From an optimization exercise on the open Yosys and OpenROAD flow, aimed at a short achievable clock period and few clock cycles; shortcuts taken in it are not production practice.
Where RTL was checked, it was by simulation tests only, not by an equivalence proof against the original.
Not every run is shown, and edits may drop behaviour that the tests do not exercise.
Only the layout flow was run in runs 2, 4 and 5; the RTL was not checked for function there.
Power figures rest on the tool's default switching activity, not on a simulated workload.

--- config.mk ---
export PLATFORM = sky130hd
export DESIGN_NAME = ARM
export DESIGN_NICKNAME = ARM
export VERILOG_FILES = /design/flow/design.v
export SDC_FILE = /design/flow/constraint.sdc
export NUM_CORES = 4
export LEC_CHECK = 0
export ABC_CLOCK_PERIOD_IN_PS = 10000
export CAP_MARGIN = 20
export CORE_MARGIN = 2
export CORE_UTILIZATION = 40
export SETUP_SLACK_MARGIN = 3
export SLEW_MARGIN = 20
--- constraint.sdc ---
create_clock -name core_clock -period 20.0 [get_ports {CLK}]
set_input_delay 4.0000 -clock core_clock [delete_from_list [all_inputs] [get_ports {CLK}]]
set_output_delay 4.0000 -clock core_clock [all_outputs]
set_load 0.01 [all_outputs]
--- design.v ---
module ALU (
    VAL1,
    VAL2,
    EXE_cmd,
    c_in,
    ALU_res,
    status_bits
);
    input[31:0] VAL1;
    input[31:0] VAL2;
    input[3:0] EXE_cmd;
    input c_in;
    output[31:0] ALU_res;
    output[3:0] status_bits;
    wire N, Z, C, V;
    assign status_bits = {N, Z, C, V};
    assign {C, ALU_res}=(EXE_cmd == 4'b0001) ? VAL2:
                        (EXE_cmd == 4'b1001) ? ~VAL2:
                        (EXE_cmd == 4'b0010) ? VAL1 + VAL2:
                        (EXE_cmd == 4'b0011) ? VAL1 + VAL2 + c_in:
                        (EXE_cmd == 4'b0100) ? VAL1 - VAL2:
                        (EXE_cmd == 4'b0101) ? VAL1 - VAL2 - {31'b0, ~c_in}:
                        (EXE_cmd == 4'b0110) ? VAL1 & VAL2:
                        (EXE_cmd == 4'b0111) ? VAL1 | VAL2:
                        (EXE_cmd == 4'b1000) ? VAL1 ^ VAL2:
                        33'b0;
    assign Z = ~(|ALU_res);
    assign N = ALU_res[31];
    assign V =  (EXE_cmd == 4'b0010 || EXE_cmd == 4'b0011) ? 
                ((ALU_res[31] & ~VAL1[31] & ~VAL2[31]) || (~ALU_res[31] & VAL1[31] & VAL2[31])):
                (EXE_cmd == 4'b0100 || EXE_cmd == 4'b0101) ?
                ((ALU_res[31] & ~VAL1[31] & VAL2[31]) || (~ALU_res[31] & VAL1[31] & ~VAL2[31])):
                1'b0;                      
endmodule
module Condition_Check (
    cond, Status_Reg, 
    cond_check
);
    input [3:0] cond, Status_Reg;
    output reg cond_check;
    wire Z_SR, C, N, V;
    assign N = Status_Reg[3];
    assign Z_SR = Status_Reg[2];
    assign C = Status_Reg[1];
    assign V = Status_Reg[0];
    always @(cond, Status_Reg) begin
        cond_check = 0;
        case (cond)
            4'd0:
                cond_check = Z_SR;
            4'd1:
                cond_check = ~Z_SR;
            4'd2:
                cond_check = C;
            4'd3:
                cond_check = ~C;
            4'd4:
                cond_check = N;
            4'd5:
                cond_check = ~N;
            4'd6:
                cond_check = V;
            4'd7:
                cond_check = ~V;
            4'd8:
                cond_check = C & ~Z_SR;
            4'd9:
                cond_check = ~C & Z_SR;
            4'd10:
                cond_check = N == V;
            4'd11:
                cond_check = N != V;
            4'd12:
                cond_check = Z_SR == 0 & N == V;
            4'd13:
                cond_check = Z_SR == 1 | N != V;
            4'd14:
                cond_check = 1;
            default:
                cond_check = 1;
        endcase
    end
endmodule
module ControlUnit(
    mode,
    opcode, 
    S,
	Instruction,
    mem_read,
    mem_write,
    B,
    EXE_CMD, 
	WB_enable, 
    up_status
);
    input [1:0] mode;
    input [3:0] opcode;
    input S;
	input [31:0] Instruction;
    output reg mem_write, mem_read;
    output reg WB_enable, B;
    output reg [3:0] EXE_CMD;
    output reg up_status;
    always @(*) begin
        {up_status, B, EXE_CMD, mem_write, mem_read, WB_enable} = 0;
        if (mode == 2'b00) begin
            up_status = S;
            case (opcode)
                4'b1101: begin
                    WB_enable = 1'b1;
                    EXE_CMD = 4'b0001;
                end
                4'b1111: begin
                    WB_enable = 1'b1;
                    EXE_CMD = 4'b1001;
                end
                4'b0100: begin
                    WB_enable = 1'b1;
                    EXE_CMD = 4'b0010;
                end
                4'b0101: begin
                    WB_enable = 1'b1;
                    EXE_CMD = 4'b0011;
                end
                4'b0010: begin
                    WB_enable = 1'b1;
                    EXE_CMD = 4'b0100;
                end
                4'b0110: begin
                    WB_enable = 1'b1;
                    EXE_CMD = 4'b0101;
                end
                4'b0000: begin
                    WB_enable = (Instruction == {4'b1110, 28'b0}) ? 1'b0 : 1'b1;
                    EXE_CMD = 4'b0110;
                end
                4'b1100: begin
                    WB_enable = 1'b1;
                    EXE_CMD = 4'b0111;
                end
                4'b0001: begin
                    WB_enable = 1'b1;
                    EXE_CMD = 4'b1000;
                end
                4'b1010: begin  
                    WB_enable = 1'b0;
                    EXE_CMD = 4'b0100;
                end
                4'b1000: begin  
                    WB_enable = 1'b0;
                    EXE_CMD = 4'b0110;
                end
            endcase
        end
        else if (mode == 2'b01) begin
            if (opcode == 4'b0100) begin
                if (S == 1'b1) begin
                    mem_read = 1'b1;
                    EXE_CMD = 4'b0010;
                    WB_enable = 1'b1;
                end
                else begin
                    mem_write = 1'b1;
                    EXE_CMD = 4'b0010;
                end
            end
        end
        else if (mode == 2'b10) begin
            if(Instruction[24] == 0)begin
                B = 1'b1;
            end
        end
        else begin
            {B, EXE_CMD, mem_write, mem_read, WB_enable} = 0;
        end
    end
endmodule
module DecodeReg (
    clk,
    rst,
    flush,
    PC_in,
    B_in,
    EXE_CMD_in,
    S_in,
    MEM_R_EN_in,
    MEM_W_EN_in,
    Status_Reg_in,
    WB_EN_in,
    Signed_imm_24_in,
    Dest_in,
    Val_Rn_in,
    Val_Rm_in,
    imm_in,
    Shift_operand_in,
    PC,
    B,
    EXE_CMD,
    S,
    MEM_R_EN,
    MEM_W_EN,
    WB_EN,
    Signed_imm_24,
    Dest,
    Val_Rn,
    Val_Rm,
    imm,
    Shift_operand,
    Status_Reg,
    src1_in,
    src2_in,
    src1,
    src2,
    freeze
);
    input wire clk;
    input wire rst;
    input wire flush;
    input wire [31:0] PC_in, Val_Rn_in, Val_Rm_in;
    input B_in, S_in, MEM_R_EN_in, MEM_W_EN_in, WB_EN_in, imm_in;
    input [23:0] Signed_imm_24_in;
    input [3:0] Dest_in, EXE_CMD_in, Status_Reg_in;
    input [11:0] Shift_operand_in;
    input [3:0] src1_in, src2_in;
    input freeze;
    output reg [31:0] PC;
    output reg [23:0] Signed_imm_24;
    output reg [3:0] Dest;
    output reg B, S, MEM_W_EN, MEM_R_EN, WB_EN, imm;
    output reg [3:0] EXE_CMD, Status_Reg;
    output reg [31:0] Val_Rm, Val_Rn;
    output reg [11:0] Shift_operand;
    output reg [3:0] src1, src2;
    always @(posedge clk, posedge rst) begin
        if(rst)begin
            {PC, Signed_imm_24, Dest, B, S, MEM_W_EN, MEM_R_EN, WB_EN, EXE_CMD, Val_Rm, Val_Rn, imm, Shift_operand, Status_Reg, src1, src2} <= 0;
        end
        else if(flush)begin
            {PC, Signed_imm_24, Dest, B, S, MEM_W_EN, MEM_R_EN, WB_EN, EXE_CMD, Val_Rm, Val_Rn, imm, Shift_operand, Status_Reg, src1, src2} <= 0;
        end
        else if (~freeze) begin
            {PC, Signed_imm_24, Dest, B, S, MEM_W_EN, MEM_R_EN, WB_EN, EXE_CMD, Val_Rm, Val_Rn, imm, Shift_operand, Status_Reg, src1, src2} <=
            {PC_in, Signed_imm_24_in, Dest_in, B_in, S_in, MEM_W_EN_in, MEM_R_EN_in, WB_EN_in, EXE_CMD_in, Val_Rm_in, Val_Rn_in, imm_in, Shift_operand_in, Status_Reg_in, src1_in, src2_in};
        end
    end
endmodule
module DecodeStage (
    clk,
    rst,
    WB_WB_EN,
    Instruction,
    Status_Reg,
    hazard,
    Dest_wb,
    Result_Wb,
    Signed_imm_24,
    Dest,
    S,
    B,
    MEM_W_EN,
    MEM_R_EN,
    WB_EN,
    EXE_CMD,
    Val_Rn,
    Val_Rm,
    imm,
    Shift_operand,
    src1,
    src2,
    Two_src
);
    input clk;
    input rst;
    input [31:0] Instruction, Result_Wb;
    input [3:0] Status_Reg;
    input [3:0] Dest_wb;
    input hazard, WB_WB_EN;
    output [23:0] Signed_imm_24;
    output [3:0] Dest;
    output wire B, S, MEM_W_EN, MEM_R_EN, WB_EN;
    output wire [3:0] EXE_CMD;
    output wire [31:0] Val_Rn, Val_Rm;
	output imm;
	output[11:0] Shift_operand;
    output [3:0] src1, src2;
    output Two_src;
    assign imm = Instruction[25];
    assign Shift_operand = Instruction[11:0];
    wire [3:0] Rm, Rn, Rd;
    assign Rm = Instruction[3:0];
    assign Rd = Instruction[15:12];
    assign Rn = Instruction[19:16];
    wire [3:0] opcode;
    assign opcode = Instruction[24:21];
    wire S_in;
    assign S_in = Instruction[20];
    wire [1:0] mode;
    assign mode = Instruction[27:26];
    wire [3:0] cond;
    assign cond = Instruction[31:28];
    assign Dest = Rd;
    wire [3:0] in1_Addr, in2_Addr;
    wire cond_check;
    wire CU_B, CU_MEM_W_EN, CU_MEM_R_EN, CU_WB_EN, CU_up_status;
    wire [3:0] CU_EXE_CMD;
    assign in1_Addr = Rn;
    assign in2_Addr = CU_MEM_W_EN ? Rd : Rm;
    RegisterFile RF (
        .clk(clk),
        .rst(rst),
        .src1(in1_Addr), 
        .src2(in2_Addr), 
        .Dest_wb(Dest_wb),
        .Result_wb(Result_Wb),
        .writeBackEn(WB_WB_EN),
        .reg1(Val_Rn), 
		.reg2(Val_Rm)
    );
    ControlUnit CU (
        .mode(mode), 
        .opcode(opcode),
        .S(S_in),
		.Instruction(Instruction),
        .mem_read(CU_MEM_R_EN), 
        .mem_write(CU_MEM_W_EN),
        .B(CU_B),
        .EXE_CMD(CU_EXE_CMD),
		.WB_enable(CU_WB_EN), 
        .up_status(CU_up_status)
    );
    Condition_Check CC (
        .cond(cond), 
		.Status_Reg(Status_Reg),
        .cond_check(cond_check)
    );
    assign Signed_imm_24 = {{16{Instruction[7]}}, Instruction[7:0]};
    assign {S, B, MEM_W_EN, MEM_R_EN, WB_EN, EXE_CMD} = (~cond_check | hazard) ? 0 :
           {S_in, CU_B, CU_MEM_W_EN, CU_MEM_R_EN, CU_WB_EN, CU_EXE_CMD};
    assign Two_src = ~imm | CU_MEM_W_EN;
    assign src1 = in1_Addr;
    assign src2 = in2_Addr;
endmodule
module ExecuteReg (
    clk,
    rst,
    WB_en_in,
    MEM_R_EN_in,
    MEM_W_EN_in,
    ALU_result_in,
    ST_val_in,
    Dest_in,
    WB_en,
    MEM_R_EN,
    MEM_W_EN,
    ALU_result,
    ST_val,
    Dest,
    freeze
);
    input clk;
    input rst;
    input WB_en_in;
    input MEM_R_EN_in;
    input MEM_W_EN_in;
    input [31:0] ALU_result_in;
    input [31:0] ST_val_in;
    input [3:0] Dest_in;
    input freeze;
    output reg WB_en;
    output reg MEM_R_EN;
    output reg MEM_W_EN;
    output reg [31:0] ALU_result;
    output reg [31:0] ST_val;
    output reg [3:0] Dest;
	always @(posedge clk, posedge rst) begin
		if (rst == 1) begin
			WB_en	        <= 0;
			MEM_W_EN 	    <= 0;
			MEM_R_EN	    <= 0;
			ALU_result	    <= 32'b0;
			ST_val		    <= 32'b0;
			Dest			<= 4'b0;
		end
		else if(freeze != 1'b1) begin
			WB_en           <= WB_en_in;
			MEM_W_EN        <= MEM_W_EN_in;
			MEM_R_EN        <= MEM_R_EN_in;
			ALU_result      <= ALU_result_in;
		    ST_val          <= ST_val_in;
		    Dest            <= Dest_in;
		end		
	end
endmodule
module ExecuteStage(
    clk,
    EXE_CMD,
    MEM_R_EN,
    MEM_W_EN,
    PC,
    Val_Rn,
    Val_Rm,
    imm,
    Shift_operand,
    Signed_imm_24,
    Status_Reg_in,
    ALU_result,
    Br_addr,
    Status_Reg,
    sel_src1,
    sel_src2,
    ALU_result_ER,
    WB_Value,
    MEM_ADDR
);
    input clk;
    input MEM_R_EN;
    input MEM_W_EN;
    input imm;
    input [31:0] PC;
    input [31:0] Val_Rn;
    input [31:0] Val_Rm;
    input [3:0] EXE_CMD;
    input [3:0] Status_Reg_in;
    input [11:0] Shift_operand;
    input [23:0] Signed_imm_24;
    input [1:0] sel_src1, sel_src2;
    input [31:0] ALU_result_ER, WB_Value;
    output [31:0] ALU_result;
    output [31:0] Br_addr;
    output [3:0] Status_Reg;
    output [31:0] MEM_ADDR;
    wire [31:0] VAL2GEN;
    wire [31:0] Val1, Val2;
    assign Val1 =   (sel_src1 == 2'b00) ? Val_Rn : 
                    (sel_src1 == 2'b01) ? ALU_result_ER :
                    (sel_src1 == 2'b10) ? WB_Value : 32'b0;
    assign Val2 =   (sel_src2 == 2'b00) ? Val_Rm : 
                    (sel_src2 == 2'b01) ? ALU_result_ER :
                    (sel_src2 == 2'b10) ? WB_Value : 32'b0;
    assign MEM_ADDR = Val2;
    ALU ALU1(
        .VAL1(Val1),
        .VAL2(VAL2GEN),
        .EXE_cmd(EXE_CMD),
        .c_in(Status_Reg_in[1]),
        .ALU_res(ALU_result),
        .status_bits(Status_Reg)
    );
    adder_addr ADDEER_ADDR(
        .PC(PC),
        .sign_24_imm(Signed_imm_24),
        .br_addr(Br_addr)
    );
    Val2_Gen VAL2GENERATOR(
        .imm(imm),
        .MEM_RW_EN(MEM_W_EN | MEM_R_EN),
        .shift_operand(Shift_operand),
        .Val_Rm(Val2),
        .Val2(VAL2GEN)
    );
endmodule
module FetchReg (
    clk,
    rst,
    freeze,
    flush,
    PC_in,
    Instruction_in,
    PC,
    Instruction
);
    input wire clk;
    input wire rst;
    input wire freeze;
    input wire flush;
    input [31:0] PC_in;
    input [31:0] Instruction_in;
    output reg [31:0] PC;
    output reg [31:0] Instruction;
    always @(posedge clk, posedge rst) begin
        if(rst)begin
            Instruction <= 0;
            PC <= 0;
        end
        else if (flush)begin
            Instruction <= {4'b1110, 28'b0};
            PC <= 0;
        end        
        else if(~freeze)begin
            PC <= PC_in;
            Instruction <= Instruction_in;
        end
    end
endmodule
module FetchStage (
    clk,
    rst,
    freeze,
    Branch_taken,
    BranchAddr,
    Inst_addr,
    Inst_data,
    PC,
    Instruction
);
    input wire clk;
    input wire rst;
    input wire freeze;
    input wire Branch_taken;
    input [31:0] BranchAddr;
    input [31:0] Inst_data;
    output [31:0] Inst_addr;
    output [31:0] PC;
    output [31:0] Instruction;
    reg [31:0] PC_Reg;
    wire [31:0] PC_In;
    assign Inst_addr = PC_Reg;
    assign Instruction = Inst_data;
    always @(posedge clk, posedge rst) begin
        if(rst)
            PC_Reg <= 0;
        else if(~freeze)
            PC_Reg <= PC_In;
    end
    assign PC_In = Branch_taken ? BranchAddr : PC;
    assign PC = PC_Reg + 4;
endmodule
module ForwardingUnit (
    src1, 
    src2,
    Dest_ER,
    Dest_MR, 
    WB_EN_MR,
    WB_EN_ER,
    sel_src1,
    sel_src2
);
    input [3:0] src1; 
    input [3:0] src2;
    input [3:0] Dest_ER, Dest_MR;
    input WB_EN_ER, WB_EN_MR;
    output [1:0] sel_src1;
    output [1:0] sel_src2;
    assign sel_src1 =   ((src1 == Dest_ER) && (WB_EN_ER == 1'b1)) ? 2'b01 :
                        ((src1 == Dest_MR) && (WB_EN_MR == 1'b1)) ? 2'b10 : 2'b00;
    assign sel_src2 =   ((src2 == Dest_ER) && (WB_EN_ER == 1'b1)) ? 2'b01 :
                        ((src2 == Dest_MR) && (WB_EN_MR == 1'b1)) ? 2'b10 : 2'b00;
endmodule
module HazardDetectionUnit (
    EXE_MEM_R_EN,
    F_or_nH,
    opcode,
    src1,
    src2,
    two_src,
    Exe_Dest,
    Exe_WB_EN,
    Mem_Dest,
    Mem_WB_EN,
    hazard_detect
);
    input[3:0] src1, src2, Mem_Dest, Exe_Dest, opcode;
    input Exe_WB_EN, Mem_WB_EN, two_src;
    input EXE_MEM_R_EN, F_or_nH;
    output hazard_detect;
    assign hazard_detect =  (EXE_MEM_R_EN == 1'b1 && F_or_nH && (Exe_Dest == src1 || (Exe_Dest == src2 && two_src == 1'b1))) ? 1'b1 :
                            F_or_nH ? 1'b0 : ~(opcode == 4'b1101 || opcode == 4'b1111) ?
                            ((src1 == Exe_Dest)&&(Exe_WB_EN == 1'b1)) ? 1'b1 :
                            ((src1 == Mem_Dest)&&(Mem_WB_EN == 1'b1)) ? 1'b1 :
                            ((src2 == Exe_Dest)&&(Exe_WB_EN == 1'b1)&&(two_src == 1'b1)) ? 1'b1 :
                            ((src2 == Mem_Dest)&&(Mem_WB_EN == 1'b1)&&(two_src == 1'b1)) : 1'b0;
    endmodule
module MemAccessReg(
    clk,
    rst,
    WB_EN_in,
    MEM_R_EN_in,
	Dest_in,
	ALU_Res,
	Data_mem_res_in,
	ALU_Result,
	WB_EN,MEM_R_EN,
	Dest,
	Data_mem_res,
	freeze
);
	input clk, rst, WB_EN_in, MEM_R_EN_in;
	input [3:0] Dest_in;
	input [31:0] ALU_Res;
	input [31:0] Data_mem_res_in;
    input freeze;
	output reg [31:0] ALU_Result;
	output reg WB_EN, MEM_R_EN;
	output reg [3:0] Dest;
	output reg [31:0] Data_mem_res;
	always @(posedge clk, posedge rst) begin
		if (rst == 1) begin
			ALU_Result      <= 32'b0;
			WB_EN           <= 0;
			MEM_R_EN        <= 0;
			Dest            <= 4'b0;
			Data_mem_res    <= 32'b0;
		end
		else if (~freeze) begin
			ALU_Result      <= ALU_Res;
			WB_EN           <= WB_EN_in;
			MEM_R_EN        <= MEM_R_EN_in;
			Dest            <= Dest_in;
			Data_mem_res    <= Data_mem_res_in;
		end
	end
endmodule
module RegisterFile (
    clk,
    rst,
    src1,
    src2, 
    Dest_wb,
    Result_wb,
    writeBackEn,
    reg1,
    reg2
);
    input wire clk, rst;
    input wire [3:0] src1, src2, Dest_wb;
    input wire [31:0] Result_wb; 
    input wire writeBackEn;
    output wire [31:0] reg1, reg2;
    reg [31:0] Reg_File [14:0];
    integer i;
    always @(negedge clk, posedge rst) begin
        if (rst) begin
            for (i = 0; i < 15; i = i + 1) begin
                Reg_File[i] <= i;
            end
        end
        else if(writeBackEn) begin
            Reg_File[Dest_wb] <= Result_wb;
        end
    end
    assign reg1 = Reg_File[src1];
    assign reg2 = Reg_File[src2];
endmodule
module SRAM_Controller (
    input clk,
    input rst,
    input MEM_W_EN,
    input MEM_R_EN,
    input [31:0] Data_address,  
    input [31:0] Data_in,  
    output [31:0] Data_out,  
    output freeze_signal,
    input [15:0] SRAM_DQ_in,  
    output [15:0] SRAM_DQ_out,  
    output [17:0] SRAM_ADDR,  
    output SRAM_WE_N  
);
    reg [3:0] counter;
    always@(posedge clk, posedge rst)begin
        if(rst == 1'b1)begin
            counter <= 3'b0;
        end
        else if((MEM_W_EN == 1'b1) || (MEM_R_EN == 1'b1)) begin
            if(counter != 3'b101)
                counter <= counter + 3'b001;
            else
                counter <= 3'b0;
        end
        else 
            counter <= 3'b0;
    end
    assign SRAM_WE_N = ((MEM_W_EN == 1'b1) && (counter < 3'b010)) ? 1'b0 : 1'b1;
    assign freeze_signal = (MEM_W_EN || MEM_R_EN) & (counter != 3'b101);
    wire [31:0] Decoded_Address;
    assign Decoded_Address = (Data_address - 32'd1024);
    wire [31:0] Memory_address;
    assign Memory_address = {1'b0 , Decoded_Address[31:1]};
    assign SRAM_ADDR =  ((MEM_W_EN == 1'b1) && counter == 3'b000) ? (Memory_address [17:0]) :  
                        ((MEM_W_EN == 1'b1) && counter == 3'b001) ? (Memory_address [17:0] + 1'b1) :
                        ((MEM_R_EN == 1'b1) && counter == 3'b000) ? (Memory_address [17:0]) :
                        ((MEM_R_EN == 1'b1) && counter == 3'b001) ? (Memory_address [17:0] + 1'b1) : 18'b0;
    assign SRAM_DQ_out = ((MEM_W_EN == 1'b1) && counter == 3'b000) ? Data_in [15:0] :
                         ((MEM_W_EN == 1'b1) && counter == 3'b001) ? Data_in [31:16] : 16'b0;
    reg [31:0] Data_out_reg;
    always @(posedge clk, posedge rst) begin
        if (rst) begin
            Data_out_reg <= 0;
        end
        else if ((MEM_R_EN == 1'b1) && counter == 3'b000) begin
            Data_out_reg[15:0] <= SRAM_DQ_in;
        end
        else if ((MEM_R_EN == 1'b1) && counter == 3'b001) begin
            Data_out_reg[31:16] <= SRAM_DQ_in;
        end
    end
    assign Data_out = Data_out_reg;
endmodule
module Val2_Gen (
	imm,
	MEM_RW_EN,
	shift_operand,
	Val_Rm,
	Val2
);
	input imm;
	input MEM_RW_EN;
	input[11:0] shift_operand;
	input[31:0] Val_Rm;
	output reg[31:0] Val2;
	always @(imm, MEM_RW_EN, shift_operand, Val_Rm) 
	begin
		Val2 = Val_Rm;
		if (MEM_RW_EN == 1)
		begin
			Val2 = {{20{shift_operand[11]}}, shift_operand[11:0]};
		end
		else if (imm == 1) begin
			Val2 = {shift_operand[7:0], 24'b0, shift_operand[7:0]} >> {shift_operand[11:8], 1'b0};
		end
		else if(shift_operand[4] == 1'b0)
		begin
			case(shift_operand[6:5])
				2'b00:  Val2 = Val_Rm 		   << 	shift_operand[11:7];
		        2'b01:	Val2 = Val_Rm 		   >> 	shift_operand[11:7];
		        2'b10:	Val2 = Val_Rm 		   >>> 	shift_operand[11:7];
		        2'b11:	Val2 = {Val_Rm,Val_Rm} >>   shift_operand[11:7];
			endcase
		end
	end
endmodule
module WriteBackStage(
    ALU_result,
    MEM_result,
    MEM_R_en,
    out
);
	input  [31:0]ALU_result;
	input  [31:0]MEM_result;
	input  MEM_R_en;
	output [31:0]out;
	reg	   [31:0]out;
	always @(MEM_R_en, ALU_result, MEM_result) 
		case (MEM_R_en)
			1'b0  : out = ALU_result;
			1'b1  : out = MEM_result;			
		endcase
endmodule
module adder_addr(
    PC,
    sign_24_imm,
    br_addr
);
    input[31:0] PC;
    input[23:0] sign_24_imm;
    output[31:0] br_addr;
    wire[31:0] branch;
    assign branch = ({{8{sign_24_imm[23]}}, sign_24_imm}) << 2'b10;
    assign br_addr = PC + branch;
endmodule
module status_reg(
	clk,
	rst,
	S,
	status_bit,
	SR
);
	input clk, rst, S;
	input[3:0] status_bit;
	output reg [3:0] SR;
	always@(negedge clk, posedge rst)
	begin
		if(rst)
			SR <= 4'b0;
		else if(S)
			SR <= status_bit;
	end
endmodule
module ARM
	(
		CLK,							 
		RST,							 
		INST_ADDR,						 
		INST_DATA,						 
		SRAM_ADDR,						 
		SRAM_WE_N,						 
		SRAM_DQ_OUT,					 
		SRAM_DQ_IN						 
	);
input			CLK;
input			RST;
output	[31:0]	INST_ADDR;
input	[31:0]	INST_DATA;
output	[17:0]	SRAM_ADDR;
output			SRAM_WE_N;
output	[15:0]	SRAM_DQ_OUT;
input	[15:0]	SRAM_DQ_IN;
	wire [31:0] PC, PC_FR, PC_DR;
	wire [31:0] Instruction, Instruction_FR;
	wire flush, rst;
	wire hazard, freeze;
	wire F_or_nH;
	assign rst = RST;
	assign F_or_nH = 1'b1;  
	wire B_DR;
	wire [31:0] BranchAddr;
	wire CLOCK_25;
	assign CLOCK_25 = CLK;
	FetchStage FS (
		.clk(CLOCK_25),
		.rst(rst),
		.freeze(hazard | freeze),
		.Branch_taken(B_DR),
		.BranchAddr(BranchAddr),
		.Inst_addr(INST_ADDR),
		.Inst_data(INST_DATA),
		.PC(PC),
		.Instruction(Instruction)
	);
	FetchReg FR (
		.clk(CLOCK_25),
		.rst(rst),
		.freeze(hazard | freeze),
		.flush(flush),
		.PC_in(PC),
		.Instruction_in(Instruction),
		.PC(PC_FR),
		.Instruction(Instruction_FR)
	);
	wire [23:0] Signed_imm_24, Signed_imm_24_DR;
	wire S, B, MEM_R_EN, MEM_W_EN, WB_EN;
	wire S_DR, MEM_R_EN_DR, MEM_W_EN_DR, WB_EN_DR;
	wire MEM_R_EN_ER, MEM_W_EN_ER, WB_EN_ER, WB_EN_MR, MEM_R_EN_MR;
	wire [3:0] Dest, Dest_DR, Dest_ER, Dest_MR;
	wire [3:0] EXE_CMD, EXE_CMD_DR;
	wire [31:0] Val_Rn, Val_Rm, Val_Rn_DR, Val_Rm_DR, Val_Rm_ER;
	wire [31:0] WB_Value;
	wire imm, imm_DR;
	wire [11:0] Shift_operand, Shift_operand_DR;
	wire [3:0] Status_Reg, Status_Reg_DR, Status_Reg_ER;
	wire [3:0] Rn, src2, src1_DR, src2_DR;
	wire Two_src;
	wire [1:0] sel_src1, sel_src2, sel_src1_FU, sel_src2_FU;
	DecodeStage DS (
		.clk(CLOCK_25), 
		.rst(rst),
		.WB_WB_EN(WB_EN_MR),
		.Instruction(Instruction_FR),
		.Status_Reg(Status_Reg_ER),
		.hazard(hazard),
		.Dest_wb(Dest_MR),
		.Result_Wb(WB_Value),
		.Signed_imm_24(Signed_imm_24),
		.Dest(Dest),
		.S(S),
		.B(B),
		.MEM_W_EN(MEM_W_EN),
		.MEM_R_EN(MEM_R_EN),
		.WB_EN(WB_EN),
		.EXE_CMD(EXE_CMD),
    	.Val_Rn(Val_Rn),
    	.Val_Rm(Val_Rm),
		.imm(imm),
		.Shift_operand(Shift_operand),
		.src1(Rn),
		.src2(src2),
		.Two_src(Two_src)
	);
	assign flush = B_DR & ~freeze;
	DecodeReg DR (
		.clk(CLOCK_25),
		.rst(rst),
		.flush(flush),
		.imm_in(imm),
		.Shift_operand_in(Shift_operand),
		.PC_in(PC_FR),
		.PC(PC_DR),
		.B_in(B),
		.EXE_CMD_in(EXE_CMD),
		.S_in(S), 
		.MEM_R_EN_in(MEM_R_EN),
		.MEM_W_EN_in(MEM_W_EN),
    	.Status_Reg_in(Status_Reg_ER),
		.WB_EN_in(WB_EN),
		.Signed_imm_24_in(Signed_imm_24),
		.Dest_in(Dest),
		.B(B_DR),
		.EXE_CMD(EXE_CMD_DR),
		.S(S_DR),
		.MEM_R_EN(MEM_R_EN_DR),
		.MEM_W_EN(MEM_W_EN_DR),
		.WB_EN(WB_EN_DR),
		.Signed_imm_24(Signed_imm_24_DR),
		.Dest(Dest_DR),
		.Val_Rn_in(Val_Rn),
		.Val_Rm_in(Val_Rm),
		.Val_Rn(Val_Rn_DR),
		.Val_Rm(Val_Rm_DR),
		.imm(imm_DR),
		.Shift_operand(Shift_operand_DR),
		.Status_Reg(Status_Reg_DR),
    	.src1_in(Rn),
    	.src2_in(src2),
    	.src1(src1_DR),
    	.src2(src2_DR),
		.freeze(freeze)
	);
	status_reg sr(
		.clk(CLOCK_25),
		.rst(rst),
		.S(S_DR),
		.status_bit(Status_Reg),
		.SR(Status_Reg_ER)
	);
	wire [31:0] ALU_result, ALU_result_ER, ALU_result_MR, MEM_ADDR;
	ExecuteStage ES(
		.clk(CLOCK_25),
		.EXE_CMD(EXE_CMD_DR),
		.MEM_R_EN(MEM_R_EN_DR),
		.MEM_W_EN(MEM_W_EN_DR),
		.PC(PC_DR),
		.Val_Rn(Val_Rn_DR),
		.Val_Rm(Val_Rm_DR),
		.imm(imm_DR),
		.Shift_operand(Shift_operand_DR),
		.Signed_imm_24(Signed_imm_24_DR),
		.Status_Reg_in(Status_Reg_DR),
		.ALU_result(ALU_result),
		.Br_addr(BranchAddr),
		.Status_Reg(Status_Reg),
		.sel_src1(sel_src1),
		.sel_src2(sel_src2),
		.ALU_result_ER(ALU_result_ER),
		.WB_Value(WB_Value),
		.MEM_ADDR(MEM_ADDR)
	);
	ExecuteReg ER (
		.clk(CLOCK_25),
		.rst(rst),
		.WB_en_in(WB_EN_DR),
		.MEM_R_EN_in(MEM_R_EN_DR),
		.MEM_W_EN_in(MEM_W_EN_DR),
		.ALU_result_in(ALU_result),
		.ST_val_in(MEM_ADDR),
		.Dest_in(Dest_DR),
		.WB_en(WB_EN_ER),
		.MEM_R_EN(MEM_R_EN_ER),
		.MEM_W_EN(MEM_W_EN_ER),
		.ALU_result(ALU_result_ER),
		.ST_val(Val_Rm_ER),
		.Dest(Dest_ER),
		.freeze(freeze)
	);
	wire [31:0] Data_mem_res, Data_mem_res_MR;
	MemAccessReg MAR(
		.clk(CLOCK_25),
		.rst(rst),
		.WB_EN_in(WB_EN_ER),
		.MEM_R_EN_in(MEM_R_EN_ER),
		.Dest_in(Dest_ER),
		.ALU_Res(ALU_result_ER),
		.Data_mem_res_in(Data_mem_res),
		.ALU_Result(ALU_result_MR),
		.WB_EN(WB_EN_MR),
		.MEM_R_EN(MEM_R_EN_MR),
		.Dest(Dest_MR),
		.Data_mem_res(Data_mem_res_MR),
		.freeze(freeze)
	);
	WriteBackStage WBS(
		.ALU_result(ALU_result_MR),
		.MEM_result(Data_mem_res_MR),
		.MEM_R_en(MEM_R_EN_MR),
		.out(WB_Value)
	);
	HazardDetectionUnit HDU(
		.EXE_MEM_R_EN(MEM_R_EN_DR),
		.F_or_nH(F_or_nH),
		.opcode(Instruction_FR[24:21]),
		.src1(Rn),
		.src2(src2),
		.two_src(Two_src),
		.Exe_Dest(Dest_DR),
		.Exe_WB_EN(WB_EN_DR),
		.Mem_Dest(Dest_ER),
		.Mem_WB_EN(WB_EN_ER),
		.hazard_detect(hazard)
	);
	ForwardingUnit FU(
    	.src1(src1_DR),
		.src2(src2_DR),
		.Dest_ER(Dest_ER),
		.Dest_MR(Dest_MR),
		.WB_EN_MR(WB_EN_MR),
		.WB_EN_ER(WB_EN_ER),
		.sel_src1(sel_src1_FU),
		.sel_src2(sel_src2_FU)
	);
	assign sel_src1 = F_or_nH ? sel_src1_FU : 2'b0;
	assign sel_src2 = F_or_nH ? sel_src2_FU : 2'b0;
	SRAM_Controller SC(
		.clk(CLOCK_25),
		.rst(rst),
		.MEM_W_EN(MEM_W_EN_ER),
		.MEM_R_EN(MEM_R_EN_ER),
		.Data_address(ALU_result_ER),
		.Data_in(Val_Rm_ER),
		.freeze_signal(freeze),
		.Data_out(Data_mem_res),
		.SRAM_DQ_in(SRAM_DQ_IN),
		.SRAM_DQ_out(SRAM_DQ_OUT),
		.SRAM_ADDR(SRAM_ADDR),
		.SRAM_WE_N(SRAM_WE_N)
	);
endmodule
--- run.sh ---
#!/bin/bash
# synth_recipe.tcl (not shown) runs the flow's synth.tcl, then flattens the netlist and writes it again
# the make line also repeats each setting of config.mk as NAME=value (left out here)
make -C /OpenROAD-flow-scripts/flow DESIGN_CONFIG=/design/flow/config.mk WORK_HOME=/design/flow/orfs CLKGATE_MAP_FILE= SYNTH_SCRIPT=/design/flow/synth_recipe.tcl finish
Figure 1. M1 wires (run 1).
Drawn at 1.5 px/um. Cells faint in the background.
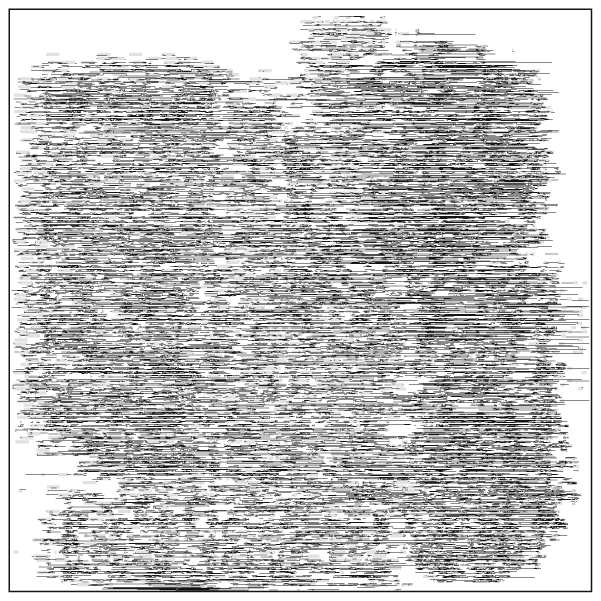
main direction	horizontal
nets with wire on the layer	7057

Figure 2. Metal 2 (run 1).
Drawn at 1 px/um. Cells faint in the background.
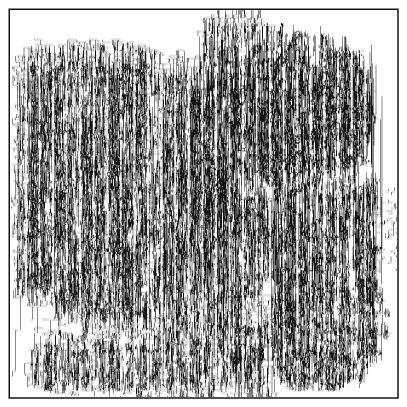
main direction	vertical
wire length on this layer	123 mm
longest straight run	152 um

==> results.tsv, run 1 <==
metric	value	unit
status	no timing/DRC/antenna violations	
yosysUniqueCellTypes	111	
antenna_found_initial	13	
power.group.top	combinational cells	
cap_violations	0	
place_ws	0.482	ns
crit_required	10.47	ns
final-nonclk-buf-share	7.97	%
seq-power	3300	uW
hold_viol	0	
ys_seq_elements	888	
top_register	DS.RF.Reg_File	
met3_length	32600	um
drive_gt1_share	17.3	%
clkTransAtPathRegs	0.06	ns
synth_cells	7086	
dpl_cell_area	0.0636	mm^2
root_buffer	clkbuf_16	
numPortBuffers	116	
drt_iter0_markers	8179	
seq_power_share	20.9	%
top_usage_layer	met2	
multi_input_cells	5467	
seq_share	31.7	%
die_h	387	um
syn_area	0.0587	mm^2
p_per_area	225	mW/mm^2
crit_top_cell	buf_4	
dominant_cells	multi-input combinational cells	
synth_most_common_cell	nand2_1	
worst_setup_path_start_kind	register	
n_all_inverters	157	
syn_to_final_growth	19.6	%
drc	0	
clkbuf_count	132	
synth-simple-area-share	18.4	%
wl_per_cell	31.6	um
route.met2.wl	123000	um
grt_max_degree	210	
num_vias	61400	
grt_pass1_vias	58000	
pwr-share-clk	11.2	%
worstSetupEndpointType	register	
routed_via_density	6.62	
switching_share	53.3	%
tightest_slew	1.19	ns
final_common_cell	nand2_1	
p_comb	10700	uW
syn_nets	7272	
dp_hpwl	199000	um
cts_buffers	91	
grt_use_met1	49.1	%
fill_cells	14100	
synth_area_leaders	dfrtn_1, dfrtp_1, nand2_1	
ctsResizeCount	310	
slew_headroom	20.5	%
crit_arrival	8.52	ns
die-width	387	um
peakVddDrop	0.0989	mV
criticalPathCategory	register to register	
synth_compound_area_share	27.9	%
synth_top_family_by_area	compound AO/OA/AOI/OAI gates	
synth_common_cells	nand2_1, nor2_1, a21oi_1	
leakagePower	0.0291	uW
synth_flop_cell	dfrtn_1	
comb_power_share	67.8	%
htree_levels	3	
highest_layer	met5	
cts_setup_buffers	106	
fin_tns_setup	0	ns
drv_slew	0	
start_util	40.3	%
seq_area_frac_synth	37.9	%
largest_reg_flops	480	
synth_top_area_cell	dfrtn_1	
cts_sinks	888	
cts_tree	yes	
design.seq.count	888	
io_pins	117	
clk_share	4.42	%
clockBufferDepth	3	
grt_pass1_wl	419000	um
finalInstanceArea	0.0703	mm^2
rsz0062_at_grt	yes	
insertion_delay	0.71	ns
buffers	634	
detail_route.wirelength	293000	um
drtPass1Iterations	9	
p_int	7360	uW
Testbench counts for the RTL of run 1, summed over its fixed seeds: cycles 84,912.
Figure 3. Signal wires on met3 (run 1).
Drawn at 1 px/um.
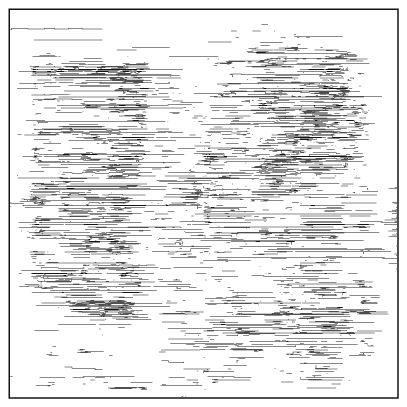
share of all routed wire	11%
longest straight run	182 um
main direction	horizontal

Figure 4. The metal 4 layer (run 1).
Drawn at 1 px/um.
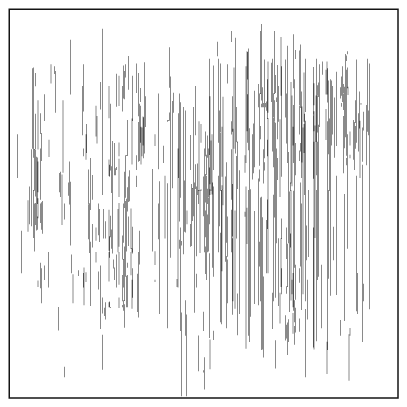
wire length on this layer	23.2 mm
share of all routed wire	7.9%
longest straight run	246 um

[run 1: critical path: cells and delay by family (launching register included)]
kind / cells / cell delay, ns
buffers and inverters: 9 / 1.67
AND/OR/NAND/NOR: 7 / 1.31
AO/OA/AOI/OAI: 13 / 3.32
adder cells (fa/ha/maj): 1 / 0.29
flip-flops: 1 / 0.45
multiplexers: 2 / 0.74
[run 1: stage by stage]
step / total power (uW) / std cells / utilization, % / hold WS, ns
after global placement: 12600 / 8908 / 43.6 / 0.442
after CTS: 15100 / 9220 / 47.6 / 0.451
after global routing: 16400 / 9263 / 48.2 / 0.473
after detailed placement: 12600 / 8909 / 43.6 / 0.451
after floorplan: 8730 / 7086 / - / 0.427
final: 15800 / 9268 / 48.2 / 0.447
[run 1: final timing paths]
path	cells past startpoint	slack [ns]	start	end
setup / recovery	32	1.96	DR.src2[0]	sr.SR[2]
hold / removal	2	0.45	DS.RF.Reg_File[0][23]	DS.RF.Reg_File[0][23]
setup reg to reg	32	1.96	DR.src2[0]	sr.SR[2]
hold reg to reg	2	0.45	DS.RF.Reg_File[0][23]	DS.RF.Reg_File[0][23]
max in group asynchronous	4	4.64	RST	DS.RF.Reg_File[0][7]
min in group asynchronous	3	4.35	RST	DR.PC[31]
## Run 2: files that changed since run 1, shown whole
removed: run.sh
==> design.v <==
module ARM
	(
		CLK,
		RST,
		INST_ADDR,
		INST_DATA,
		SRAM_ADDR,
		SRAM_WE_N,
		SRAM_DQ_OUT,
		SRAM_DQ_IN
	);
input			CLK;
input			RST;
output	[31:0]	INST_ADDR;
input	[31:0]	INST_DATA;
output	[17:0]	SRAM_ADDR;
output			SRAM_WE_N;
output	[15:0]	SRAM_DQ_OUT;
input	[15:0]	SRAM_DQ_IN;
	function cond_ok;
		input [3:0] c;
		input [3:0] f;	 
		begin
			case (c)
				4'd0:  cond_ok = f[2];
				4'd1:  cond_ok = ~f[2];
				4'd2:  cond_ok = f[1];
				4'd3:  cond_ok = ~f[1];
				4'd4:  cond_ok = f[3];
				4'd5:  cond_ok = ~f[3];
				4'd6:  cond_ok = f[0];
				4'd7:  cond_ok = ~f[0];
				4'd8:  cond_ok = f[1] & ~f[2];
				4'd9:  cond_ok = ~f[1] & f[2];
				4'd10: cond_ok = f[3] == f[0];
				4'd11: cond_ok = f[3] != f[0];
				4'd12: cond_ok = ~f[2] & (f[3] == f[0]);
				4'd13: cond_ok = f[2] | (f[3] != f[0]);
				default: cond_ok = 1'b1;
			endcase
		end
	endfunction
	function [32:0] ks_add;
		input [31:0] a;
		input [31:0] b;
		input        ci;
		reg [31:0] g, p, gg, pp, gn, pn;
		integer i, l;
		begin
			g = a & b;
			p = a ^ b;
			gg = g;
			pp = p;
			gg[0] = g[0] | (p[0] & ci);
			for (l = 0; l < 5; l = l + 1) begin
				for (i = 0; i < 32; i = i + 1) begin
					if (i >= (1 << l)) begin
						gn[i] = gg[i] | (pp[i] & gg[i - (1 << l)]);
						pn[i] = pp[i] & pp[i - (1 << l)];
					end else begin
						gn[i] = gg[i];
						pn[i] = pp[i];
					end
				end
				gg = gn;
				pp = pn;
			end
			ks_add[0] = p[0] ^ ci;
			for (i = 1; i < 32; i = i + 1)
				ks_add[i] = p[i] ^ gg[i - 1];
			ks_add[32] = gg[31];
		end
	endfunction
	function [8:0] ks_add8;
		input [7:0] a;
		input [7:0] b;
		reg [7:0] g, p, gg, pp, gn, pn;
		integer i, l;
		begin
			g = a & b;
			p = a ^ b;
			gg = g | p;
			gg[7:1] = g[7:1];
			pp = p;
			for (l = 0; l < 3; l = l + 1) begin
				for (i = 0; i < 8; i = i + 1) begin
					if (i >= (1 << l)) begin
						gn[i] = gg[i] | (pp[i] & gg[i - (1 << l)]);
						pn[i] = pp[i] & pp[i - (1 << l)];
					end else begin
						gn[i] = gg[i];
						pn[i] = pp[i];
					end
				end
				gg = gn;
				pp = pn;
			end
			ks_add8[0] = ~p[0];
			for (i = 1; i < 8; i = i + 1)
				ks_add8[i] = p[i] ^ gg[i - 1];
			ks_add8[8] = gg[7];
		end
	endfunction
	reg [31:0] pc;
	reg        id_valid;
	reg        ex_valid;
	reg [31:0] rf [0:14];
	reg [3:0]  flags;			 
	reg [14:0] pending;			 
	reg        wb_alu_v, wb_ld_v;	 
	reg        act_v;
	reg        sram_we_n_q;
	localparam QD = 4;
	localparam QW = 3;
	reg [QW-1:0] q_cnt;
	reg [31:0] id_ir, id_pc, id_pc4;
	reg        id_pred;
	reg [3:0]  ex_cond;
	reg        ex_wb, ex_setf, ex_ld, ex_st, ex_br, ex_pred;
	reg [3:0]  ex_dest;
	reg        ex_add, ex_sub, ex_usec, ex_and, ex_orr, ex_eor, ex_mov, ex_mvn;
	reg [31:0] ex_b;
	reg [18:0] ex_imm_adj;
	reg [31:0] ex_a, ex_m;
	reg        ex_fa_alu, ex_fa_ld, ex_fm_alu, ex_fm_ld, ex_fb_alu, ex_fb_ld;
	reg [31:0] ex_alt_pc;
	reg [31:0] alu_q;			 
	reg [31:0] ld_q;			 
	reg [3:0]  wb_alu_d, wb_ld_d;
	reg        act_ph, act_ld;
	reg [3:0]  act_dest;
	reg [15:0] act_hi, act_lo;
	reg [17:0] sram_addr_q;
	reg [15:0] sram_dq_q;
	reg        q_ld [0:QD-1];
	reg [17:0] q_h [0:QD-1];
	reg [31:0] q_d [0:QD-1];
	reg [3:0]  q_dest [0:QD-1];
	wire [31:0] id_tgt = id_pc4 + {{22{id_ir[7]}}, id_ir[7:0], 2'b00};
	assign INST_ADDR   = pc;
	assign SRAM_ADDR   = sram_addr_q;
	assign SRAM_DQ_OUT = sram_dq_q;
	assign SRAM_WE_N   = sram_we_n_q;
	wire ex_pass = cond_ok(ex_cond, flags);
	wire [31:0] opa = ex_fa_alu ? alu_q : ex_fa_ld ? ld_q : ex_a;
	wire [31:0] opm = ex_fm_alu ? alu_q : ex_fm_ld ? ld_q : ex_m;
	wire [31:0] opb = ex_fb_alu ? alu_q : ex_fb_ld ? ld_q : ex_b;
	wire [31:0] bx  = ex_sub ? ~opb : opb;
	wire        cin = ex_usec ? flags[1] : ex_sub;
	wire [32:0] sum = ks_add(opa, bx, cin);
	wire        arith = ex_add | ex_sub;
	wire [31:0] logic_r = ({32{ex_and}} & (opa & opb)) |
	                      ({32{ex_orr}} & (opa | opb)) |
	                      ({32{ex_eor}} & (opa ^ opb)) |
	                      ({32{ex_mov}} & opb) |
	                      ({32{ex_mvn}} & ~opb);
	wire [31:0] result = arith ? sum[31:0] : logic_r;
	wire [31:0] zt = {opa[30:0] | bx[30:0], cin};
	wire z_arith = &(~(opa ^ bx ^ zt));
	wire z_logic = ~|logic_r;
	wire f_n = result[31];
	wire f_z = arith ? z_arith : z_logic;
	wire f_c = arith ? (sum[32] ^ ex_sub) : ex_mvn;
	wire f_v = arith & ((result[31] ^ opa[31]) & ~(opa[31] ^ bx[31]));
	wire ex_do    = ex_valid & ex_pass;
	wire ex_wr    = ex_do & ex_wb & ~ex_ld;
	wire ex_redir = ex_valid & ex_br & (ex_pass != ex_pred);
	wire [18:0] maddr = opa[18:0] + ex_imm_adj;
	wire        iss_v = ex_do & (ex_ld | ex_st);
	wire ld_done   = act_v & act_ph & act_ld;
	wire sram_free = ~act_v | act_ph;
	wire q_pop     = sram_free & (q_cnt != 0);
	wire direct    = sram_free & (q_cnt == 0) & iss_v;
	wire q_push    = iss_v & ~direct;
	wire [QW-1:0] q_cnt_p = q_cnt - q_pop;
	wire [31:0] ld_word = {SRAM_DQ_IN, act_lo};
	wire [3:0] opc = id_ir[24:21];
	wire m00 = id_ir[27:26] == 2'b00;
	wire m01 = id_ir[27:26] == 2'b01;
	wire m10 = id_ir[27:26] == 2'b10;
	wire is_mem = m01 & (opc == 4'b0100);
	wire is_ld  = is_mem & id_ir[20];
	wire is_st  = is_mem & ~id_ir[20];
	wire is_br  = m10 & ~id_ir[24];
	wire o_mov = m00 & (opc == 4'b1101);
	wire o_mvn = m00 & (opc == 4'b1111);
	wire o_add = m00 & (opc == 4'b0100);
	wire o_adc = m00 & (opc == 4'b0101);
	wire o_sub = m00 & (opc == 4'b0010);
	wire o_sbc = m00 & (opc == 4'b0110);
	wire o_and = m00 & (opc == 4'b0000);
	wire o_orr = m00 & (opc == 4'b1100);
	wire o_eor = m00 & (opc == 4'b0001);
	wire o_cmp = m00 & (opc == 4'b1010);
	wire o_tst = m00 & (opc == 4'b1000);
	wire d_wb = o_mov | o_mvn | o_add | o_adc | o_sub | o_sbc | o_orr | o_eor |
	            (o_and & (id_ir != 32'hE000_0000)) | is_ld;
	wire [3:0] rn = id_ir[19:16];
	wire [3:0] rd = id_ir[15:12];
	wire [3:0] rm = id_ir[3:0];
	wire [3:0] r2 = is_st ? rd : rm;
	wire use_a = (m00 & ~o_mov & ~o_mvn) | is_mem;
	wire use_m = (m00 & ~id_ir[25]) | is_st;
	wire use_d = d_wb;
	wire breg = m00 & ~id_ir[25];					 
	wire [4:0] samt = id_ir[4] ? 5'd0 : id_ir[11:7];
	wire bshift = breg & (samt != 5'd0);			 
	wire [31:0] rd_a = (wb_alu_v && wb_alu_d == rn) ? alu_q :
	                   (wb_ld_v && wb_ld_d == rn) ? ld_q :
	                   (rn == 4'd15) ? 32'b0 : rf[rn];
	wire [31:0] rd_m = (wb_alu_v && wb_alu_d == r2) ? alu_q :
	                   (wb_ld_v && wb_ld_d == r2) ? ld_q :
	                   (r2 == 4'd15) ? 32'b0 : rf[r2];
	wire ex_ld_go = ex_do & ex_ld;
	function busy;
		input [3:0] r;
		input [14:0] pend;
		input ldd; input [3:0] ldr;
		input exl; input [3:0] exr;
		begin
			busy = (r != 4'd15 && pend[r] && !(ldd && ldr == r)) || (exl && exr == r);
		end
	endfunction
	wire haz = (use_a & busy(rn, pending, ld_done, act_dest, ex_ld_go, ex_dest)) |
	           (use_m & busy(r2, pending, ld_done, act_dest, ex_ld_go, ex_dest)) |
	           (use_d & busy(rd, pending, ld_done, act_dest, ex_ld_go, ex_dest));
	wire memfull = is_mem & ((q_cnt + (ex_valid & (ex_ld | ex_st))) >= QD);
	wire shdep = bshift & ((ex_wr & (ex_dest == rm)) | (ld_done & (act_dest == rm)));
	wire id_stall = id_valid & (haz | memfull | shdep);
	reg [31:0] shifted;
	always @(*) begin
		case (id_ir[6:5])
			2'b00: shifted = rd_m << samt;
			2'b11: shifted = ({rd_m, rd_m} >> samt);
			default: shifted = rd_m >> samt;
		endcase
	end
	wire [63:0] rot_src = {24'b0, id_ir[7:0], 24'b0, id_ir[7:0]};
	wire [63:0] rot_sh = rot_src >> {id_ir[11:8], 1'b0};
	wire [31:0] imm12 = {{20{id_ir[11]}}, id_ir[11:0]};
	wire [31:0] imm_adj = imm12 - 32'd1024;
	wire [31:0] pc4 = pc + 32'd4;
	wire [8:0]  f_lo = ks_add8(pc[9:2], INST_DATA[7:0]);
	wire        f_near = (f_lo[8] == INST_DATA[7]) & ~(&pc[9:2]);
	wire f_isbr = (INST_DATA[27:26] == 2'b10) & ~INST_DATA[24];
	wire f_stable = ~(id_valid & id_ir[20]) & ~(ex_valid & ex_setf & ex_pass);
	wire f_pred = f_stable ? cond_ok(INST_DATA[31:28], flags) :
	              ((INST_DATA[31:28] >= 4'd14) | INST_DATA[7]);
	wire f_take = f_isbr & f_pred & f_near;
	integer i;
	always @(posedge CLK or posedge RST) begin
		if (RST) begin
			pc <= 32'b0;
			id_valid <= 1'b0;
			ex_valid <= 1'b0;
			for (i = 0; i < 15; i = i + 1) rf[i] <= i;
			flags <= 4'b0;
			pending <= 15'b0;
			wb_alu_v <= 1'b0;
			wb_ld_v <= 1'b0;
			act_v <= 1'b0;
			sram_we_n_q <= 1'b1;
			q_cnt <= 0;
		end else begin
			if (ex_redir) begin
				pc <= ex_alt_pc;
				id_valid <= 1'b0;
			end else if (!id_stall) begin
				pc <= {pc4[31:10], f_take ? f_lo[7:0] : pc4[9:2], pc4[1:0]};
				id_valid <= 1'b1;
			end
			ex_valid <= id_valid & ~id_stall & ~ex_redir;
			if (ex_do & ex_setf)
				flags <= {f_n, f_z, f_c, f_v};
			wb_alu_v <= ex_wr;
			wb_ld_v <= ld_done;
			if (wb_alu_v && wb_alu_d != 4'd15)
				rf[wb_alu_d] <= alu_q;
			if (wb_ld_v && wb_ld_d != 4'd15 && !(wb_alu_v && wb_alu_d == wb_ld_d))
				rf[wb_ld_d] <= ld_q;
			for (i = 0; i < 15; i = i + 1) begin
				if (ex_ld_go && ex_dest == i)
					pending[i] <= 1'b1;
				else if (ld_done && act_dest == i)
					pending[i] <= 1'b0;
			end
			if (sram_free) begin
				if (q_cnt != 0) begin
					act_v <= 1'b1;
					sram_we_n_q <= q_ld[0];
				end else if (iss_v) begin
					act_v <= 1'b1;
					sram_we_n_q <= ex_ld;
				end else begin
					act_v <= 1'b0;
					sram_we_n_q <= 1'b1;
				end
			end
			q_cnt <= q_cnt_p + q_push;
		end
	end
	always @(posedge CLK) begin
		if (!ex_redir && !id_stall) begin
			id_ir <= INST_DATA;
			id_pc <= pc;
			id_pred <= f_take;
			id_pc4 <= pc4;
		end
		ex_cond <= id_ir[31:28];
		ex_wb <= d_wb;
		ex_setf <= id_ir[20];
		ex_ld <= is_ld;
		ex_st <= is_st;
		ex_br <= is_br;
		ex_pred <= id_pred;
		ex_dest <= rd;
		ex_add <= o_add | o_adc | is_mem;
		ex_sub <= o_sub | o_sbc | o_cmp;
		ex_usec <= o_adc | o_sbc;
		ex_and <= o_and | o_tst;
		ex_orr <= o_orr;
		ex_eor <= o_eor;
		ex_mov <= o_mov;
		ex_mvn <= o_mvn;
		ex_b <= breg ? shifted : is_mem ? imm12 : rot_sh[31:0];
		ex_imm_adj <= imm_adj[18:0];
		ex_a <= rd_a;
		ex_m <= rd_m;
		ex_fa_alu <= ex_wr & (ex_dest == rn);
		ex_fm_alu <= ex_wr & (ex_dest == r2);
		ex_fa_ld <= ld_done & (act_dest == rn);
		ex_fm_ld <= ld_done & (act_dest == r2);
		ex_fb_alu <= breg & ~bshift & ex_wr & (ex_dest == rm);
		ex_fb_ld <= breg & ~bshift & ld_done & (act_dest == rm);
		ex_alt_pc <= id_pred ? id_pc4 : id_tgt;
		alu_q <= result;
		wb_alu_d <= ex_dest;
		wb_ld_d <= act_dest;
		if (ld_done)
			ld_q <= ld_word;
		if (sram_free) begin
			act_ph <= 1'b0;
			if (q_cnt != 0) begin
				act_ld <= q_ld[0]; act_dest <= q_dest[0];
				sram_addr_q <= q_h[0]; sram_dq_q <= q_d[0][15:0]; act_hi <= q_d[0][31:16];
			end else begin
				act_ld <= ex_ld; act_dest <= ex_dest;
				sram_addr_q <= maddr[18:1]; sram_dq_q <= opm[15:0]; act_hi <= opm[31:16];
			end
		end else begin
			act_ph <= 1'b1;
			sram_addr_q <= sram_addr_q + 18'd1;
			sram_dq_q <= act_hi;
			act_lo <= SRAM_DQ_IN;
		end
		for (i = 0; i < QD; i = i + 1) begin
			if (q_push && q_cnt_p == i) begin
				q_ld[i] <= ex_ld; q_h[i] <= maddr[18:1]; q_d[i] <= opm; q_dest[i] <= ex_dest;
			end else if (q_pop && i < QD - 1) begin
				q_ld[i] <= q_ld[i+1]; q_h[i] <= q_h[i+1]; q_d[i] <= q_d[i+1]; q_dest[i] <= q_dest[i+1];
			end
		end
	end
endmodule
==> flow/run.sh <==
#!/bin/bash
# Layout flow: the standard synthesis unchanged, then the standard ORFS
# layout steps with timing repair aimed well below the clock constraint
# (a larger setup margin and full TNS repair), so the achieved period is
# pushed down. Each step's full output goes to a log file here; ORFS also
# keeps its per-stage logs under orfs/logs.
set -euo pipefail
MARGIN=${FLOW_SETUP_MARGIN:-14.5}
bash standard.sh synth > flow_synth.log 2>&1
bash standard.sh SETUP_SLACK_MARGIN=$MARGIN TNS_END_PERCENT=100 finish > flow_layout.log 2>&1
==> standard.sh <==
#!/bin/bash
# synth_recipe.tcl (not shown) runs the flow's synth.tcl, then flattens the netlist and writes it again
# the make line also repeats each setting of config.mk as NAME=value (left out here)
make -C /OpenROAD-flow-scripts/flow DESIGN_CONFIG=/design/flow/config.mk WORK_HOME=/design/flow/orfs CLKGATE_MAP_FILE= SYNTH_SCRIPT=/design/flow/synth_recipe.tcl "${@:-finish}"
==> run 2 against run 1 <==
  * Power down 7.5%
  * Clock-buffer cell count up 47
  * Global-route usage is 2.1 points higher
  * Synthesized area grew 25%
  * Cell count grew 13%
  * Worst setup slack gained 12 ns
  * Synthesized cell count is 15% higher
  * Critical endpoint is now pc[5]
  * Clock skew shrank 0.024 ns
  * Utilization down 2.3 points
  * Non-clock buffer count decreased by 189
  * Worst hold slack got worse by 0.10 ns
==> results.tsv, run 2 <==
metric	value	unit
tightest_slew	1.20	ns
grt_use_met1	51.5	%
dpl.cell_count	10200	
grt_use_met2	54.3	%
crit_required	20.79	ns
final-nonclk-buf-share	4.56	%
clkbuf_count	179	
drtPass1Iterations	14	
p_int	7400	uW
finalInstanceArea	0.0832	mm^2
pwr-share-clk	18.2	%
seq_power_share	30.9	%
ys_seq_elements	1138	
switching_share	49.3	%
power.group.top	combinational cells	
clk_share	5.70	%
synth_area_leaders	dfrtp_1, edfxtp_1, mux2i_1	
multi_input_cells	6046	
cap_violations	0	
synth_common_cells	nand2_1, o21ai_0, mux2i_1	
fill_cells	17300	
fin_tns_setup	0	ns
grt_use_met3	16.7	%
highest_layer	met5	
syn_area	0.0731	mm^2
seq_area_frac_synth	39.7	%
synth_most_common_cell	nand2_1	
p_comb	7440	uW
worst_setup_path_start_kind	input pin	
numPortBuffers	116	
comb_power_share	51.0	%
dominant_cells	multi-input combinational cells	
place_ws	12.14	ns
buffers	445	
dp_hpwl	255000	um
rsz0062_at_grt	yes	
antenna_found_initial	23	
routed_via_density	6.82	
power	14600	uW
io_pins	117	
peakVddDrop	0.0833	mV
root_buffer	clkbuf_16	
die_h	432	um
clkTransAtPathRegs	0.06	ns
yosysUniqueCellTypes	120	
n_all_inverters	245	
fin_cells	10500	
synth_top_area_cell	dfrtp_1	
hold_viol	0	
syn_to_final_growth	13.7	%
drc	0	
grt_max_degree	93	
largest_reg_flops	480	
slew_headroom	19.2	%
grt_pass1_wl	529000	um
leakagePower	0.0334	uW
worstSetupEndpointType	register	
crit_arrival	6.54	ns
hold_ws	0.344	ns
clockBufferDepth	3	
grt_pass1_vias	66500	
p_per_area	175	mW/mm^2
setup_viol	0	
top_register	rf	
synth_top_area_share	17.5	%
drive_gt1_share	13.5	%
dpl_cell_area	0.0770	mm^2
critPathBufInv	3	
wl_per_cell	36.3	um
drt_iter0_markers	12000	
cts_setup_buffers	45	
ctsResizeCount	364	
insertion_delay	0.86	ns
status	no timing/DRC/antenna violations	
start_util	40.4	%
==> run 2: changes by cell type in the layout (fill, tap and decap cells not counted), moves of 60 or more <==
cell and delta:
ha_1 +71, nor2_1 -277, o21ai_0 +291, edfxtp_1 +354, dfxtp_1 +218, a21oi_1 -223
dfrtn_1 -456, inv_1 +61, dfrtp_1 +108, nand4_1 -60, buf_4 -178, nand2_1 +92
mux2i_1 +626, clkdlybuf4s50_1 -72
==> run 2: cell families after synthesis <==
kind of cell	Yosys count	share of synthesized area, %
buffers and inverters	995	5.44
and+or+nand+nor	2298	14.4
AOI/OAI and AO/OA	2471	22.1
muxes	824	11.9
DFF	1138	39.7
xor gates and xnor gates	259	3.10
adders and majority gates	193	3.35
==> run 2: worst paths after layout <==
check | startpoint | to | cells past startpoint
worst max-delay path | INST_DATA[0] | pc[5] | 16
worst min-delay path | id_pc4[1] | ex_alt_pc[1] | 0
worst max register to register | id_ir[20] | ex_b[24] | 15
worst min register to register | id_pc4[1] | ex_alt_pc[1] | 0
max in group asynchronous | RST | sram_we_n_q | 5
min in group asynchronous | RST | rf[2][18] | 2
Figure 5. The clock tree on the layout (run 2).
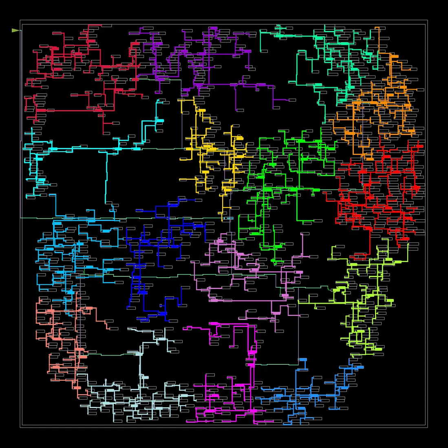
Num CTS Buffers: 137
H-tree depth: 4
clock net sink count: 1138

Figure 6. Metal 2 (run 2).
Drawn at 1 px/um. Cells faint in the background.
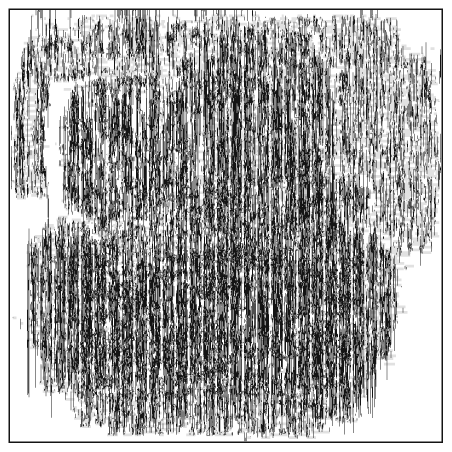
main direction	vertical
longest straight run	169 um

Figure 7. The metal 4 layer (run 2).
Drawn at 1 px/um.
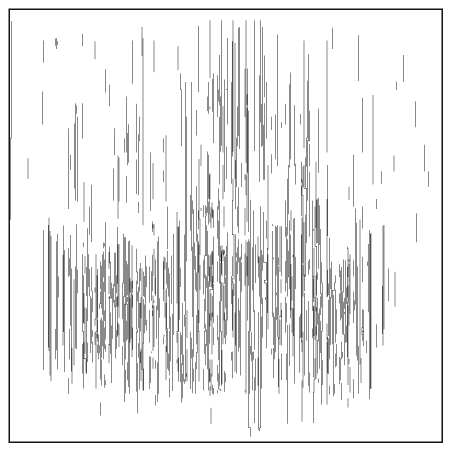
via count: 71700
Post-Route WL: 381000 um

Figure 8. M1 wires (run 2).
Drawn at 1.5 px/um. Cells faint in the background.
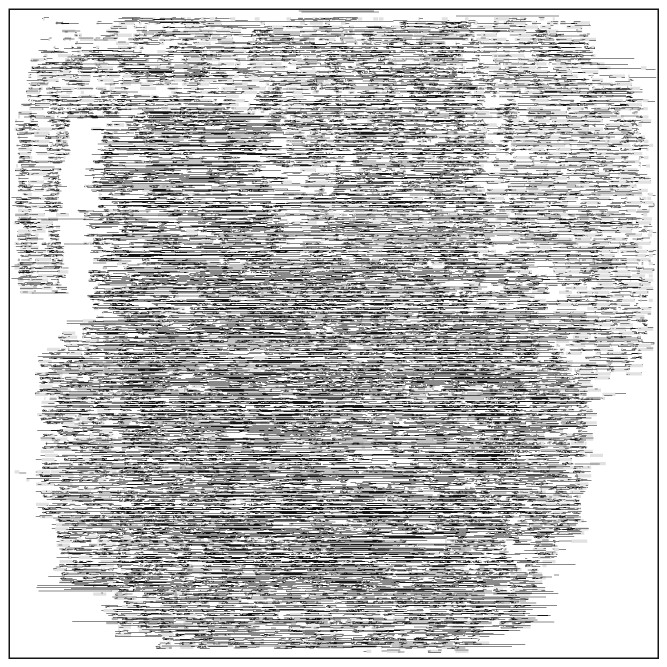

## Run 3: files that changed since run 2, shown whole
removed: flow/run.sh
removed: standard.sh
==> design.v <==
module ARM
	(
		CLK,
		RST,
		INST_ADDR,
		INST_DATA,
		SRAM_ADDR,
		SRAM_WE_N,
		SRAM_DQ_OUT,
		SRAM_DQ_IN
	);
input			CLK;
input			RST;
output	[31:0]	INST_ADDR;
input	[31:0]	INST_DATA;
output	[17:0]	SRAM_ADDR;
output			SRAM_WE_N;
output	[15:0]	SRAM_DQ_OUT;
input	[15:0]	SRAM_DQ_IN;
	function cond_ok;
		input [3:0] c;
		input [3:0] f;	 
		begin
			case (c)
				4'd0:  cond_ok = f[2];
				4'd1:  cond_ok = ~f[2];
				4'd2:  cond_ok = f[1];
				4'd3:  cond_ok = ~f[1];
				4'd4:  cond_ok = f[3];
				4'd5:  cond_ok = ~f[3];
				4'd6:  cond_ok = f[0];
				4'd7:  cond_ok = ~f[0];
				4'd8:  cond_ok = f[1] & ~f[2];
				4'd9:  cond_ok = ~f[1] & f[2];
				4'd10: cond_ok = f[3] == f[0];
				4'd11: cond_ok = f[3] != f[0];
				4'd12: cond_ok = ~f[2] & (f[3] == f[0]);
				4'd13: cond_ok = f[2] | (f[3] != f[0]);
				default: cond_ok = 1'b1;
			endcase
		end
	endfunction
	reg [31:0] pc;
	reg        id_valid;
	reg [31:0] id_ir, id_pc;
	reg [31:0] rf [0:14];
	reg [3:0]  flags;			 
	reg [14:0] pending;			 
	reg        ex_valid;
	reg [3:0]  ex_cond;
	reg        ex_wb, ex_setf, ex_ld, ex_st, ex_br, ex_pred;
	reg [3:0]  ex_dest;
	reg        ex_add, ex_sub, ex_usec, ex_and, ex_orr, ex_eor, ex_mov, ex_mvn;
	reg        ex_breg;
	reg [4:0]  ex_samt;
	reg [1:0]  ex_styp;
	reg [31:0] ex_imm;
	reg [18:0] ex_imm_adj;
	reg [31:0] ex_a, ex_m;
	reg        ex_fa_alu, ex_fa_ld, ex_fm_alu, ex_fm_ld;
	reg [31:0] ex_alt_pc;
	reg [31:0] alu_q;			 
	reg [31:0] ld_q;			 
	reg        act_v, act_ph, act_ld;
	reg [3:0]  act_dest;
	reg [15:0] act_hi, act_lo;
	reg [17:0] sram_addr_q;
	reg [15:0] sram_dq_q;
	reg        sram_we_n_q;
	reg [1:0]  q_cnt;
	reg        q0_ld, q1_ld;
	reg [17:0] q0_h, q1_h;
	reg [31:0] q0_d, q1_d;
	reg [3:0]  q0_dest, q1_dest;
	assign INST_ADDR   = pc;
	assign SRAM_ADDR   = sram_addr_q;
	assign SRAM_DQ_OUT = sram_dq_q;
	assign SRAM_WE_N   = sram_we_n_q;
	wire ex_pass = cond_ok(ex_cond, flags);
	wire [31:0] opa = ex_fa_alu ? alu_q : ex_fa_ld ? ld_q : ex_a;
	wire [31:0] opm = ex_fm_alu ? alu_q : ex_fm_ld ? ld_q : ex_m;
	reg [31:0] shifted;
	always @(*) begin
		case (ex_styp)
			2'b00: shifted = opm << ex_samt;
			2'b11: shifted = ({opm, opm} >> ex_samt);
			default: shifted = opm >> ex_samt;
		endcase
	end
	wire [31:0] opb = ex_breg ? shifted : ex_imm;
	wire [31:0] bx  = ex_sub ? ~opb : opb;
	wire        cin = ex_usec ? flags[1] : ex_sub;
	wire [32:0] sum = {1'b0, opa} + {1'b0, bx} + {32'b0, cin};
	wire        arith = ex_add | ex_sub;
	wire [31:0] logic_r = ({32{ex_and}} & (opa & opb)) |
	                      ({32{ex_orr}} & (opa | opb)) |
	                      ({32{ex_eor}} & (opa ^ opb)) |
	                      ({32{ex_mov}} & opb) |
	                      ({32{ex_mvn}} & ~opb);
	wire [31:0] result = arith ? sum[31:0] : logic_r;
	wire f_n = result[31];
	wire f_z = ~|result;
	wire f_c = arith ? (sum[32] ^ ex_sub) : ex_mvn;
	wire f_v = arith & ((result[31] ^ opa[31]) & ~(opa[31] ^ bx[31]));
	wire ex_do    = ex_valid & ex_pass;
	wire ex_wr    = ex_do & ex_wb & ~ex_ld;
	wire ex_redir = ex_valid & ex_br & (ex_pass != ex_pred);
	wire [18:0] maddr = opa[18:0] + ex_imm_adj;
	wire        iss_v  = ex_do & (ex_ld | ex_st);
	wire ld_done  = act_v & act_ph & act_ld;
	wire sram_free = ~act_v | act_ph;
	wire q_pop   = sram_free & (q_cnt != 2'd0);
	wire direct  = sram_free & (q_cnt == 2'd0) & iss_v;
	wire q_push  = iss_v & ~direct;
	wire [31:0] ld_word = {SRAM_DQ_IN, act_lo};
	wire [3:0] opc = id_ir[24:21];
	wire m00 = id_ir[27:26] == 2'b00;
	wire m01 = id_ir[27:26] == 2'b01;
	wire m10 = id_ir[27:26] == 2'b10;
	wire is_mem = m01 & (opc == 4'b0100);
	wire is_ld  = is_mem & id_ir[20];
	wire is_st  = is_mem & ~id_ir[20];
	wire is_br  = m10 & ~id_ir[24];
	wire o_mov = m00 & (opc == 4'b1101);
	wire o_mvn = m00 & (opc == 4'b1111);
	wire o_add = m00 & (opc == 4'b0100);
	wire o_adc = m00 & (opc == 4'b0101);
	wire o_sub = m00 & (opc == 4'b0010);
	wire o_sbc = m00 & (opc == 4'b0110);
	wire o_and = m00 & (opc == 4'b0000);
	wire o_orr = m00 & (opc == 4'b1100);
	wire o_eor = m00 & (opc == 4'b0001);
	wire o_cmp = m00 & (opc == 4'b1010);
	wire o_tst = m00 & (opc == 4'b1000);
	wire d_wb = o_mov | o_mvn | o_add | o_adc | o_sub | o_sbc | o_orr | o_eor |
	            (o_and & (id_ir != 32'hE000_0000)) | is_ld;
	wire [3:0] rn = id_ir[19:16];
	wire [3:0] rd = id_ir[15:12];
	wire [3:0] rm = id_ir[3:0];
	wire [3:0] r2 = is_st ? rd : rm;
	wire use_a = (m00 & ~o_mov & ~o_mvn) | is_mem;
	wire use_m = (m00 & ~id_ir[25]) | is_st;
	wire use_d = d_wb;
	wire [31:0] rd_a = (rn == 4'd15) ? 32'b0 : rf[rn];
	wire [31:0] rd_m = (r2 == 4'd15) ? 32'b0 : rf[r2];
	wire ex_ld_go = ex_do & ex_ld;
	function busy;
		input [3:0] r;
		input [14:0] pend;
		input ldd; input [3:0] ldr;
		input exl; input [3:0] exr;
		begin
			busy = (r != 4'd15 && pend[r] && !(ldd && ldr == r)) || (exl && exr == r);
		end
	endfunction
	wire haz = (use_a & busy(rn, pending, ld_done, act_dest, ex_ld_go, ex_dest)) |
	           (use_m & busy(r2, pending, ld_done, act_dest, ex_ld_go, ex_dest)) |
	           (use_d & busy(rd, pending, ld_done, act_dest, ex_ld_go, ex_dest));
	wire memfull = is_mem & ((q_cnt + {1'b0, ex_valid & (ex_ld | ex_st)}) >= 2'd2);
	wire id_stall = id_valid & (haz | memfull);
	wire flags_stable = ~(ex_valid & ex_setf & ex_pass);
	wire id_pass = cond_ok(id_ir[31:28], flags);
	wire pred = flags_stable ? id_pass : ((id_ir[31:28] >= 4'd14) | id_ir[7]);
	wire [31:0] id_pc4 = id_pc + 32'd4;
	wire [31:0] br_tgt = id_pc4 + {{22{id_ir[7]}}, id_ir[7:0], 2'b00};
	wire id_take = id_valid & is_br & pred;
	wire [63:0] rot_src = {24'b0, id_ir[7:0], 24'b0, id_ir[7:0]};
	wire [63:0] rot_sh = rot_src >> {id_ir[11:8], 1'b0};
	wire [31:0] imm12 = {{20{id_ir[11]}}, id_ir[11:0]};
	wire [31:0] imm_adj = imm12 - 32'd1024;
	wire ld_fin = act_v & act_ph & act_ld;
	integer i;
	always @(posedge CLK or posedge RST) begin
		if (RST) begin
			pc <= 32'b0;
			id_valid <= 1'b0;
			id_ir <= 32'b0;
			id_pc <= 32'b0;
			for (i = 0; i < 15; i = i + 1) rf[i] <= i;
			flags <= 4'b0;
			pending <= 15'b0;
			ex_valid <= 1'b0;
			ex_cond <= 4'b0; ex_wb <= 1'b0; ex_setf <= 1'b0; ex_ld <= 1'b0; ex_st <= 1'b0;
			ex_br <= 1'b0; ex_pred <= 1'b0; ex_dest <= 4'b0;
			ex_add <= 1'b0; ex_sub <= 1'b0; ex_usec <= 1'b0; ex_and <= 1'b0; ex_orr <= 1'b0;
			ex_eor <= 1'b0; ex_mov <= 1'b0; ex_mvn <= 1'b0;
			ex_breg <= 1'b0; ex_samt <= 5'b0; ex_styp <= 2'b0; ex_imm <= 32'b0; ex_imm_adj <= 19'b0;
			ex_a <= 32'b0; ex_m <= 32'b0;
			ex_fa_alu <= 1'b0; ex_fa_ld <= 1'b0; ex_fm_alu <= 1'b0; ex_fm_ld <= 1'b0;
			ex_alt_pc <= 32'b0;
			alu_q <= 32'b0; ld_q <= 32'b0;
			act_v <= 1'b0; act_ph <= 1'b0; act_ld <= 1'b0; act_dest <= 4'b0;
			act_hi <= 16'b0; act_lo <= 16'b0;
			sram_addr_q <= 18'b0; sram_dq_q <= 16'b0; sram_we_n_q <= 1'b1;
			q_cnt <= 2'b0;
			q0_ld <= 1'b0; q1_ld <= 1'b0; q0_h <= 18'b0; q1_h <= 18'b0;
			q0_d <= 32'b0; q1_d <= 32'b0; q0_dest <= 4'b0; q1_dest <= 4'b0;
		end else begin
			if (ex_redir) begin
				pc <= ex_alt_pc;
				id_valid <= 1'b0;
			end else if (!id_stall) begin
				if (id_take) begin
					pc <= br_tgt;
					id_valid <= 1'b0;
				end else begin
					pc <= pc + 32'd4;
					id_valid <= 1'b1;
					id_ir <= INST_DATA;
					id_pc <= pc;
				end
			end
			ex_valid <= id_valid & ~id_stall & ~ex_redir;
			ex_cond <= id_ir[31:28];
			ex_wb <= d_wb;
			ex_setf <= id_ir[20];
			ex_ld <= is_ld;
			ex_st <= is_st;
			ex_br <= is_br;
			ex_pred <= pred;
			ex_dest <= rd;
			ex_add <= o_add | o_adc | is_mem;
			ex_sub <= o_sub | o_sbc | o_cmp;
			ex_usec <= o_adc | o_sbc;
			ex_and <= o_and | o_tst;
			ex_orr <= o_orr;
			ex_eor <= o_eor;
			ex_mov <= o_mov;
			ex_mvn <= o_mvn;
			ex_breg <= m00 & ~id_ir[25];
			ex_samt <= id_ir[4] ? 5'd0 : id_ir[11:7];
			ex_styp <= id_ir[6:5];
			ex_imm <= is_mem ? imm12 : rot_sh[31:0];
			ex_imm_adj <= imm_adj[18:0];
			ex_a <= rd_a;
			ex_m <= rd_m;
			ex_fa_alu <= ex_wr & (ex_dest == rn);
			ex_fm_alu <= ex_wr & (ex_dest == r2);
			ex_fa_ld <= ld_fin & (act_dest == rn);
			ex_fm_ld <= ld_fin & (act_dest == r2);
			ex_alt_pc <= pred ? id_pc4 : br_tgt;
			alu_q <= result;
			if (ex_do & ex_setf)
				flags <= {f_n, f_z, f_c, f_v};
			if (ex_wr && ex_dest != 4'd15)
				rf[ex_dest] <= result;
			if (ld_done) begin
				ld_q <= ld_word;
				if (act_dest != 4'd15 && !(ex_wr && ex_dest == act_dest))
					rf[act_dest] <= ld_word;
			end
			for (i = 0; i < 15; i = i + 1) begin
				if (ex_ld_go && ex_dest == i)
					pending[i] <= 1'b1;
				else if (ld_done && act_dest == i)
					pending[i] <= 1'b0;
			end
			if (sram_free) begin
				if (q_cnt != 2'd0) begin
					act_v <= 1'b1; act_ph <= 1'b0; act_ld <= q0_ld; act_dest <= q0_dest;
					sram_addr_q <= q0_h; sram_dq_q <= q0_d[15:0]; act_hi <= q0_d[31:16];
					sram_we_n_q <= q0_ld;
				end else if (iss_v) begin
					act_v <= 1'b1; act_ph <= 1'b0; act_ld <= ex_ld; act_dest <= ex_dest;
					sram_addr_q <= maddr[18:1]; sram_dq_q <= opm[15:0]; act_hi <= opm[31:16];
					sram_we_n_q <= ex_ld;
				end else begin
					act_v <= 1'b0; act_ph <= 1'b0;
					sram_we_n_q <= 1'b1;
				end
			end else begin
				act_ph <= 1'b1;
				sram_addr_q <= sram_addr_q + 18'd1;
				sram_dq_q <= act_hi;
				act_lo <= SRAM_DQ_IN;
			end
			if (q_pop) begin
				q0_ld <= q1_ld; q0_h <= q1_h; q0_d <= q1_d; q0_dest <= q1_dest;
			end
			if (q_push) begin
				if ((q_cnt - {1'b0, q_pop}) == 2'd0) begin
					q0_ld <= ex_ld; q0_h <= maddr[18:1]; q0_d <= opm; q0_dest <= ex_dest;
				end else begin
					q1_ld <= ex_ld; q1_h <= maddr[18:1]; q1_d <= opm; q1_dest <= ex_dest;
				end
			end
			q_cnt <= q_cnt - {1'b0, q_pop} + {1'b0, q_push};
		end
	end
endmodule
==> run.sh <==
#!/bin/bash
# synth_recipe.tcl (not shown) runs the flow's synth.tcl, then flattens the netlist and writes it again
# the make line also repeats each setting of config.mk as NAME=value (left out here)
make -C /OpenROAD-flow-scripts/flow DESIGN_CONFIG=/design/flow/config.mk WORK_HOME=/design/flow/orfs CLKGATE_MAP_FILE= SYNTH_SCRIPT=/design/flow/synth_recipe.tcl finish
==> config.mk <==
export PLATFORM = sky130hd
export DESIGN_NAME = ARM
export DESIGN_NICKNAME = ARM
export VERILOG_FILES = /design/flow/design.v
export SDC_FILE = /design/flow/constraint.sdc
export NUM_CORES = 4
export LEC_CHECK = 0
export ABC_CLOCK_PERIOD_IN_PS = 4000
export CAP_MARGIN = 20
export CORE_MARGIN = 2
export CORE_UTILIZATION = 40
export SETUP_SLACK_MARGIN = 5
export SLEW_MARGIN = 20
Figure 9. M1 wires (run 3).
Drawn at 1.5 px/um. Cells faint in the background.
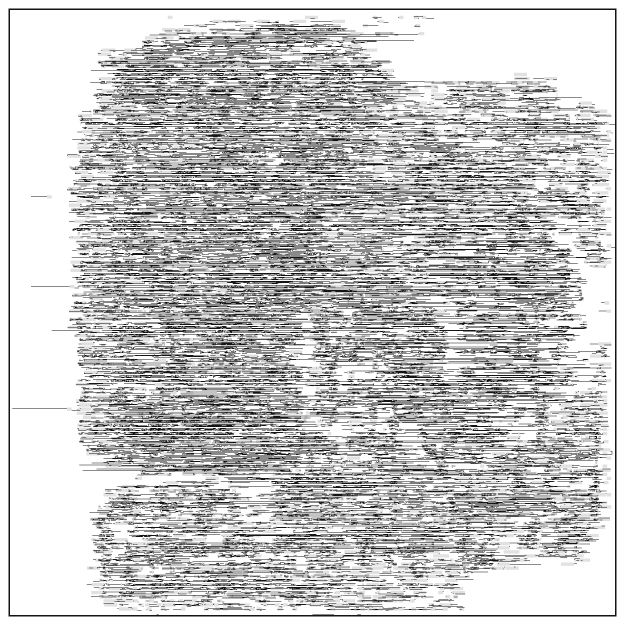
wire length on this layer	109 mm
main direction	horizontal
nets with wire on the layer	6714
longest straight run	112 um

Figure 10. Signal wires on met3 (run 3).
Drawn at 1 px/um.
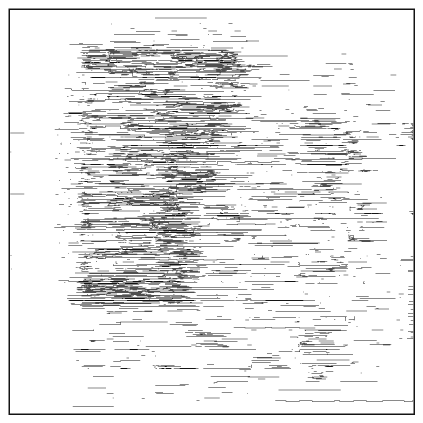
wire length on this layer	32.4 mm
share of all routed wire	11%

==> run 3 against run 2 <==
  * Combinational power up 6.7%
  * Sequential share of layout area is 1.0 points higher
  * Worst hold slack gained 0.053 ns
  * Critical endpoint is now flags[2]
  * Clock power fell by 14%
  * Sequential power shrank 8.9%
  * Power is 1.8% lower
  * Cell count is 13% lower
  * Critical path depth is 8 higher
  * Clock-buffer cell count decreased by 19
  * Register-to-register slack got worse by 3.2 ns
  * Design area fell by 15%
  * Clock skew grew 0.022 ns
  * Still clean
==> results.tsv, run 3 <==
metric	value	unit
min_to	ex_alt_pc[1]	
synth_area_leaders	dfrtp_1, mux2i_1, nand2_1	
final_common_cell	dfrtp_1	
worstSetupEndpointType	register	
regToRegSetupSlack	11.09	ns
synthMuxAreaShare	12.6	%
yosysUniqueCellTypes	95	
grt_pass1_vias	56900	
ctsResizeCount	0	
hold_viol	0	
cts_sinks	1020	
synth_flop_cell	dfrtp_1	
finalInstanceArea	0.0710	mm^2
holdCritStartpoint	id_pc[1]	
top_register	rf	
power	14300	uW
synthAdderAreaFrac	3.07	%
seq_area_frac_synth	40.1	%
tightest_slew	1.24	ns
final_util	44.8	%
syn_area	0.0638	mm^2
leakagePower	0.0302	uW
hold_ws	0.397	ns
htree_levels	3	
wl_per_cell	31.0	um
p_per_area	202	mW/mm^2
criticalPathCategory	register to register	
insertion_delay	0.81	ns
fill_cells	15100	
status	no timing/DRC/antenna violations	
grt_pass1_wl	408000	um
syn_nets	7358	
r2r-start	ex_samt[0]	
worstRegToRegCells	24	
clkTransAtPathRegs	0.08	ns
routed_via_density	6.63	
crit_required	20.69	ns
synth_top_family_by_area	compound AO/OA/AOI/OAI gates	
cts_setup_buffers	0	
synth_top_area_cell	dfrtp_1	
clockBufferDepth	3	
synth_cells	7154	
synth_most_common_cell	dfrtp_1	
min_period_over_period	44.5	%
antenna_found_initial	18	
p_comb	7940	uW
pwr-share-clk	15.9	%
start_util	40.3	%
switching_share	50.0	%
drv_slew	0	
numPortBuffers	116	
r2r-end	flags[2]	
peakVddDrop	0.131	mV
syn_to_final_growth	11.3	%
drtPass1Iterations	11	
whs_path_depth	0	
critPathBufInv	4	
largest_reg_flops	480	
dpl_cell_area	0.0670	mm^2
synth_top_area_share	38.9	%
crit_arrival	9.59	ns
p_int	7160	uW
comb_power_share	55.4	%
place_ws	11.31	ns
cts_tree	yes	
setup_viol	0	
cts_buffers	112	
rsz0062_at_grt	no	
drive_gt1_share	11.9	%
seq-power	4100	uW
fin_tns_setup	0	ns
grt_max_degree	87	
ys_seq_elements	1020	
seq_power_share	28.7	%
power.group.top	combinational cells	
synth-simple-area-share	14.9	%
cap_violations	0	
worst_setup_path_start_kind	register	
die_h	403	um
crit_start	ex_samt[0]	
Testbench counts for the RTL of run 3, summed over its fixed seeds: cycles 45,838.
Figure 11. The metal 4 layer (run 3).
Drawn at 1 px/um.
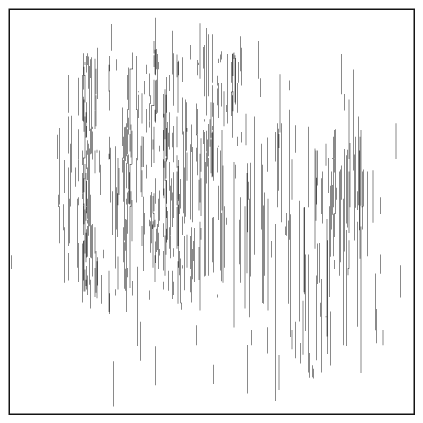
via count: 60400
Post-Route WL: 283000 um

==> run 3: worst register-to-register path, delay by kind of cell (launching register included) <==
kind / cells / cell delay (ns)
compound gates: 12 / 4.63
xor+xnor: 2 / 0.27
fa+ha+maj: 1 / 0.37
buf+inv: 4 / 1.39
flops: 1 / 0.53
mux: 1 / 0.64
simple gates: 4 / 0.98
==> run 3: cell families after synthesis <==
family	Yosys count
mux	662
compound gates	2148
flops	1020
fa+ha+maj	154
simple gates	2194
xor+xnor	196
buf+inv	780
==> run 3: layout make-up <==
type | instances | area share [%]
clock buffers | 160 | 4.57
repair buffers | 285 | 3.46
multi-input cells | 5354 | 50.4
diodes | 5 | 0.0176
flip-flops and latches | 1020 | 36.0
well taps | 2072 | 3.65
inverters | 163 | 0.867
clock inverters | 51 | 1.07
==> run 3: per-layer routing <==
metal  part of all wire, %  global-route usage (%)  wire [um]  vias up
met5                 0.019                       0         53        -
met4                   6.7                    19.2      19000        8
met3                    11                    9.35      32400     1077
met2                    43                    51.1     122000     4078
met1                    39                    43.9     109000    29600
li1                      -                       -          -    25600
--- run 4 (changed files replaced; the others as in run 3) ---
removed: run.sh
==> design.v <==
module ALU (
    input  [31:0] alu_q,	 
    input  [31:0] ld_q,		 
    input  [31:0] ex_a,		 
    input  [31:0] ex_b,		 
    input         fa_alu, fa_ld, fb_alu, fb_ld,	 
    input         add, sub, usec, op_and, orr, eor, mov, mvn,
    input         c_in,		 
    output [31:0] opa,
    output [31:0] result,
    output [3:0]  nzcv
);
    assign opa = fa_alu ? alu_q : fa_ld ? ld_q : ex_a;
    wire [31:0] opb = fb_alu ? alu_q : fb_ld ? ld_q : ex_b;
    wire [31:0] bx  = sub ? ~opb : opb;
    wire        cin = usec ? c_in : sub;
    reg [31:0] g, p, gg, pp, gn, pn;
    reg [32:0] sum;
    integer i, l;
    always @(*) begin
        g = opa & bx;
        p = opa ^ bx;
        gg = g;
        pp = p;
        gg[0] = g[0] | (p[0] & cin);
        for (l = 0; l < 5; l = l + 1) begin
            for (i = 0; i < 32; i = i + 1) begin
                if (i >= (1 << l)) begin
                    gn[i] = gg[i] | (pp[i] & gg[i - (1 << l)]);
                    pn[i] = pp[i] & pp[i - (1 << l)];
                end else begin
                    gn[i] = gg[i];
                    pn[i] = pp[i];
                end
            end
            gg = gn;
            pp = pn;
        end
        sum[0] = p[0] ^ cin;
        for (i = 1; i < 32; i = i + 1)
            sum[i] = p[i] ^ gg[i - 1];
        sum[32] = gg[31];
    end
    wire        arith = add | sub;
    wire [31:0] logic_r = ({32{op_and}} & (opa & opb)) |
                          ({32{orr}} & (opa | opb)) |
                          ({32{eor}} & (opa ^ opb)) |
                          ({32{mov}} & opb) |
                          ({32{mvn}} & ~opb);
    assign result = arith ? sum[31:0] : logic_r;
    wire [31:0] zt = {opa[30:0] | bx[30:0], cin};
    wire z_arith = &(~(opa ^ bx ^ zt));
    wire z_logic = ~|logic_r;
    assign nzcv[3] = result[31];
    assign nzcv[2] = arith ? z_arith : z_logic;
    assign nzcv[1] = arith ? (sum[32] ^ sub) : mvn;
    assign nzcv[0] = arith & ((result[31] ^ opa[31]) & ~(opa[31] ^ bx[31]));
endmodule
module FetchStage (
    input  [31:0] inst,		 
    input  [7:0]  pcw,		 
    input         pc_last,	 
    input  [3:0]  flags,	 
    input         stable,	 
    input  [7:0]  early_w,	 
    input         allow,	 
    output        take,		 
    output        near,
    output [7:0]  nxt_w		 
);
    function cond_ok;
        input [3:0] c;
        input [3:0] f;
        begin
            case (c)
                4'd0:  cond_ok = f[2];
                4'd1:  cond_ok = ~f[2];
                4'd2:  cond_ok = f[1];
                4'd3:  cond_ok = ~f[1];
                4'd4:  cond_ok = f[3];
                4'd5:  cond_ok = ~f[3];
                4'd6:  cond_ok = f[0];
                4'd7:  cond_ok = ~f[0];
                4'd8:  cond_ok = f[1] & ~f[2];
                4'd9:  cond_ok = ~f[1] & f[2];
                4'd10: cond_ok = f[3] == f[0];
                4'd11: cond_ok = f[3] != f[0];
                4'd12: cond_ok = ~f[2] & (f[3] == f[0]);
                4'd13: cond_ok = f[2] | (f[3] != f[0]);
                default: cond_ok = 1'b1;
            endcase
        end
    endfunction
    reg [7:0] g, p, gg, pp, gn, pn;
    reg [8:0] sum;
    integer i, l;
    always @(*) begin
        g = pcw & inst[7:0];
        p = pcw ^ inst[7:0];
        gg = g;
        gg[0] = g[0] | p[0];
        pp = p;
        for (l = 0; l < 3; l = l + 1) begin
            for (i = 0; i < 8; i = i + 1) begin
                if (i >= (1 << l)) begin
                    gn[i] = gg[i] | (pp[i] & gg[i - (1 << l)]);
                    pn[i] = pp[i] & pp[i - (1 << l)];
                end else begin
                    gn[i] = gg[i];
                    pn[i] = pp[i];
                end
            end
            gg = gn;
            pp = pn;
        end
        sum[0] = ~p[0];
        for (i = 1; i < 8; i = i + 1)
            sum[i] = p[i] ^ gg[i - 1];
        sum[8] = gg[7];
    end
    assign near = (sum[8] == inst[7]) & ~pc_last;
    wire isbr = (inst[27:26] == 2'b10) & ~inst[24];
    wire pred = stable ? cond_ok(inst[31:28], flags) :
                ((inst[31:28] >= 4'd14) | inst[7]);
    assign take = isbr & pred;
    assign nxt_w = (take & allow) ? sum[7:0] : early_w;
endmodule
module HazardDetectionUnit (
    input  [31:0] ir,
    input         valid,
    input  [14:0] sa, s2, sd,	 
    input  [14:0] pending,
    input         ld_done,
    input  [3:0]  ld_dest,
    input         ex_ld_go,
    input         ex_wr,
    input  [3:0]  ex_dest,
    input         q_full,	 
    input         q_near,	 
    input         ex_mem,
    output        stall
);
    wire [3:0] opc = ir[24:21];
    wire m00 = ir[27:26] == 2'b00;
    wire m01 = ir[27:26] == 2'b01;
    wire is_mem = m01 & (opc == 4'b0100);
    wire is_ld  = is_mem & ir[20];
    wire is_st  = is_mem & ~ir[20];
    wire o_mov = m00 & (opc == 4'b1101);
    wire o_mvn = m00 & (opc == 4'b1111);
    wire d_wb = (m00 & (opc == 4'b1101 || opc == 4'b1111 || opc == 4'b0100 ||
                        opc == 4'b0101 || opc == 4'b0010 || opc == 4'b0110 ||
                        opc == 4'b1100 || opc == 4'b0001 ||
                        (opc == 4'b0000 && ir != 32'hE000_0000))) | is_ld;
    wire [3:0] rn = ir[19:16];
    wire [3:0] rd = ir[15:12];
    wire [3:0] rm = ir[3:0];
    wire [3:0] r2 = is_st ? rd : rm;
    wire use_a = (m00 & ~o_mov & ~o_mvn) | is_mem;
    wire use_m = (m00 & ~ir[25]) | is_st;
    wire breg = m00 & ~ir[25];
    wire bshift = breg & ~ir[4] & (ir[11:7] != 5'd0);
    reg [14:0] busy;
    integer i;
    always @(*)
        for (i = 0; i < 15; i = i + 1)
            busy[i] = (pending[i] & ~(ld_done & (ld_dest == i))) | (ex_ld_go & (ex_dest == i));
    wire haz = (use_a & |(sa & busy)) | (use_m & |(s2 & busy)) | (d_wb & |(sd & busy));
    wire memfull = is_mem & (q_full | (q_near & ex_mem));
    wire shdep = bshift & ((ex_wr & (ex_dest == rm)) | (ld_done & (ld_dest == rm)));
    assign stall = valid & (haz | memfull | shdep);
endmodule
module ARM
	(
		CLK,
		RST,
		INST_ADDR,
		INST_DATA,
		SRAM_ADDR,
		SRAM_WE_N,
		SRAM_DQ_OUT,
		SRAM_DQ_IN
	);
input			CLK;
input			RST;
output	[31:0]	INST_ADDR;
input	[31:0]	INST_DATA;
output	[17:0]	SRAM_ADDR;
output			SRAM_WE_N;
output	[15:0]	SRAM_DQ_OUT;
input	[15:0]	SRAM_DQ_IN;
	function cond_ok;
		input [3:0] c;
		input [3:0] f;	 
		begin
			case (c)
				4'd0:  cond_ok = f[2];
				4'd1:  cond_ok = ~f[2];
				4'd2:  cond_ok = f[1];
				4'd3:  cond_ok = ~f[1];
				4'd4:  cond_ok = f[3];
				4'd5:  cond_ok = ~f[3];
				4'd6:  cond_ok = f[0];
				4'd7:  cond_ok = ~f[0];
				4'd8:  cond_ok = f[1] & ~f[2];
				4'd9:  cond_ok = ~f[1] & f[2];
				4'd10: cond_ok = f[3] == f[0];
				4'd11: cond_ok = f[3] != f[0];
				4'd12: cond_ok = ~f[2] & (f[3] == f[0]);
				4'd13: cond_ok = f[2] | (f[3] != f[0]);
				default: cond_ok = 1'b1;
			endcase
		end
	endfunction
	integer i;
	reg [31:0] pc;
	reg        id_valid;
	reg        ex_valid;
	reg [14:0] rf_set;			 
	reg [3:0]  flags;			 
	reg [14:0] pending;			 
	reg        wb_alu_v, wb_ld_v;	 
	reg        act_v;
	reg        sram_we_n_q;
	localparam QD = 4;
	localparam QW = 3;
	reg [QW-1:0] q_cnt;
	reg [31:0] rf [0:14];
	reg [31:0] id_ir, id_pc, id_pc4;
	reg [14:0] id_sa, id_s2, id_sd;	 
	reg        id_pred, id_near;
	reg [3:0]  ex_cond;
	reg        ex_wb, ex_setf, ex_ld, ex_st, ex_br, ex_pred;
	reg [3:0]  ex_dest;
	reg        ex_add, ex_sub, ex_usec, ex_and, ex_orr, ex_eor, ex_mov, ex_mvn;
	reg [31:0] ex_b;
	reg [18:0] ex_imm_adj;
	reg        ex_early;		 
	reg [31:0] ex_a, ex_m;
	reg        ex_fa_alu, ex_fa_ld, ex_fm_alu, ex_fm_ld, ex_fb_alu, ex_fb_ld;
	reg [31:0] ex_alt_pc;
	reg [31:0] alu_q;			 
	reg [31:0] ld_q;			 
	reg [3:0]  wb_alu_d, wb_ld_d;
	reg        act_ph, act_ld;
	reg [3:0]  act_dest;
	reg [15:0] act_hi, act_lo;
	reg [17:0] sram_addr_q;
	reg [15:0] sram_dq_q;
	reg        q_ld [0:QD-1];
	reg [17:0] q_h [0:QD-1];
	reg [31:0] q_d [0:QD-1];
	reg [3:0]  q_dest [0:QD-1];
	wire [31:0] id_tgt = id_pc4 + {{22{id_ir[7]}}, id_ir[7:0], 2'b00};
	assign INST_ADDR   = pc;
	assign SRAM_ADDR   = sram_addr_q;
	assign SRAM_DQ_OUT = sram_dq_q;
	assign SRAM_WE_N   = sram_we_n_q;
	wire ex_pass = cond_ok(ex_cond, flags);
	wire [31:0] opa, result;
	wire [3:0]  nzcv;
	ALU alu (
		.alu_q(alu_q), .ld_q(ld_q), .ex_a(ex_a), .ex_b(ex_b),
		.fa_alu(ex_fa_alu), .fa_ld(ex_fa_ld), .fb_alu(ex_fb_alu), .fb_ld(ex_fb_ld),
		.add(ex_add), .sub(ex_sub), .usec(ex_usec), .op_and(ex_and), .orr(ex_orr),
		.eor(ex_eor), .mov(ex_mov), .mvn(ex_mvn), .c_in(flags[1]),
		.opa(opa), .result(result), .nzcv(nzcv)
	);
	wire [31:0] opm = ex_fm_alu ? alu_q : ex_fm_ld ? ld_q : ex_m;
	wire ex_do    = ex_valid & ex_pass;
	wire ex_wr    = ex_do & ex_wb & ~ex_ld;
	wire ex_redir = ex_valid & ex_br & (ex_pass != ex_pred);
	wire z_next = (ex_valid & ex_pass & ex_setf) ? nzcv[2] : flags[2];
	wire id_zbr = id_valid & is_br & (id_ir[31:29] == 3'b000);
	wire id_ztk = id_ir[28] ^ z_next;
	wire id_br_pred = id_zbr ? id_ztk : id_pred;	 
	wire id_redir = id_valid & is_br & ~ex_redir &
	                ((id_br_pred != id_pred) | (id_pred & ~id_near));
	wire [31:0] id_redir_pc = id_br_pred ? id_tgt : id_pc4;
	wire [18:0] maddr = opa[18:0] + ex_imm_adj;
	wire        iss_v = ex_do & (ex_st | (ex_ld & ~ex_early));
	wire early_abort = ex_valid & ex_ld & ex_early & ~ex_pass;
	wire ld_done   = act_v & act_ph & act_ld;
	wire sram_free = ~act_v | act_ph;
	wire q_pop     = sram_free & (q_cnt != 0);
	wire direct    = sram_free & (q_cnt == 0) & iss_v;
	wire q_push    = iss_v & ~direct;
	wire [QW-1:0] q_cnt_p = q_cnt - q_pop;
	wire [31:0] ld_word = {SRAM_DQ_IN, act_lo};
	wire [3:0] opc = id_ir[24:21];
	wire m00 = id_ir[27:26] == 2'b00;
	wire m01 = id_ir[27:26] == 2'b01;
	wire m10 = id_ir[27:26] == 2'b10;
	wire is_mem = m01 & (opc == 4'b0100);
	wire is_ld  = is_mem & id_ir[20];
	wire is_st  = is_mem & ~id_ir[20];
	wire is_br  = m10 & ~id_ir[24];
	wire o_mov = m00 & (opc == 4'b1101);
	wire o_mvn = m00 & (opc == 4'b1111);
	wire o_add = m00 & (opc == 4'b0100);
	wire o_adc = m00 & (opc == 4'b0101);
	wire o_sub = m00 & (opc == 4'b0010);
	wire o_sbc = m00 & (opc == 4'b0110);
	wire o_and = m00 & (opc == 4'b0000);
	wire o_orr = m00 & (opc == 4'b1100);
	wire o_eor = m00 & (opc == 4'b0001);
	wire o_cmp = m00 & (opc == 4'b1010);
	wire o_tst = m00 & (opc == 4'b1000);
	wire d_wb = o_mov | o_mvn | o_add | o_adc | o_sub | o_sbc | o_orr | o_eor |
	            (o_and & (id_ir != 32'hE000_0000)) | is_ld;
	wire [3:0] rn = id_ir[19:16];
	wire [3:0] rd = id_ir[15:12];
	wire [3:0] rm = id_ir[3:0];
	wire [3:0] r2 = is_st ? rd : rm;
	wire breg = m00 & ~id_ir[25];					 
	wire [4:0] samt = id_ir[4] ? 5'd0 : id_ir[11:7];
	wire bshift = breg & (samt != 5'd0);			 
	reg [31:0] rf_a, rf_m;
	always @(*) begin
		rf_a = 32'b0;
		rf_m = 32'b0;
		for (i = 0; i < 15; i = i + 1) begin
			rf_a = rf_a | ({32{id_sa[i]}} & (rf_set[i] ? rf[i] : i));
			rf_m = rf_m | ({32{id_s2[i]}} & (rf_set[i] ? rf[i] : i));
		end
	end
	wire [31:0] rd_a = (wb_alu_v && wb_alu_d == rn) ? alu_q :
	                   (wb_ld_v && wb_ld_d == rn) ? ld_q : rf_a;
	wire [31:0] rd_m = (wb_alu_v && wb_alu_d == r2) ? alu_q :
	                   (wb_ld_v && wb_ld_d == r2) ? ld_q : rf_m;
	wire ex_ld_go = ex_do & ex_ld;
	wire id_stall;
	HazardDetectionUnit hdu (
		.ir(id_ir), .valid(id_valid), .sa(id_sa), .s2(id_s2), .sd(id_sd), .pending(pending),
		.ld_done(ld_done), .ld_dest(act_dest), .ex_ld_go(ex_ld_go),
		.ex_wr(ex_wr), .ex_dest(ex_dest),
		.q_full(q_cnt >= QD), .q_near(q_cnt == QD - 1),
		.ex_mem(ex_valid & (ex_ld | ex_st)), .stall(id_stall)
	);
	reg [31:0] shifted;
	always @(*) begin
		case (id_ir[6:5])
			2'b00: shifted = rd_m << samt;
			2'b11: shifted = ({rd_m, rd_m} >> samt);
			default: shifted = rd_m >> samt;
		endcase
	end
	wire [63:0] rot_src = {24'b0, id_ir[7:0], 24'b0, id_ir[7:0]};
	wire [63:0] rot_sh = rot_src >> {id_ir[11:8], 1'b0};
	wire [31:0] imm12 = {{20{id_ir[11]}}, id_ir[11:0]};
	wire [31:0] imm_adj = imm12 - 32'd1024;
	wire early = id_valid & is_ld & ~id_stall & ~ex_redir & sram_free & (q_cnt == 0) &
	             ~(ex_valid & (ex_ld | ex_st)) &
	             ~(ex_wr & (ex_dest == rn)) & ~(ld_done & (act_dest == rn));
	wire [18:0] early_addr = rd_a[18:0] + imm_adj[18:0];
	function [14:0] onehot;
		input [3:0] r;
		onehot = 15'b1 << r;
	endfunction
	wire f_st = (INST_DATA[27:26] == 2'b01) & (INST_DATA[24:21] == 4'b0100) & ~INST_DATA[20];
	wire [14:0] f_sa = onehot(INST_DATA[19:16]);
	wire [14:0] f_sd = onehot(INST_DATA[15:12]);
	wire [14:0] f_s2 = f_st ? f_sd : onehot(INST_DATA[3:0]);
	wire [31:0] pc4 = pc + 32'd4;
	wire f_stable = ~(id_valid & id_ir[20]) & ~(ex_valid & ex_setf & ex_pass);
	wire [31:0] pc_early = ex_redir ? ex_alt_pc : id_redir ? id_redir_pc :
	                       id_stall ? pc : pc4;
	wire f_allow = ~ex_redir & ~id_redir & ~id_stall;
	wire f_take, f_near;
	wire [7:0] f_nxt;
	FetchStage fs (
		.inst(INST_DATA), .pcw(pc[9:2]), .pc_last(&pc[9:2]),
		.flags(flags), .stable(f_stable), .early_w(pc_early[9:2]), .allow(f_allow),
		.take(f_take), .near(f_near), .nxt_w(f_nxt)
	);
	always @(posedge CLK or posedge RST) begin
		if (RST) begin
			pc <= 32'b0;
			id_valid <= 1'b0;
			ex_valid <= 1'b0;
			rf_set <= 15'b0;
			flags <= 4'b0;
			pending <= 15'b0;
			wb_alu_v <= 1'b0;
			wb_ld_v <= 1'b0;
			act_v <= 1'b0;
			sram_we_n_q <= 1'b1;
			q_cnt <= 0;
		end else begin
			pc <= {pc_early[31:10], f_nxt, pc_early[1:0]};
			if (ex_redir | id_redir)
				id_valid <= 1'b0;
			else if (!id_stall)
				id_valid <= 1'b1;
			ex_valid <= id_valid & ~id_stall & ~ex_redir;
			if (ex_do & ex_setf)
				flags <= nzcv;
			wb_alu_v <= ex_wr;
			wb_ld_v <= ld_done;
			for (i = 0; i < 15; i = i + 1)
				if ((wb_alu_v && wb_alu_d == i) || (wb_ld_v && wb_ld_d == i))
					rf_set[i] <= 1'b1;
			for (i = 0; i < 15; i = i + 1) begin
				if (ex_ld_go && ex_dest == i)
					pending[i] <= 1'b1;
				else if (ld_done && act_dest == i)
					pending[i] <= 1'b0;
			end
			if (early_abort) begin
				act_v <= 1'b0;
				sram_we_n_q <= 1'b1;
			end else if (sram_free) begin
				if (q_cnt != 0) begin
					act_v <= 1'b1;
					sram_we_n_q <= q_ld[0];
				end else if (iss_v) begin
					act_v <= 1'b1;
					sram_we_n_q <= ex_ld;
				end else if (early) begin
					act_v <= 1'b1;
					sram_we_n_q <= 1'b1;
				end else begin
					act_v <= 1'b0;
					sram_we_n_q <= 1'b1;
				end
			end
			q_cnt <= q_cnt_p + q_push;
		end
	end
	always @(posedge CLK) begin
		if (!id_stall) begin
			id_ir <= INST_DATA;
			id_pc <= pc;
			id_pred <= f_take;
			id_near <= f_near;
			id_pc4 <= pc4;
			id_sa <= f_sa;
			id_s2 <= f_s2;
			id_sd <= f_sd;
		end
		ex_cond <= id_ir[31:28];
		ex_wb <= d_wb;
		ex_setf <= id_ir[20];
		ex_ld <= is_ld;
		ex_st <= is_st;
		ex_br <= is_br;
		ex_pred <= id_br_pred;
		ex_dest <= rd;
		ex_add <= o_add | o_adc | is_mem;
		ex_sub <= o_sub | o_sbc | o_cmp;
		ex_usec <= o_adc | o_sbc;
		ex_and <= o_and | o_tst;
		ex_orr <= o_orr;
		ex_eor <= o_eor;
		ex_mov <= o_mov;
		ex_mvn <= o_mvn;
		ex_b <= breg ? shifted : is_mem ? imm12 : rot_sh[31:0];
		ex_imm_adj <= imm_adj[18:0];
		ex_early <= early;
		ex_a <= rd_a;
		ex_m <= rd_m;
		ex_fa_alu <= ex_wr & (ex_dest == rn);
		ex_fm_alu <= ex_wr & (ex_dest == r2);
		ex_fa_ld <= ld_done & (act_dest == rn);
		ex_fm_ld <= ld_done & (act_dest == r2);
		ex_fb_alu <= breg & ~bshift & ex_wr & (ex_dest == rm);
		ex_fb_ld <= breg & ~bshift & ld_done & (act_dest == rm);
		ex_alt_pc <= id_br_pred ? id_pc4 : id_tgt;
		alu_q <= result;
		if (wb_alu_v && wb_alu_d != 4'd15)
			rf[wb_alu_d] <= alu_q;
		if (wb_ld_v && wb_ld_d != 4'd15 && !(wb_alu_v && wb_alu_d == wb_ld_d))
			rf[wb_ld_d] <= ld_q;
		wb_alu_d <= ex_dest;
		wb_ld_d <= act_dest;
		if (ld_done)
			ld_q <= ld_word;
		if (sram_free) begin
			act_ph <= 1'b0;
			if (q_cnt != 0) begin
				act_ld <= q_ld[0]; act_dest <= q_dest[0];
				sram_addr_q <= q_h[0]; sram_dq_q <= q_d[0][15:0]; act_hi <= q_d[0][31:16];
			end else if (iss_v) begin
				act_ld <= ex_ld; act_dest <= ex_dest;
				sram_addr_q <= maddr[18:1]; sram_dq_q <= opm[15:0]; act_hi <= opm[31:16];
			end else begin
				act_ld <= 1'b1; act_dest <= rd;
				sram_addr_q <= early_addr[18:1];
			end
		end else begin
			act_ph <= 1'b1;
			sram_addr_q <= sram_addr_q + 18'd1;
			sram_dq_q <= act_hi;
			act_lo <= SRAM_DQ_IN;
		end
		for (i = 0; i < QD; i = i + 1) begin
			if (q_push && q_cnt_p == i) begin
				q_ld[i] <= ex_ld; q_h[i] <= maddr[18:1]; q_d[i] <= opm; q_dest[i] <= ex_dest;
			end else if (q_pop && i < QD - 1) begin
				q_ld[i] <= q_ld[i+1]; q_h[i] <= q_h[i+1]; q_d[i] <= q_d[i+1]; q_dest[i] <= q_dest[i+1];
			end
		end
	end
endmodule
==> flow/run.sh <==
#!/bin/bash
# Layout flow: the standard synthesis unchanged, then the standard ORFS
# layout steps with timing repair aimed well below the clock constraint
# (a larger setup margin and full TNS repair), so the achieved period is
# pushed down. Each step's full output goes to a log file here; ORFS also
# keeps its per-stage logs under orfs/logs.
set -euo pipefail
MARGIN=${FLOW_SETUP_MARGIN:-14.8}
bash standard.sh synth > flow_synth.log 2>&1
bash standard.sh SETUP_SLACK_MARGIN=$MARGIN TNS_END_PERCENT=100 finish > flow_layout.log 2>&1
==> standard.sh <==
#!/bin/bash
# synth_recipe.tcl (not shown) runs the flow's synth.tcl, then flattens the netlist and writes it again
# the make line also repeats each setting of config.mk as NAME=value (left out here)
make -C /OpenROAD-flow-scripts/flow DESIGN_CONFIG=/design/flow/config.mk WORK_HOME=/design/flow/orfs CLKGATE_MAP_FILE= SYNTH_SCRIPT=/design/flow/synth_recipe.tcl "${@:-finish}"
==> config.mk <==
export PLATFORM = sky130hd
export DESIGN_NAME = ARM
export DESIGN_NICKNAME = ARM
export VERILOG_FILES = /design/flow/design.v
export SDC_FILE = /design/flow/constraint.sdc
export NUM_CORES = 4
export LEC_CHECK = 0
export ABC_CLOCK_PERIOD_IN_PS = 10000
export CAP_MARGIN = 20
export CORE_MARGIN = 2
export CORE_UTILIZATION = 40
export SETUP_SLACK_MARGIN = 3
export SLEW_MARGIN = 20
export SYNTH_HIERARCHICAL = 1
Figure 12. Metal 2 (run 4).
Drawn at 1 px/um. Cells faint in the background.
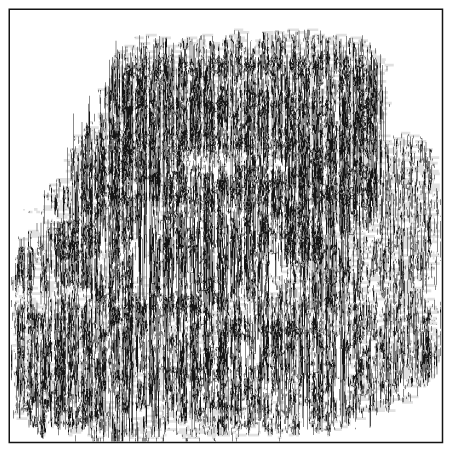
nets with wire on the layer	6183
share of all routed wire	42%
longest straight run	171 um
main direction	vertical

Figure 13. The metal 4 layer (run 4).
Drawn at 1 px/um.
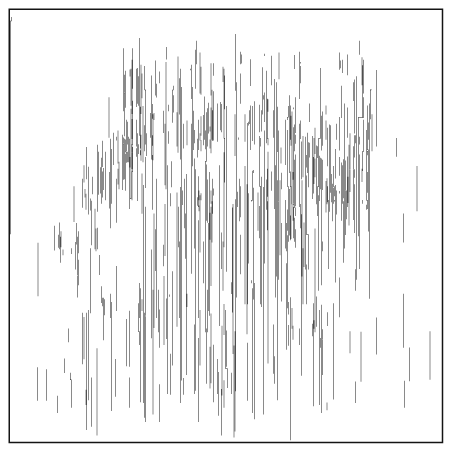
Post-Route WL: 325000 um
via count: 64400

Figure 14. Signal wires on met3 (run 4).
Drawn at 1 px/um.
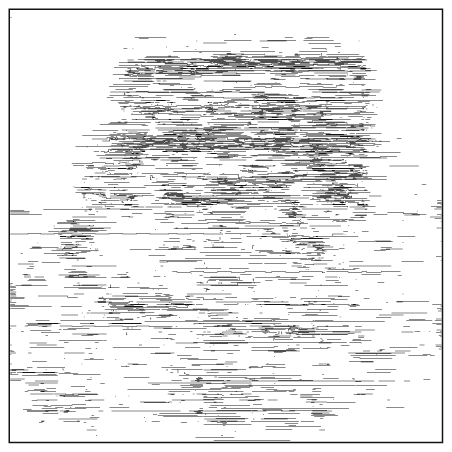
wire length on this layer	38.8 mm
main direction	horizontal
nets with wire on the layer	1066
share of all routed wire	12%
longest straight run	240 um

==> run 4 against run 3 <==
  * Still clean
  * Flip-flop and latch count is 180 higher
  * Clock-buffer cell count is 17 higher
  * Design area is 19% higher
  * Non-clock buffer count is 222 higher
  * Via count is 6.5% higher
  * Register-to-register slack better by 3.4 ns
  * Worst hold slack worse by 0.022 ns
  * Utilization is 1.5 points higher
  * Cell count is 5.7% higher
  * Global-route usage is 0.22 points lower
  * Largest power group unchanged
==> results.tsv, run 4 <==
metric	value	unit
status	no timing/DRC/antenna violations	
holdCritStartpoint	id_pc4[0]	
final_util	46.3	%
slew_headroom	15.2	%
p_comb	5080	uW
min_to	ex_alt_pc[0]	
syn_nets	7329	
numPortBuffers	116	
drt_iter0_markers	10700	
setup_viol	0	
p_int	6710	uW
syn_area	0.0732	mm^2
comb_power_share	44.0	%
met3_length	38800	um
async_flop_share	6.25	%
rsz0062_at_grt	yes	
whs_path_depth	0	
route.met2.wl	138000	um
synth-simple-area-share	11.9	%
core	0.182	mm^2
htree_levels	4	
synth_common_cells	edfxtp_1, nand2_1, mux2_2	
yosysWarnings	14	
synth_compound_area_share	17.8	%
worst_setup_path_start_kind	register	
criticalPathCategory	register to output pin	
highest_layer	met5	
grt_use_met1	44.4	%
yosysUniqueCellTypes	115	
largest_reg_flops	480	
cts_buffers	140	
grt_use_met3	8.43	%
synth_area_leaders	edfxtp_1, mux2_2, dfxtp_1	
critPathBufInv	1	
synthAdderAreaFrac	3.67	%
nets	7377	
cap_violations	0	
tightest_slew	1.26	ns
cp-endpoint	SRAM_WE_N	
cp_top_family	flip-flops	
antenna_found_initial	9	
leakagePower	0.0323	uW
fill_cells	16800	
hold_ws	0.375	ns
regToRegSetupSlack	14.52	ns
drv_slew	0	
synthMuxAreaShare	13.4	%
r2r-start	ex_fb_ld	
switching_share	41.9	%
synth_flop_cell	edfxtp_1	
io_pins	117	
p_per_area	137	mW/mm^2
ys_seq_elements	1200	
drc	0	
seq_power_share	33.6	%
final_common_cell	edfxtp_1	
place_ws	13.22	ns
power.group.top	combinational cells	
clockBufferDepth	3	
grt_use_met2	49.9	%
grt.total_usage	33.7	%
top_usage_layer	met2	
dpl_cell_area	0.0770	mm^2
drive_gt1_share	22.2	%
synth_most_common_cell	edfxtp_1	
drtPass1Iterations	10	
fin_tns_setup	0	ns
root_buffer	clkbuf_16	
synth_top_area_share	36.7	%
crit_arrival	1.71	ns
die-width	432	um
worstRegToRegCells	20	
crit_required	16.00	ns
worstSetupEndpointType	output pin	
synth_top_area_cell	edfxtp_1	
crit_path_max_fanout	2	
seq_area_frac_synth	45.6	%
synth_top_family_by_area	compound AO/OA/AOI/OAI gates	
routed_via_density	6.69	
clkTransAtPathRegs	0.06	ns
wl_per_cell	33.8	um
crit_start	sram_we_n_q	
start_util	40.1	%
cts_sinks	1200	
power	11600	uW
grt_max_degree	87	
r2r-end	pc[9]	
dpl.cell_count	9161	
die_h	432	um
grt_pass1_vias	61200	
synth_xor_area_share	3.16	%
pwr-share-clk	22.4	%
hold_viol	0	
seq-power	3890	uW
fin_cells	9626	
dp_hpwl	206000	um
min_period_over_period	28.6	%
m1WireLength	125000	um
grt_pass1_wl	455000	um
cts_hold_buf	0	
cp.depth	1	
syn_to_final_growth	15.4	%
cts_tree	yes	
insertion_delay	0.83	ns
synth_cells	7068	
run 4: cell types whose count changed in the layout (fill, tap and decap cells not counted), sizes merged, moves of 148 or more:
cell    previous run  this run
dfrtp            991        74
edfxtp             0       896
mux2             182       564
nor2             669       324
buf              169       451
nand2            954       686
dfxtp              0       229
a21oi            474       267
mux2i            391       224
a31oi            194        46
run 4: what timing repair did:
item                       in CTS  in global routing
gates cloned                   12                  4
setup endpoints to repair     195                170
setup buffers                 137                 45
gates resized for setup       533                111
pin swaps                      23                 41
run 4: final cells by class:
| cell class | instances | share of cell area (%) |
|---|---|---|
| Clock inverter | 83 | 0.991 |
| Clock buffer | 177 | 4.40 |
| Antenna cell | 7 | 0.0207 |
| Multi-Input combinational cell | 5027 | 44.8 |
| Inverter | 240 | 1.09 |
| Tap cell | 2385 | 3.53 |
| Timing Repair Buffer | 507 | 5.58 |
| Sequential cell | 1200 | 39.6 |
run 4: modules after synthesis (local to each module, per instance):
module,times used,area [um^2],flops+latches,cells
ARM,1,64100,1200,5769
ALU,1,7150,0,1013
HazardDetectionUnit,1,1360,0,203
FetchStage,1,654,0,83
==> run 5, diff against run 4 <==
--- a/design.v
+++ b/design.v
@@ -221,7 +221,7 @@
 	reg [14:0] pending;			 
 	reg        wb_alu_v, wb_ld_v;	 
 	reg        act_v;
-	reg        sram_we_n_q;
+	reg        sram_we_q;			 
 	localparam QD = 4;
 	localparam QW = 3;
 	reg [QW-1:0] q_cnt;
@@ -234,7 +234,7 @@
 	reg [3:0]  ex_dest;
 	reg        ex_add, ex_sub, ex_usec, ex_and, ex_orr, ex_eor, ex_mov, ex_mvn;
 	reg [31:0] ex_b;
-	reg [18:0] ex_imm_adj;
+	reg [18:0] ex_imm_adj, ex_imm_adj2;
 	reg        ex_early;		 
 	reg [31:0] ex_a, ex_m;
 	reg        ex_fa_alu, ex_fa_ld, ex_fm_alu, ex_fm_ld, ex_fb_alu, ex_fb_ld;
@@ -245,7 +245,8 @@
 	reg        act_ph, act_ld;
 	reg [3:0]  act_dest;
 	reg [15:0] act_hi, act_lo;
-	reg [17:0] sram_addr_q;
+	reg [17:0] sram_addr_q;		 
+	reg [17:0] sram_addr_hi;		 
 	reg [15:0] sram_dq_q;
 	reg        q_ld [0:QD-1];
 	reg [17:0] q_h [0:QD-1];
@@ -255,7 +256,7 @@
 	assign INST_ADDR   = pc;
 	assign SRAM_ADDR   = sram_addr_q;
 	assign SRAM_DQ_OUT = sram_dq_q;
-	assign SRAM_WE_N   = sram_we_n_q;
+	assign SRAM_WE_N   = ~sram_we_q;
 	wire ex_pass = cond_ok(ex_cond, flags);
 	wire [31:0] opa, result;
 	wire [3:0]  nzcv;
@@ -278,6 +279,7 @@
 	                ((id_br_pred != id_pred) | (id_pred & ~id_near));
 	wire [31:0] id_redir_pc = id_br_pred ? id_tgt : id_pc4;
 	wire [18:0] maddr = opa[18:0] + ex_imm_adj;
+	wire [18:0] maddr2 = opa[18:0] + ex_imm_adj2;	 
 	wire        iss_v = ex_do & (ex_st | (ex_ld & ~ex_early));
 	wire early_abort = ex_valid & ex_ld & ex_early & ~ex_pass;
 	wire ld_done   = act_v & act_ph & act_ld;
@@ -353,6 +355,7 @@
 	             ~(ex_valid & (ex_ld | ex_st)) &
 	             ~(ex_wr & (ex_dest == rn)) & ~(ld_done & (act_dest == rn));
 	wire [18:0] early_addr = rd_a[18:0] + imm_adj[18:0];
+	wire [18:0] early_addr2 = rd_a[18:0] + (imm_adj[18:0] + 19'd2);
 	function [14:0] onehot;
 		input [3:0] r;
 		onehot = 15'b1 << r;
@@ -384,7 +387,7 @@
 			wb_alu_v <= 1'b0;
 			wb_ld_v <= 1'b0;
 			act_v <= 1'b0;
-			sram_we_n_q <= 1'b1;
+			sram_we_q <= 1'b0;
 			q_cnt <= 0;
 		end else begin
 			pc <= {pc_early[31:10], f_nxt, pc_early[1:0]};
@@ -408,20 +411,20 @@
 			end
 			if (early_abort) begin
 				act_v <= 1'b0;
-				sram_we_n_q <= 1'b1;
+				sram_we_q <= 1'b0;
 			end else if (sram_free) begin
 				if (q_cnt != 0) begin
 					act_v <= 1'b1;
-					sram_we_n_q <= q_ld[0];
+					sram_we_q <= ~q_ld[0];
 				end else if (iss_v) begin
 					act_v <= 1'b1;
-					sram_we_n_q <= ex_ld;
+					sram_we_q <= ~ex_ld;
 				end else if (early) begin
 					act_v <= 1'b1;
-					sram_we_n_q <= 1'b1;
+					sram_we_q <= 1'b0;
 				end else begin
 					act_v <= 1'b0;
-					sram_we_n_q <= 1'b1;
+					sram_we_q <= 1'b0;
 				end
 			end
 			q_cnt <= q_cnt_p + q_push;
@@ -456,6 +459,7 @@
 		ex_mvn <= o_mvn;
 		ex_b <= breg ? shifted : is_mem ? imm12 : rot_sh[31:0];
 		ex_imm_adj <= imm_adj[18:0];
+		ex_imm_adj2 <= imm_adj[18:0] + 19'd2;
 		ex_early <= early;
 		ex_a <= rd_a;
 		ex_m <= rd_m;
@@ -479,17 +483,19 @@
 			act_ph <= 1'b0;
 			if (q_cnt != 0) begin
 				act_ld <= q_ld[0]; act_dest <= q_dest[0];
-				sram_addr_q <= q_h[0]; sram_dq_q <= q_d[0][15:0]; act_hi <= q_d[0][31:16];
+				sram_addr_q <= q_h[0]; sram_addr_hi <= q_h[0] + 18'd1;
+				sram_dq_q <= q_d[0][15:0]; act_hi <= q_d[0][31:16];
 			end else if (iss_v) begin
 				act_ld <= ex_ld; act_dest <= ex_dest;
-				sram_addr_q <= maddr[18:1]; sram_dq_q <= opm[15:0]; act_hi <= opm[31:16];
+				sram_addr_q <= maddr[18:1]; sram_addr_hi <= maddr2[18:1];
+				sram_dq_q <= opm[15:0]; act_hi <= opm[31:16];
 			end else begin
 				act_ld <= 1'b1; act_dest <= rd;
-				sram_addr_q <= early_addr[18:1];
+				sram_addr_q <= early_addr[18:1]; sram_addr_hi <= early_addr2[18:1];
 			end
 		end else begin
 			act_ph <= 1'b1;
-			sram_addr_q <= sram_addr_q + 18'd1;
+			sram_addr_q <= sram_addr_hi;
 			sram_dq_q <= act_hi;
 			act_lo <= SRAM_DQ_IN;
 		end
==> flow/run.sh (replaced) <==
#!/bin/bash
# Layout flow: the standard synthesis unchanged, then the standard ORFS
# layout steps with timing repair aimed well below the clock constraint
# (a larger setup margin and full TNS repair), sizing not held to the cell
# footprint, and port buffers of a stronger cell, so the achieved period is
# pushed down. Each step's full output goes to a log file here; ORFS also
# keeps its per-stage logs under orfs/logs.
set -euo pipefail
MARGIN=${FLOW_SETUP_MARGIN:-14.8}
bash standard.sh synth > flow_synth.log 2>&1
bash standard.sh SETUP_SLACK_MARGIN=$MARGIN TNS_END_PERCENT=100 MATCH_CELL_FOOTPRINT=0 \
  "BUFFER_PORTS_ARGS=-buffer_cell sky130_fd_sc_hd__buf_4" finish > flow_layout.log 2>&1
Figure 15. The metal 4 layer (run 5).
Drawn at 1 px/um.
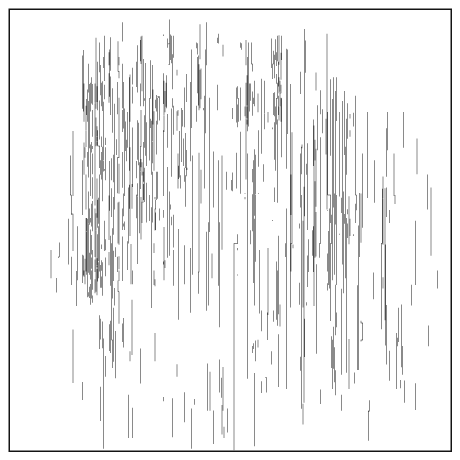
Post-Route WL: 342000 um
via count: 68100

Figure 16. Signal wires on met3 (run 5).
Drawn at 1 px/um.
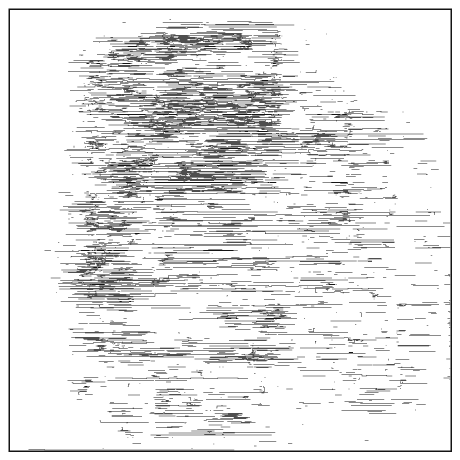
longest straight run	217 um
main direction	horizontal
share of all routed wire	12%
nets with wire on the layer	1132

==> run 5 against run 4 <==
  * Clock-buffer cell count increased by 3
  * Worst setup slack improved by 0.11 ns
  * Clock power increased by 3%
  * Synthesized area increased by 4.0%
  * Synthesized cell count increased by 7.2%
  * First-iteration DRC count increased by 0.92%
  * Design area increased by 3.3%
  * Via count increased by 5.7%
  * Wire length increased by 5.0%
  * Flip-flop and latch count increased by 31
==> results.tsv, run 5 <==
metric	value	unit
min_to	ex_alt_pc[1]	
crit_arrival	6.31	ns
routed_via_density	6.66	
core	0.190	mm^2
clockBufferDepth	3	
die_area	0.194	mm^2
final-nonclk-buf-share	5.16	%
synth_edf_count	914	
worstRegToRegCells	24	
mostFrequentLayoutCells	edfxtp_1, nand2_1, mux2_2, o21ai_0, buf_4	
multi_input_area_share	45.5	%
buffers	496	
clkTransAtPathRegs	0.06	ns
synth_area_leaders	edfxtp_1, mux2_2, dfxtp_1	
drtPass1Iterations	14	
crit_start	ex_fa_ld	
async_flop_share	6.09	%
worstSetupEndpointType	register	
insertion_delay	0.84	ns
fin_tns_setup	0	ns
route.met2.wl	145000	um
final_common_cell	edfxtp_1	
n_all_inverters	242	
fill_cells	17600	
setup_slack	14.40	ns
root_buffer	clkbuf_16	
regToRegSetupSlack	14.40	ns
numPortBuffers	116	
grt_use_met3	10.0	%
largest_reg_flops	480	
slew_headroom	17.5	%
syn_to_final_growth	14.5	%
fin_cells	10200	
r2r-end	pc[26]	
cp-endpoint	pc[26]	
nets	7873	
cap_violations	0	
criticalPathCategory	register to register	
dp_hpwl	219000	um
io_pins	117	
antennaDiodeCount	9	
top_register	rf	
top_usage_layer	met2	
drc	0	
leakagePower	0.0335	uW
grt_use_met2	50.3	%
crit_path_max_fanout	13	
whs_path_depth	0	
grt_pass1_wl	478000	um
power	12300	uW
grt_max_degree	87	
ys_seq_elements	1231	
die_h	440	um
crit_required	20.71	ns
p_per_area	141	mW/mm^2
setup_viol	0	
peakVddDrop	0.0995	mV
highest_layer	met5	
multi_input_cells	5465	
status	no timing/DRC/antenna violations	
drv_slew	0	
synth_flop_cell	edfxtp_1	
dpl_cell_area	0.0798	mm^2
antenna_found_initial	21	
grt_pass1_vias	63900	
cts_buffers	138	
min_period_over_period	28.0	%
worst_setup_path_start_kind	register	
seq_share	39.2	%
place_ws	12.86	ns
tap_cells	2511	
synth_top_area_cell	edfxtp_1	
seq_area_frac_synth	44.8	%
synth_common_cells	edfxtp_1, nand2_1, mux2_2	
yosysWarnings	14	
grt_use_met1	44.6	%
dpl.cell_count	9777	
synth_top_area_share	36.0	%
wl_per_cell	33.5	um
drive_gt1_share	21.1	%
cts_tree	yes	
m1WireLength	132000	um
start_util	40.1	%
htree_levels	4	
finalInstanceArea	0.0873	mm^2
r2r-start	ex_fa_ld	
grt.total_usage	34.1	%
holdCritStartpoint	id_pc4[1]	
yosysUniqueCellTypes	124	
die-width	440	um
tightest_slew	1.24	ns
rsz0062_at_grt	yes	
final_util	46.0	%
syn_area	0.0762	mm^2
clk_share	5.31	%
met3_length	41800	um
Figure 17. The clock tree on the layout (run 5).
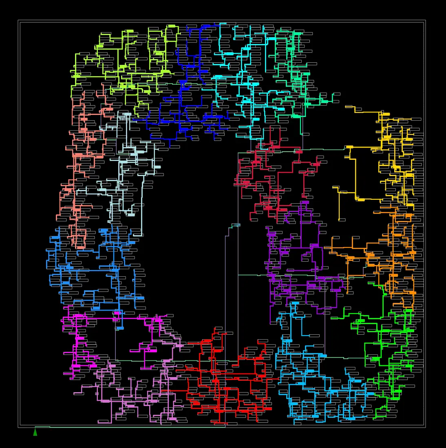
clock net sink count: 1231
flip-flop and latch count: 1231

==> run 5: modules after synthesis (local to each module, per instance) <==
module | times used | cells inside | cell area [um^2]
ALU | 1 | 1013 | 7150
FetchStage | 1 | 83 | 654
ARM | 1 | 6280 | 67000
HazardDetectionUnit | 1 | 203 | 1360
==> run 5: critical path, delay by kind of cell (launching register included) <==
kind | cells | cell delay, ns
AOI/OAI and AO/OA | 5 | 1.18
adders and majority gates | 1 | 0.19
buffers and inverters | 7 | 1.07
DFF | 1 | 0.41
muxes | 1 | 0.19
and+or+nand+nor | 10 | 2.44
==> run 5: kinds of logic after synthesis <==
group	share of synthesized area, %
compound gates	18.6
xor+xnor	3.48
fa+ha+maj	4.17
buf+inv	4.63
flops	44.8
mux	11.2
simple gates	13.1
==> run 5: power breakdown <==
| group | internal (uW) | switching [uW] | total [uW] |
|---|---|---|---|
| sequential | 3590 | 432 | 4020 |
| combinational | 1930 | 3730 | 5660 |
| clock | 1510 | 1150 | 2660 |
==> run 5: timing repair <==
action | CTS | global route
endpoints found under the setup margin | 309 | 225
pin swaps | 41 | 25
resized for setup | 289 | 75
hold buffers | 0 | 0
buffers inserted | 107 | 48
cloned | 10 | 2

==> screenshots <==
The clock tree on the layout.
panel A
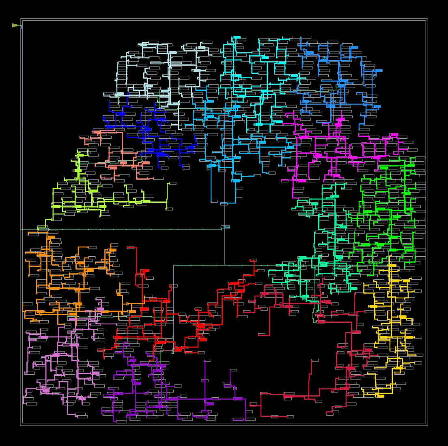
panel B
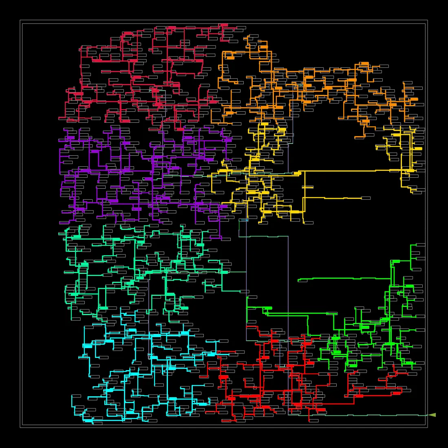
panel C
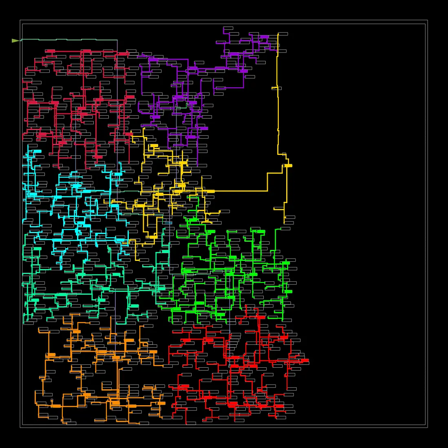
- most sequential cells: panel A
For run 4, see panel A.
For run 3, see panel B.
For run 1, see panel C.

what the ideal ports hide:
Ports are ideal in the flow. The routed layouts listed here were re-timed in OpenROAD.
Step 1, drivers: a clkbuf_16 drives CLK and a buf_2 each remaining input, both assumed.
Step 2 moves the port delays by t, midway between the first and last clock arrival at a register: inputs arrive t later, outputs are due t later. That takes back most of the time a late clock gives input paths.
a / b / c = no drivers / after step 1 / after step 2; a / b = the first two.
run | t (ns) | setup slack, ns | worst hold slack (ns) | worst setup path at the end | worst register clock-pin slew, ns
run 2 | 0.916 | 14.247 / 14.282 / 13.365 | 0.344 / 0.344 / 0.344 | input to register | 0.07 / 0.07
run 3 | 0.859 | 11.092 / 11.092 / 11.092 | 0.397 / 0.397 / 0.397 | register to register | 0.08 / 0.08
run 4 | 0.875 | 14.287 / 14.201 / 13.789 | 0.375 / 0.375 / 0.375 | input to register | 0.07 / 0.07
run 5 | 0.909 | 14.396 / 14.396 / 13.989 | 0.380 / 0.380 / 0.380 | input to register | 0.08 / 0.08
After both steps every run listed still meets setup and hold. For run 2, which loses most, drivers alone change the setup slack by +0.035 ns; drivers and shift together by -0.882 ns.
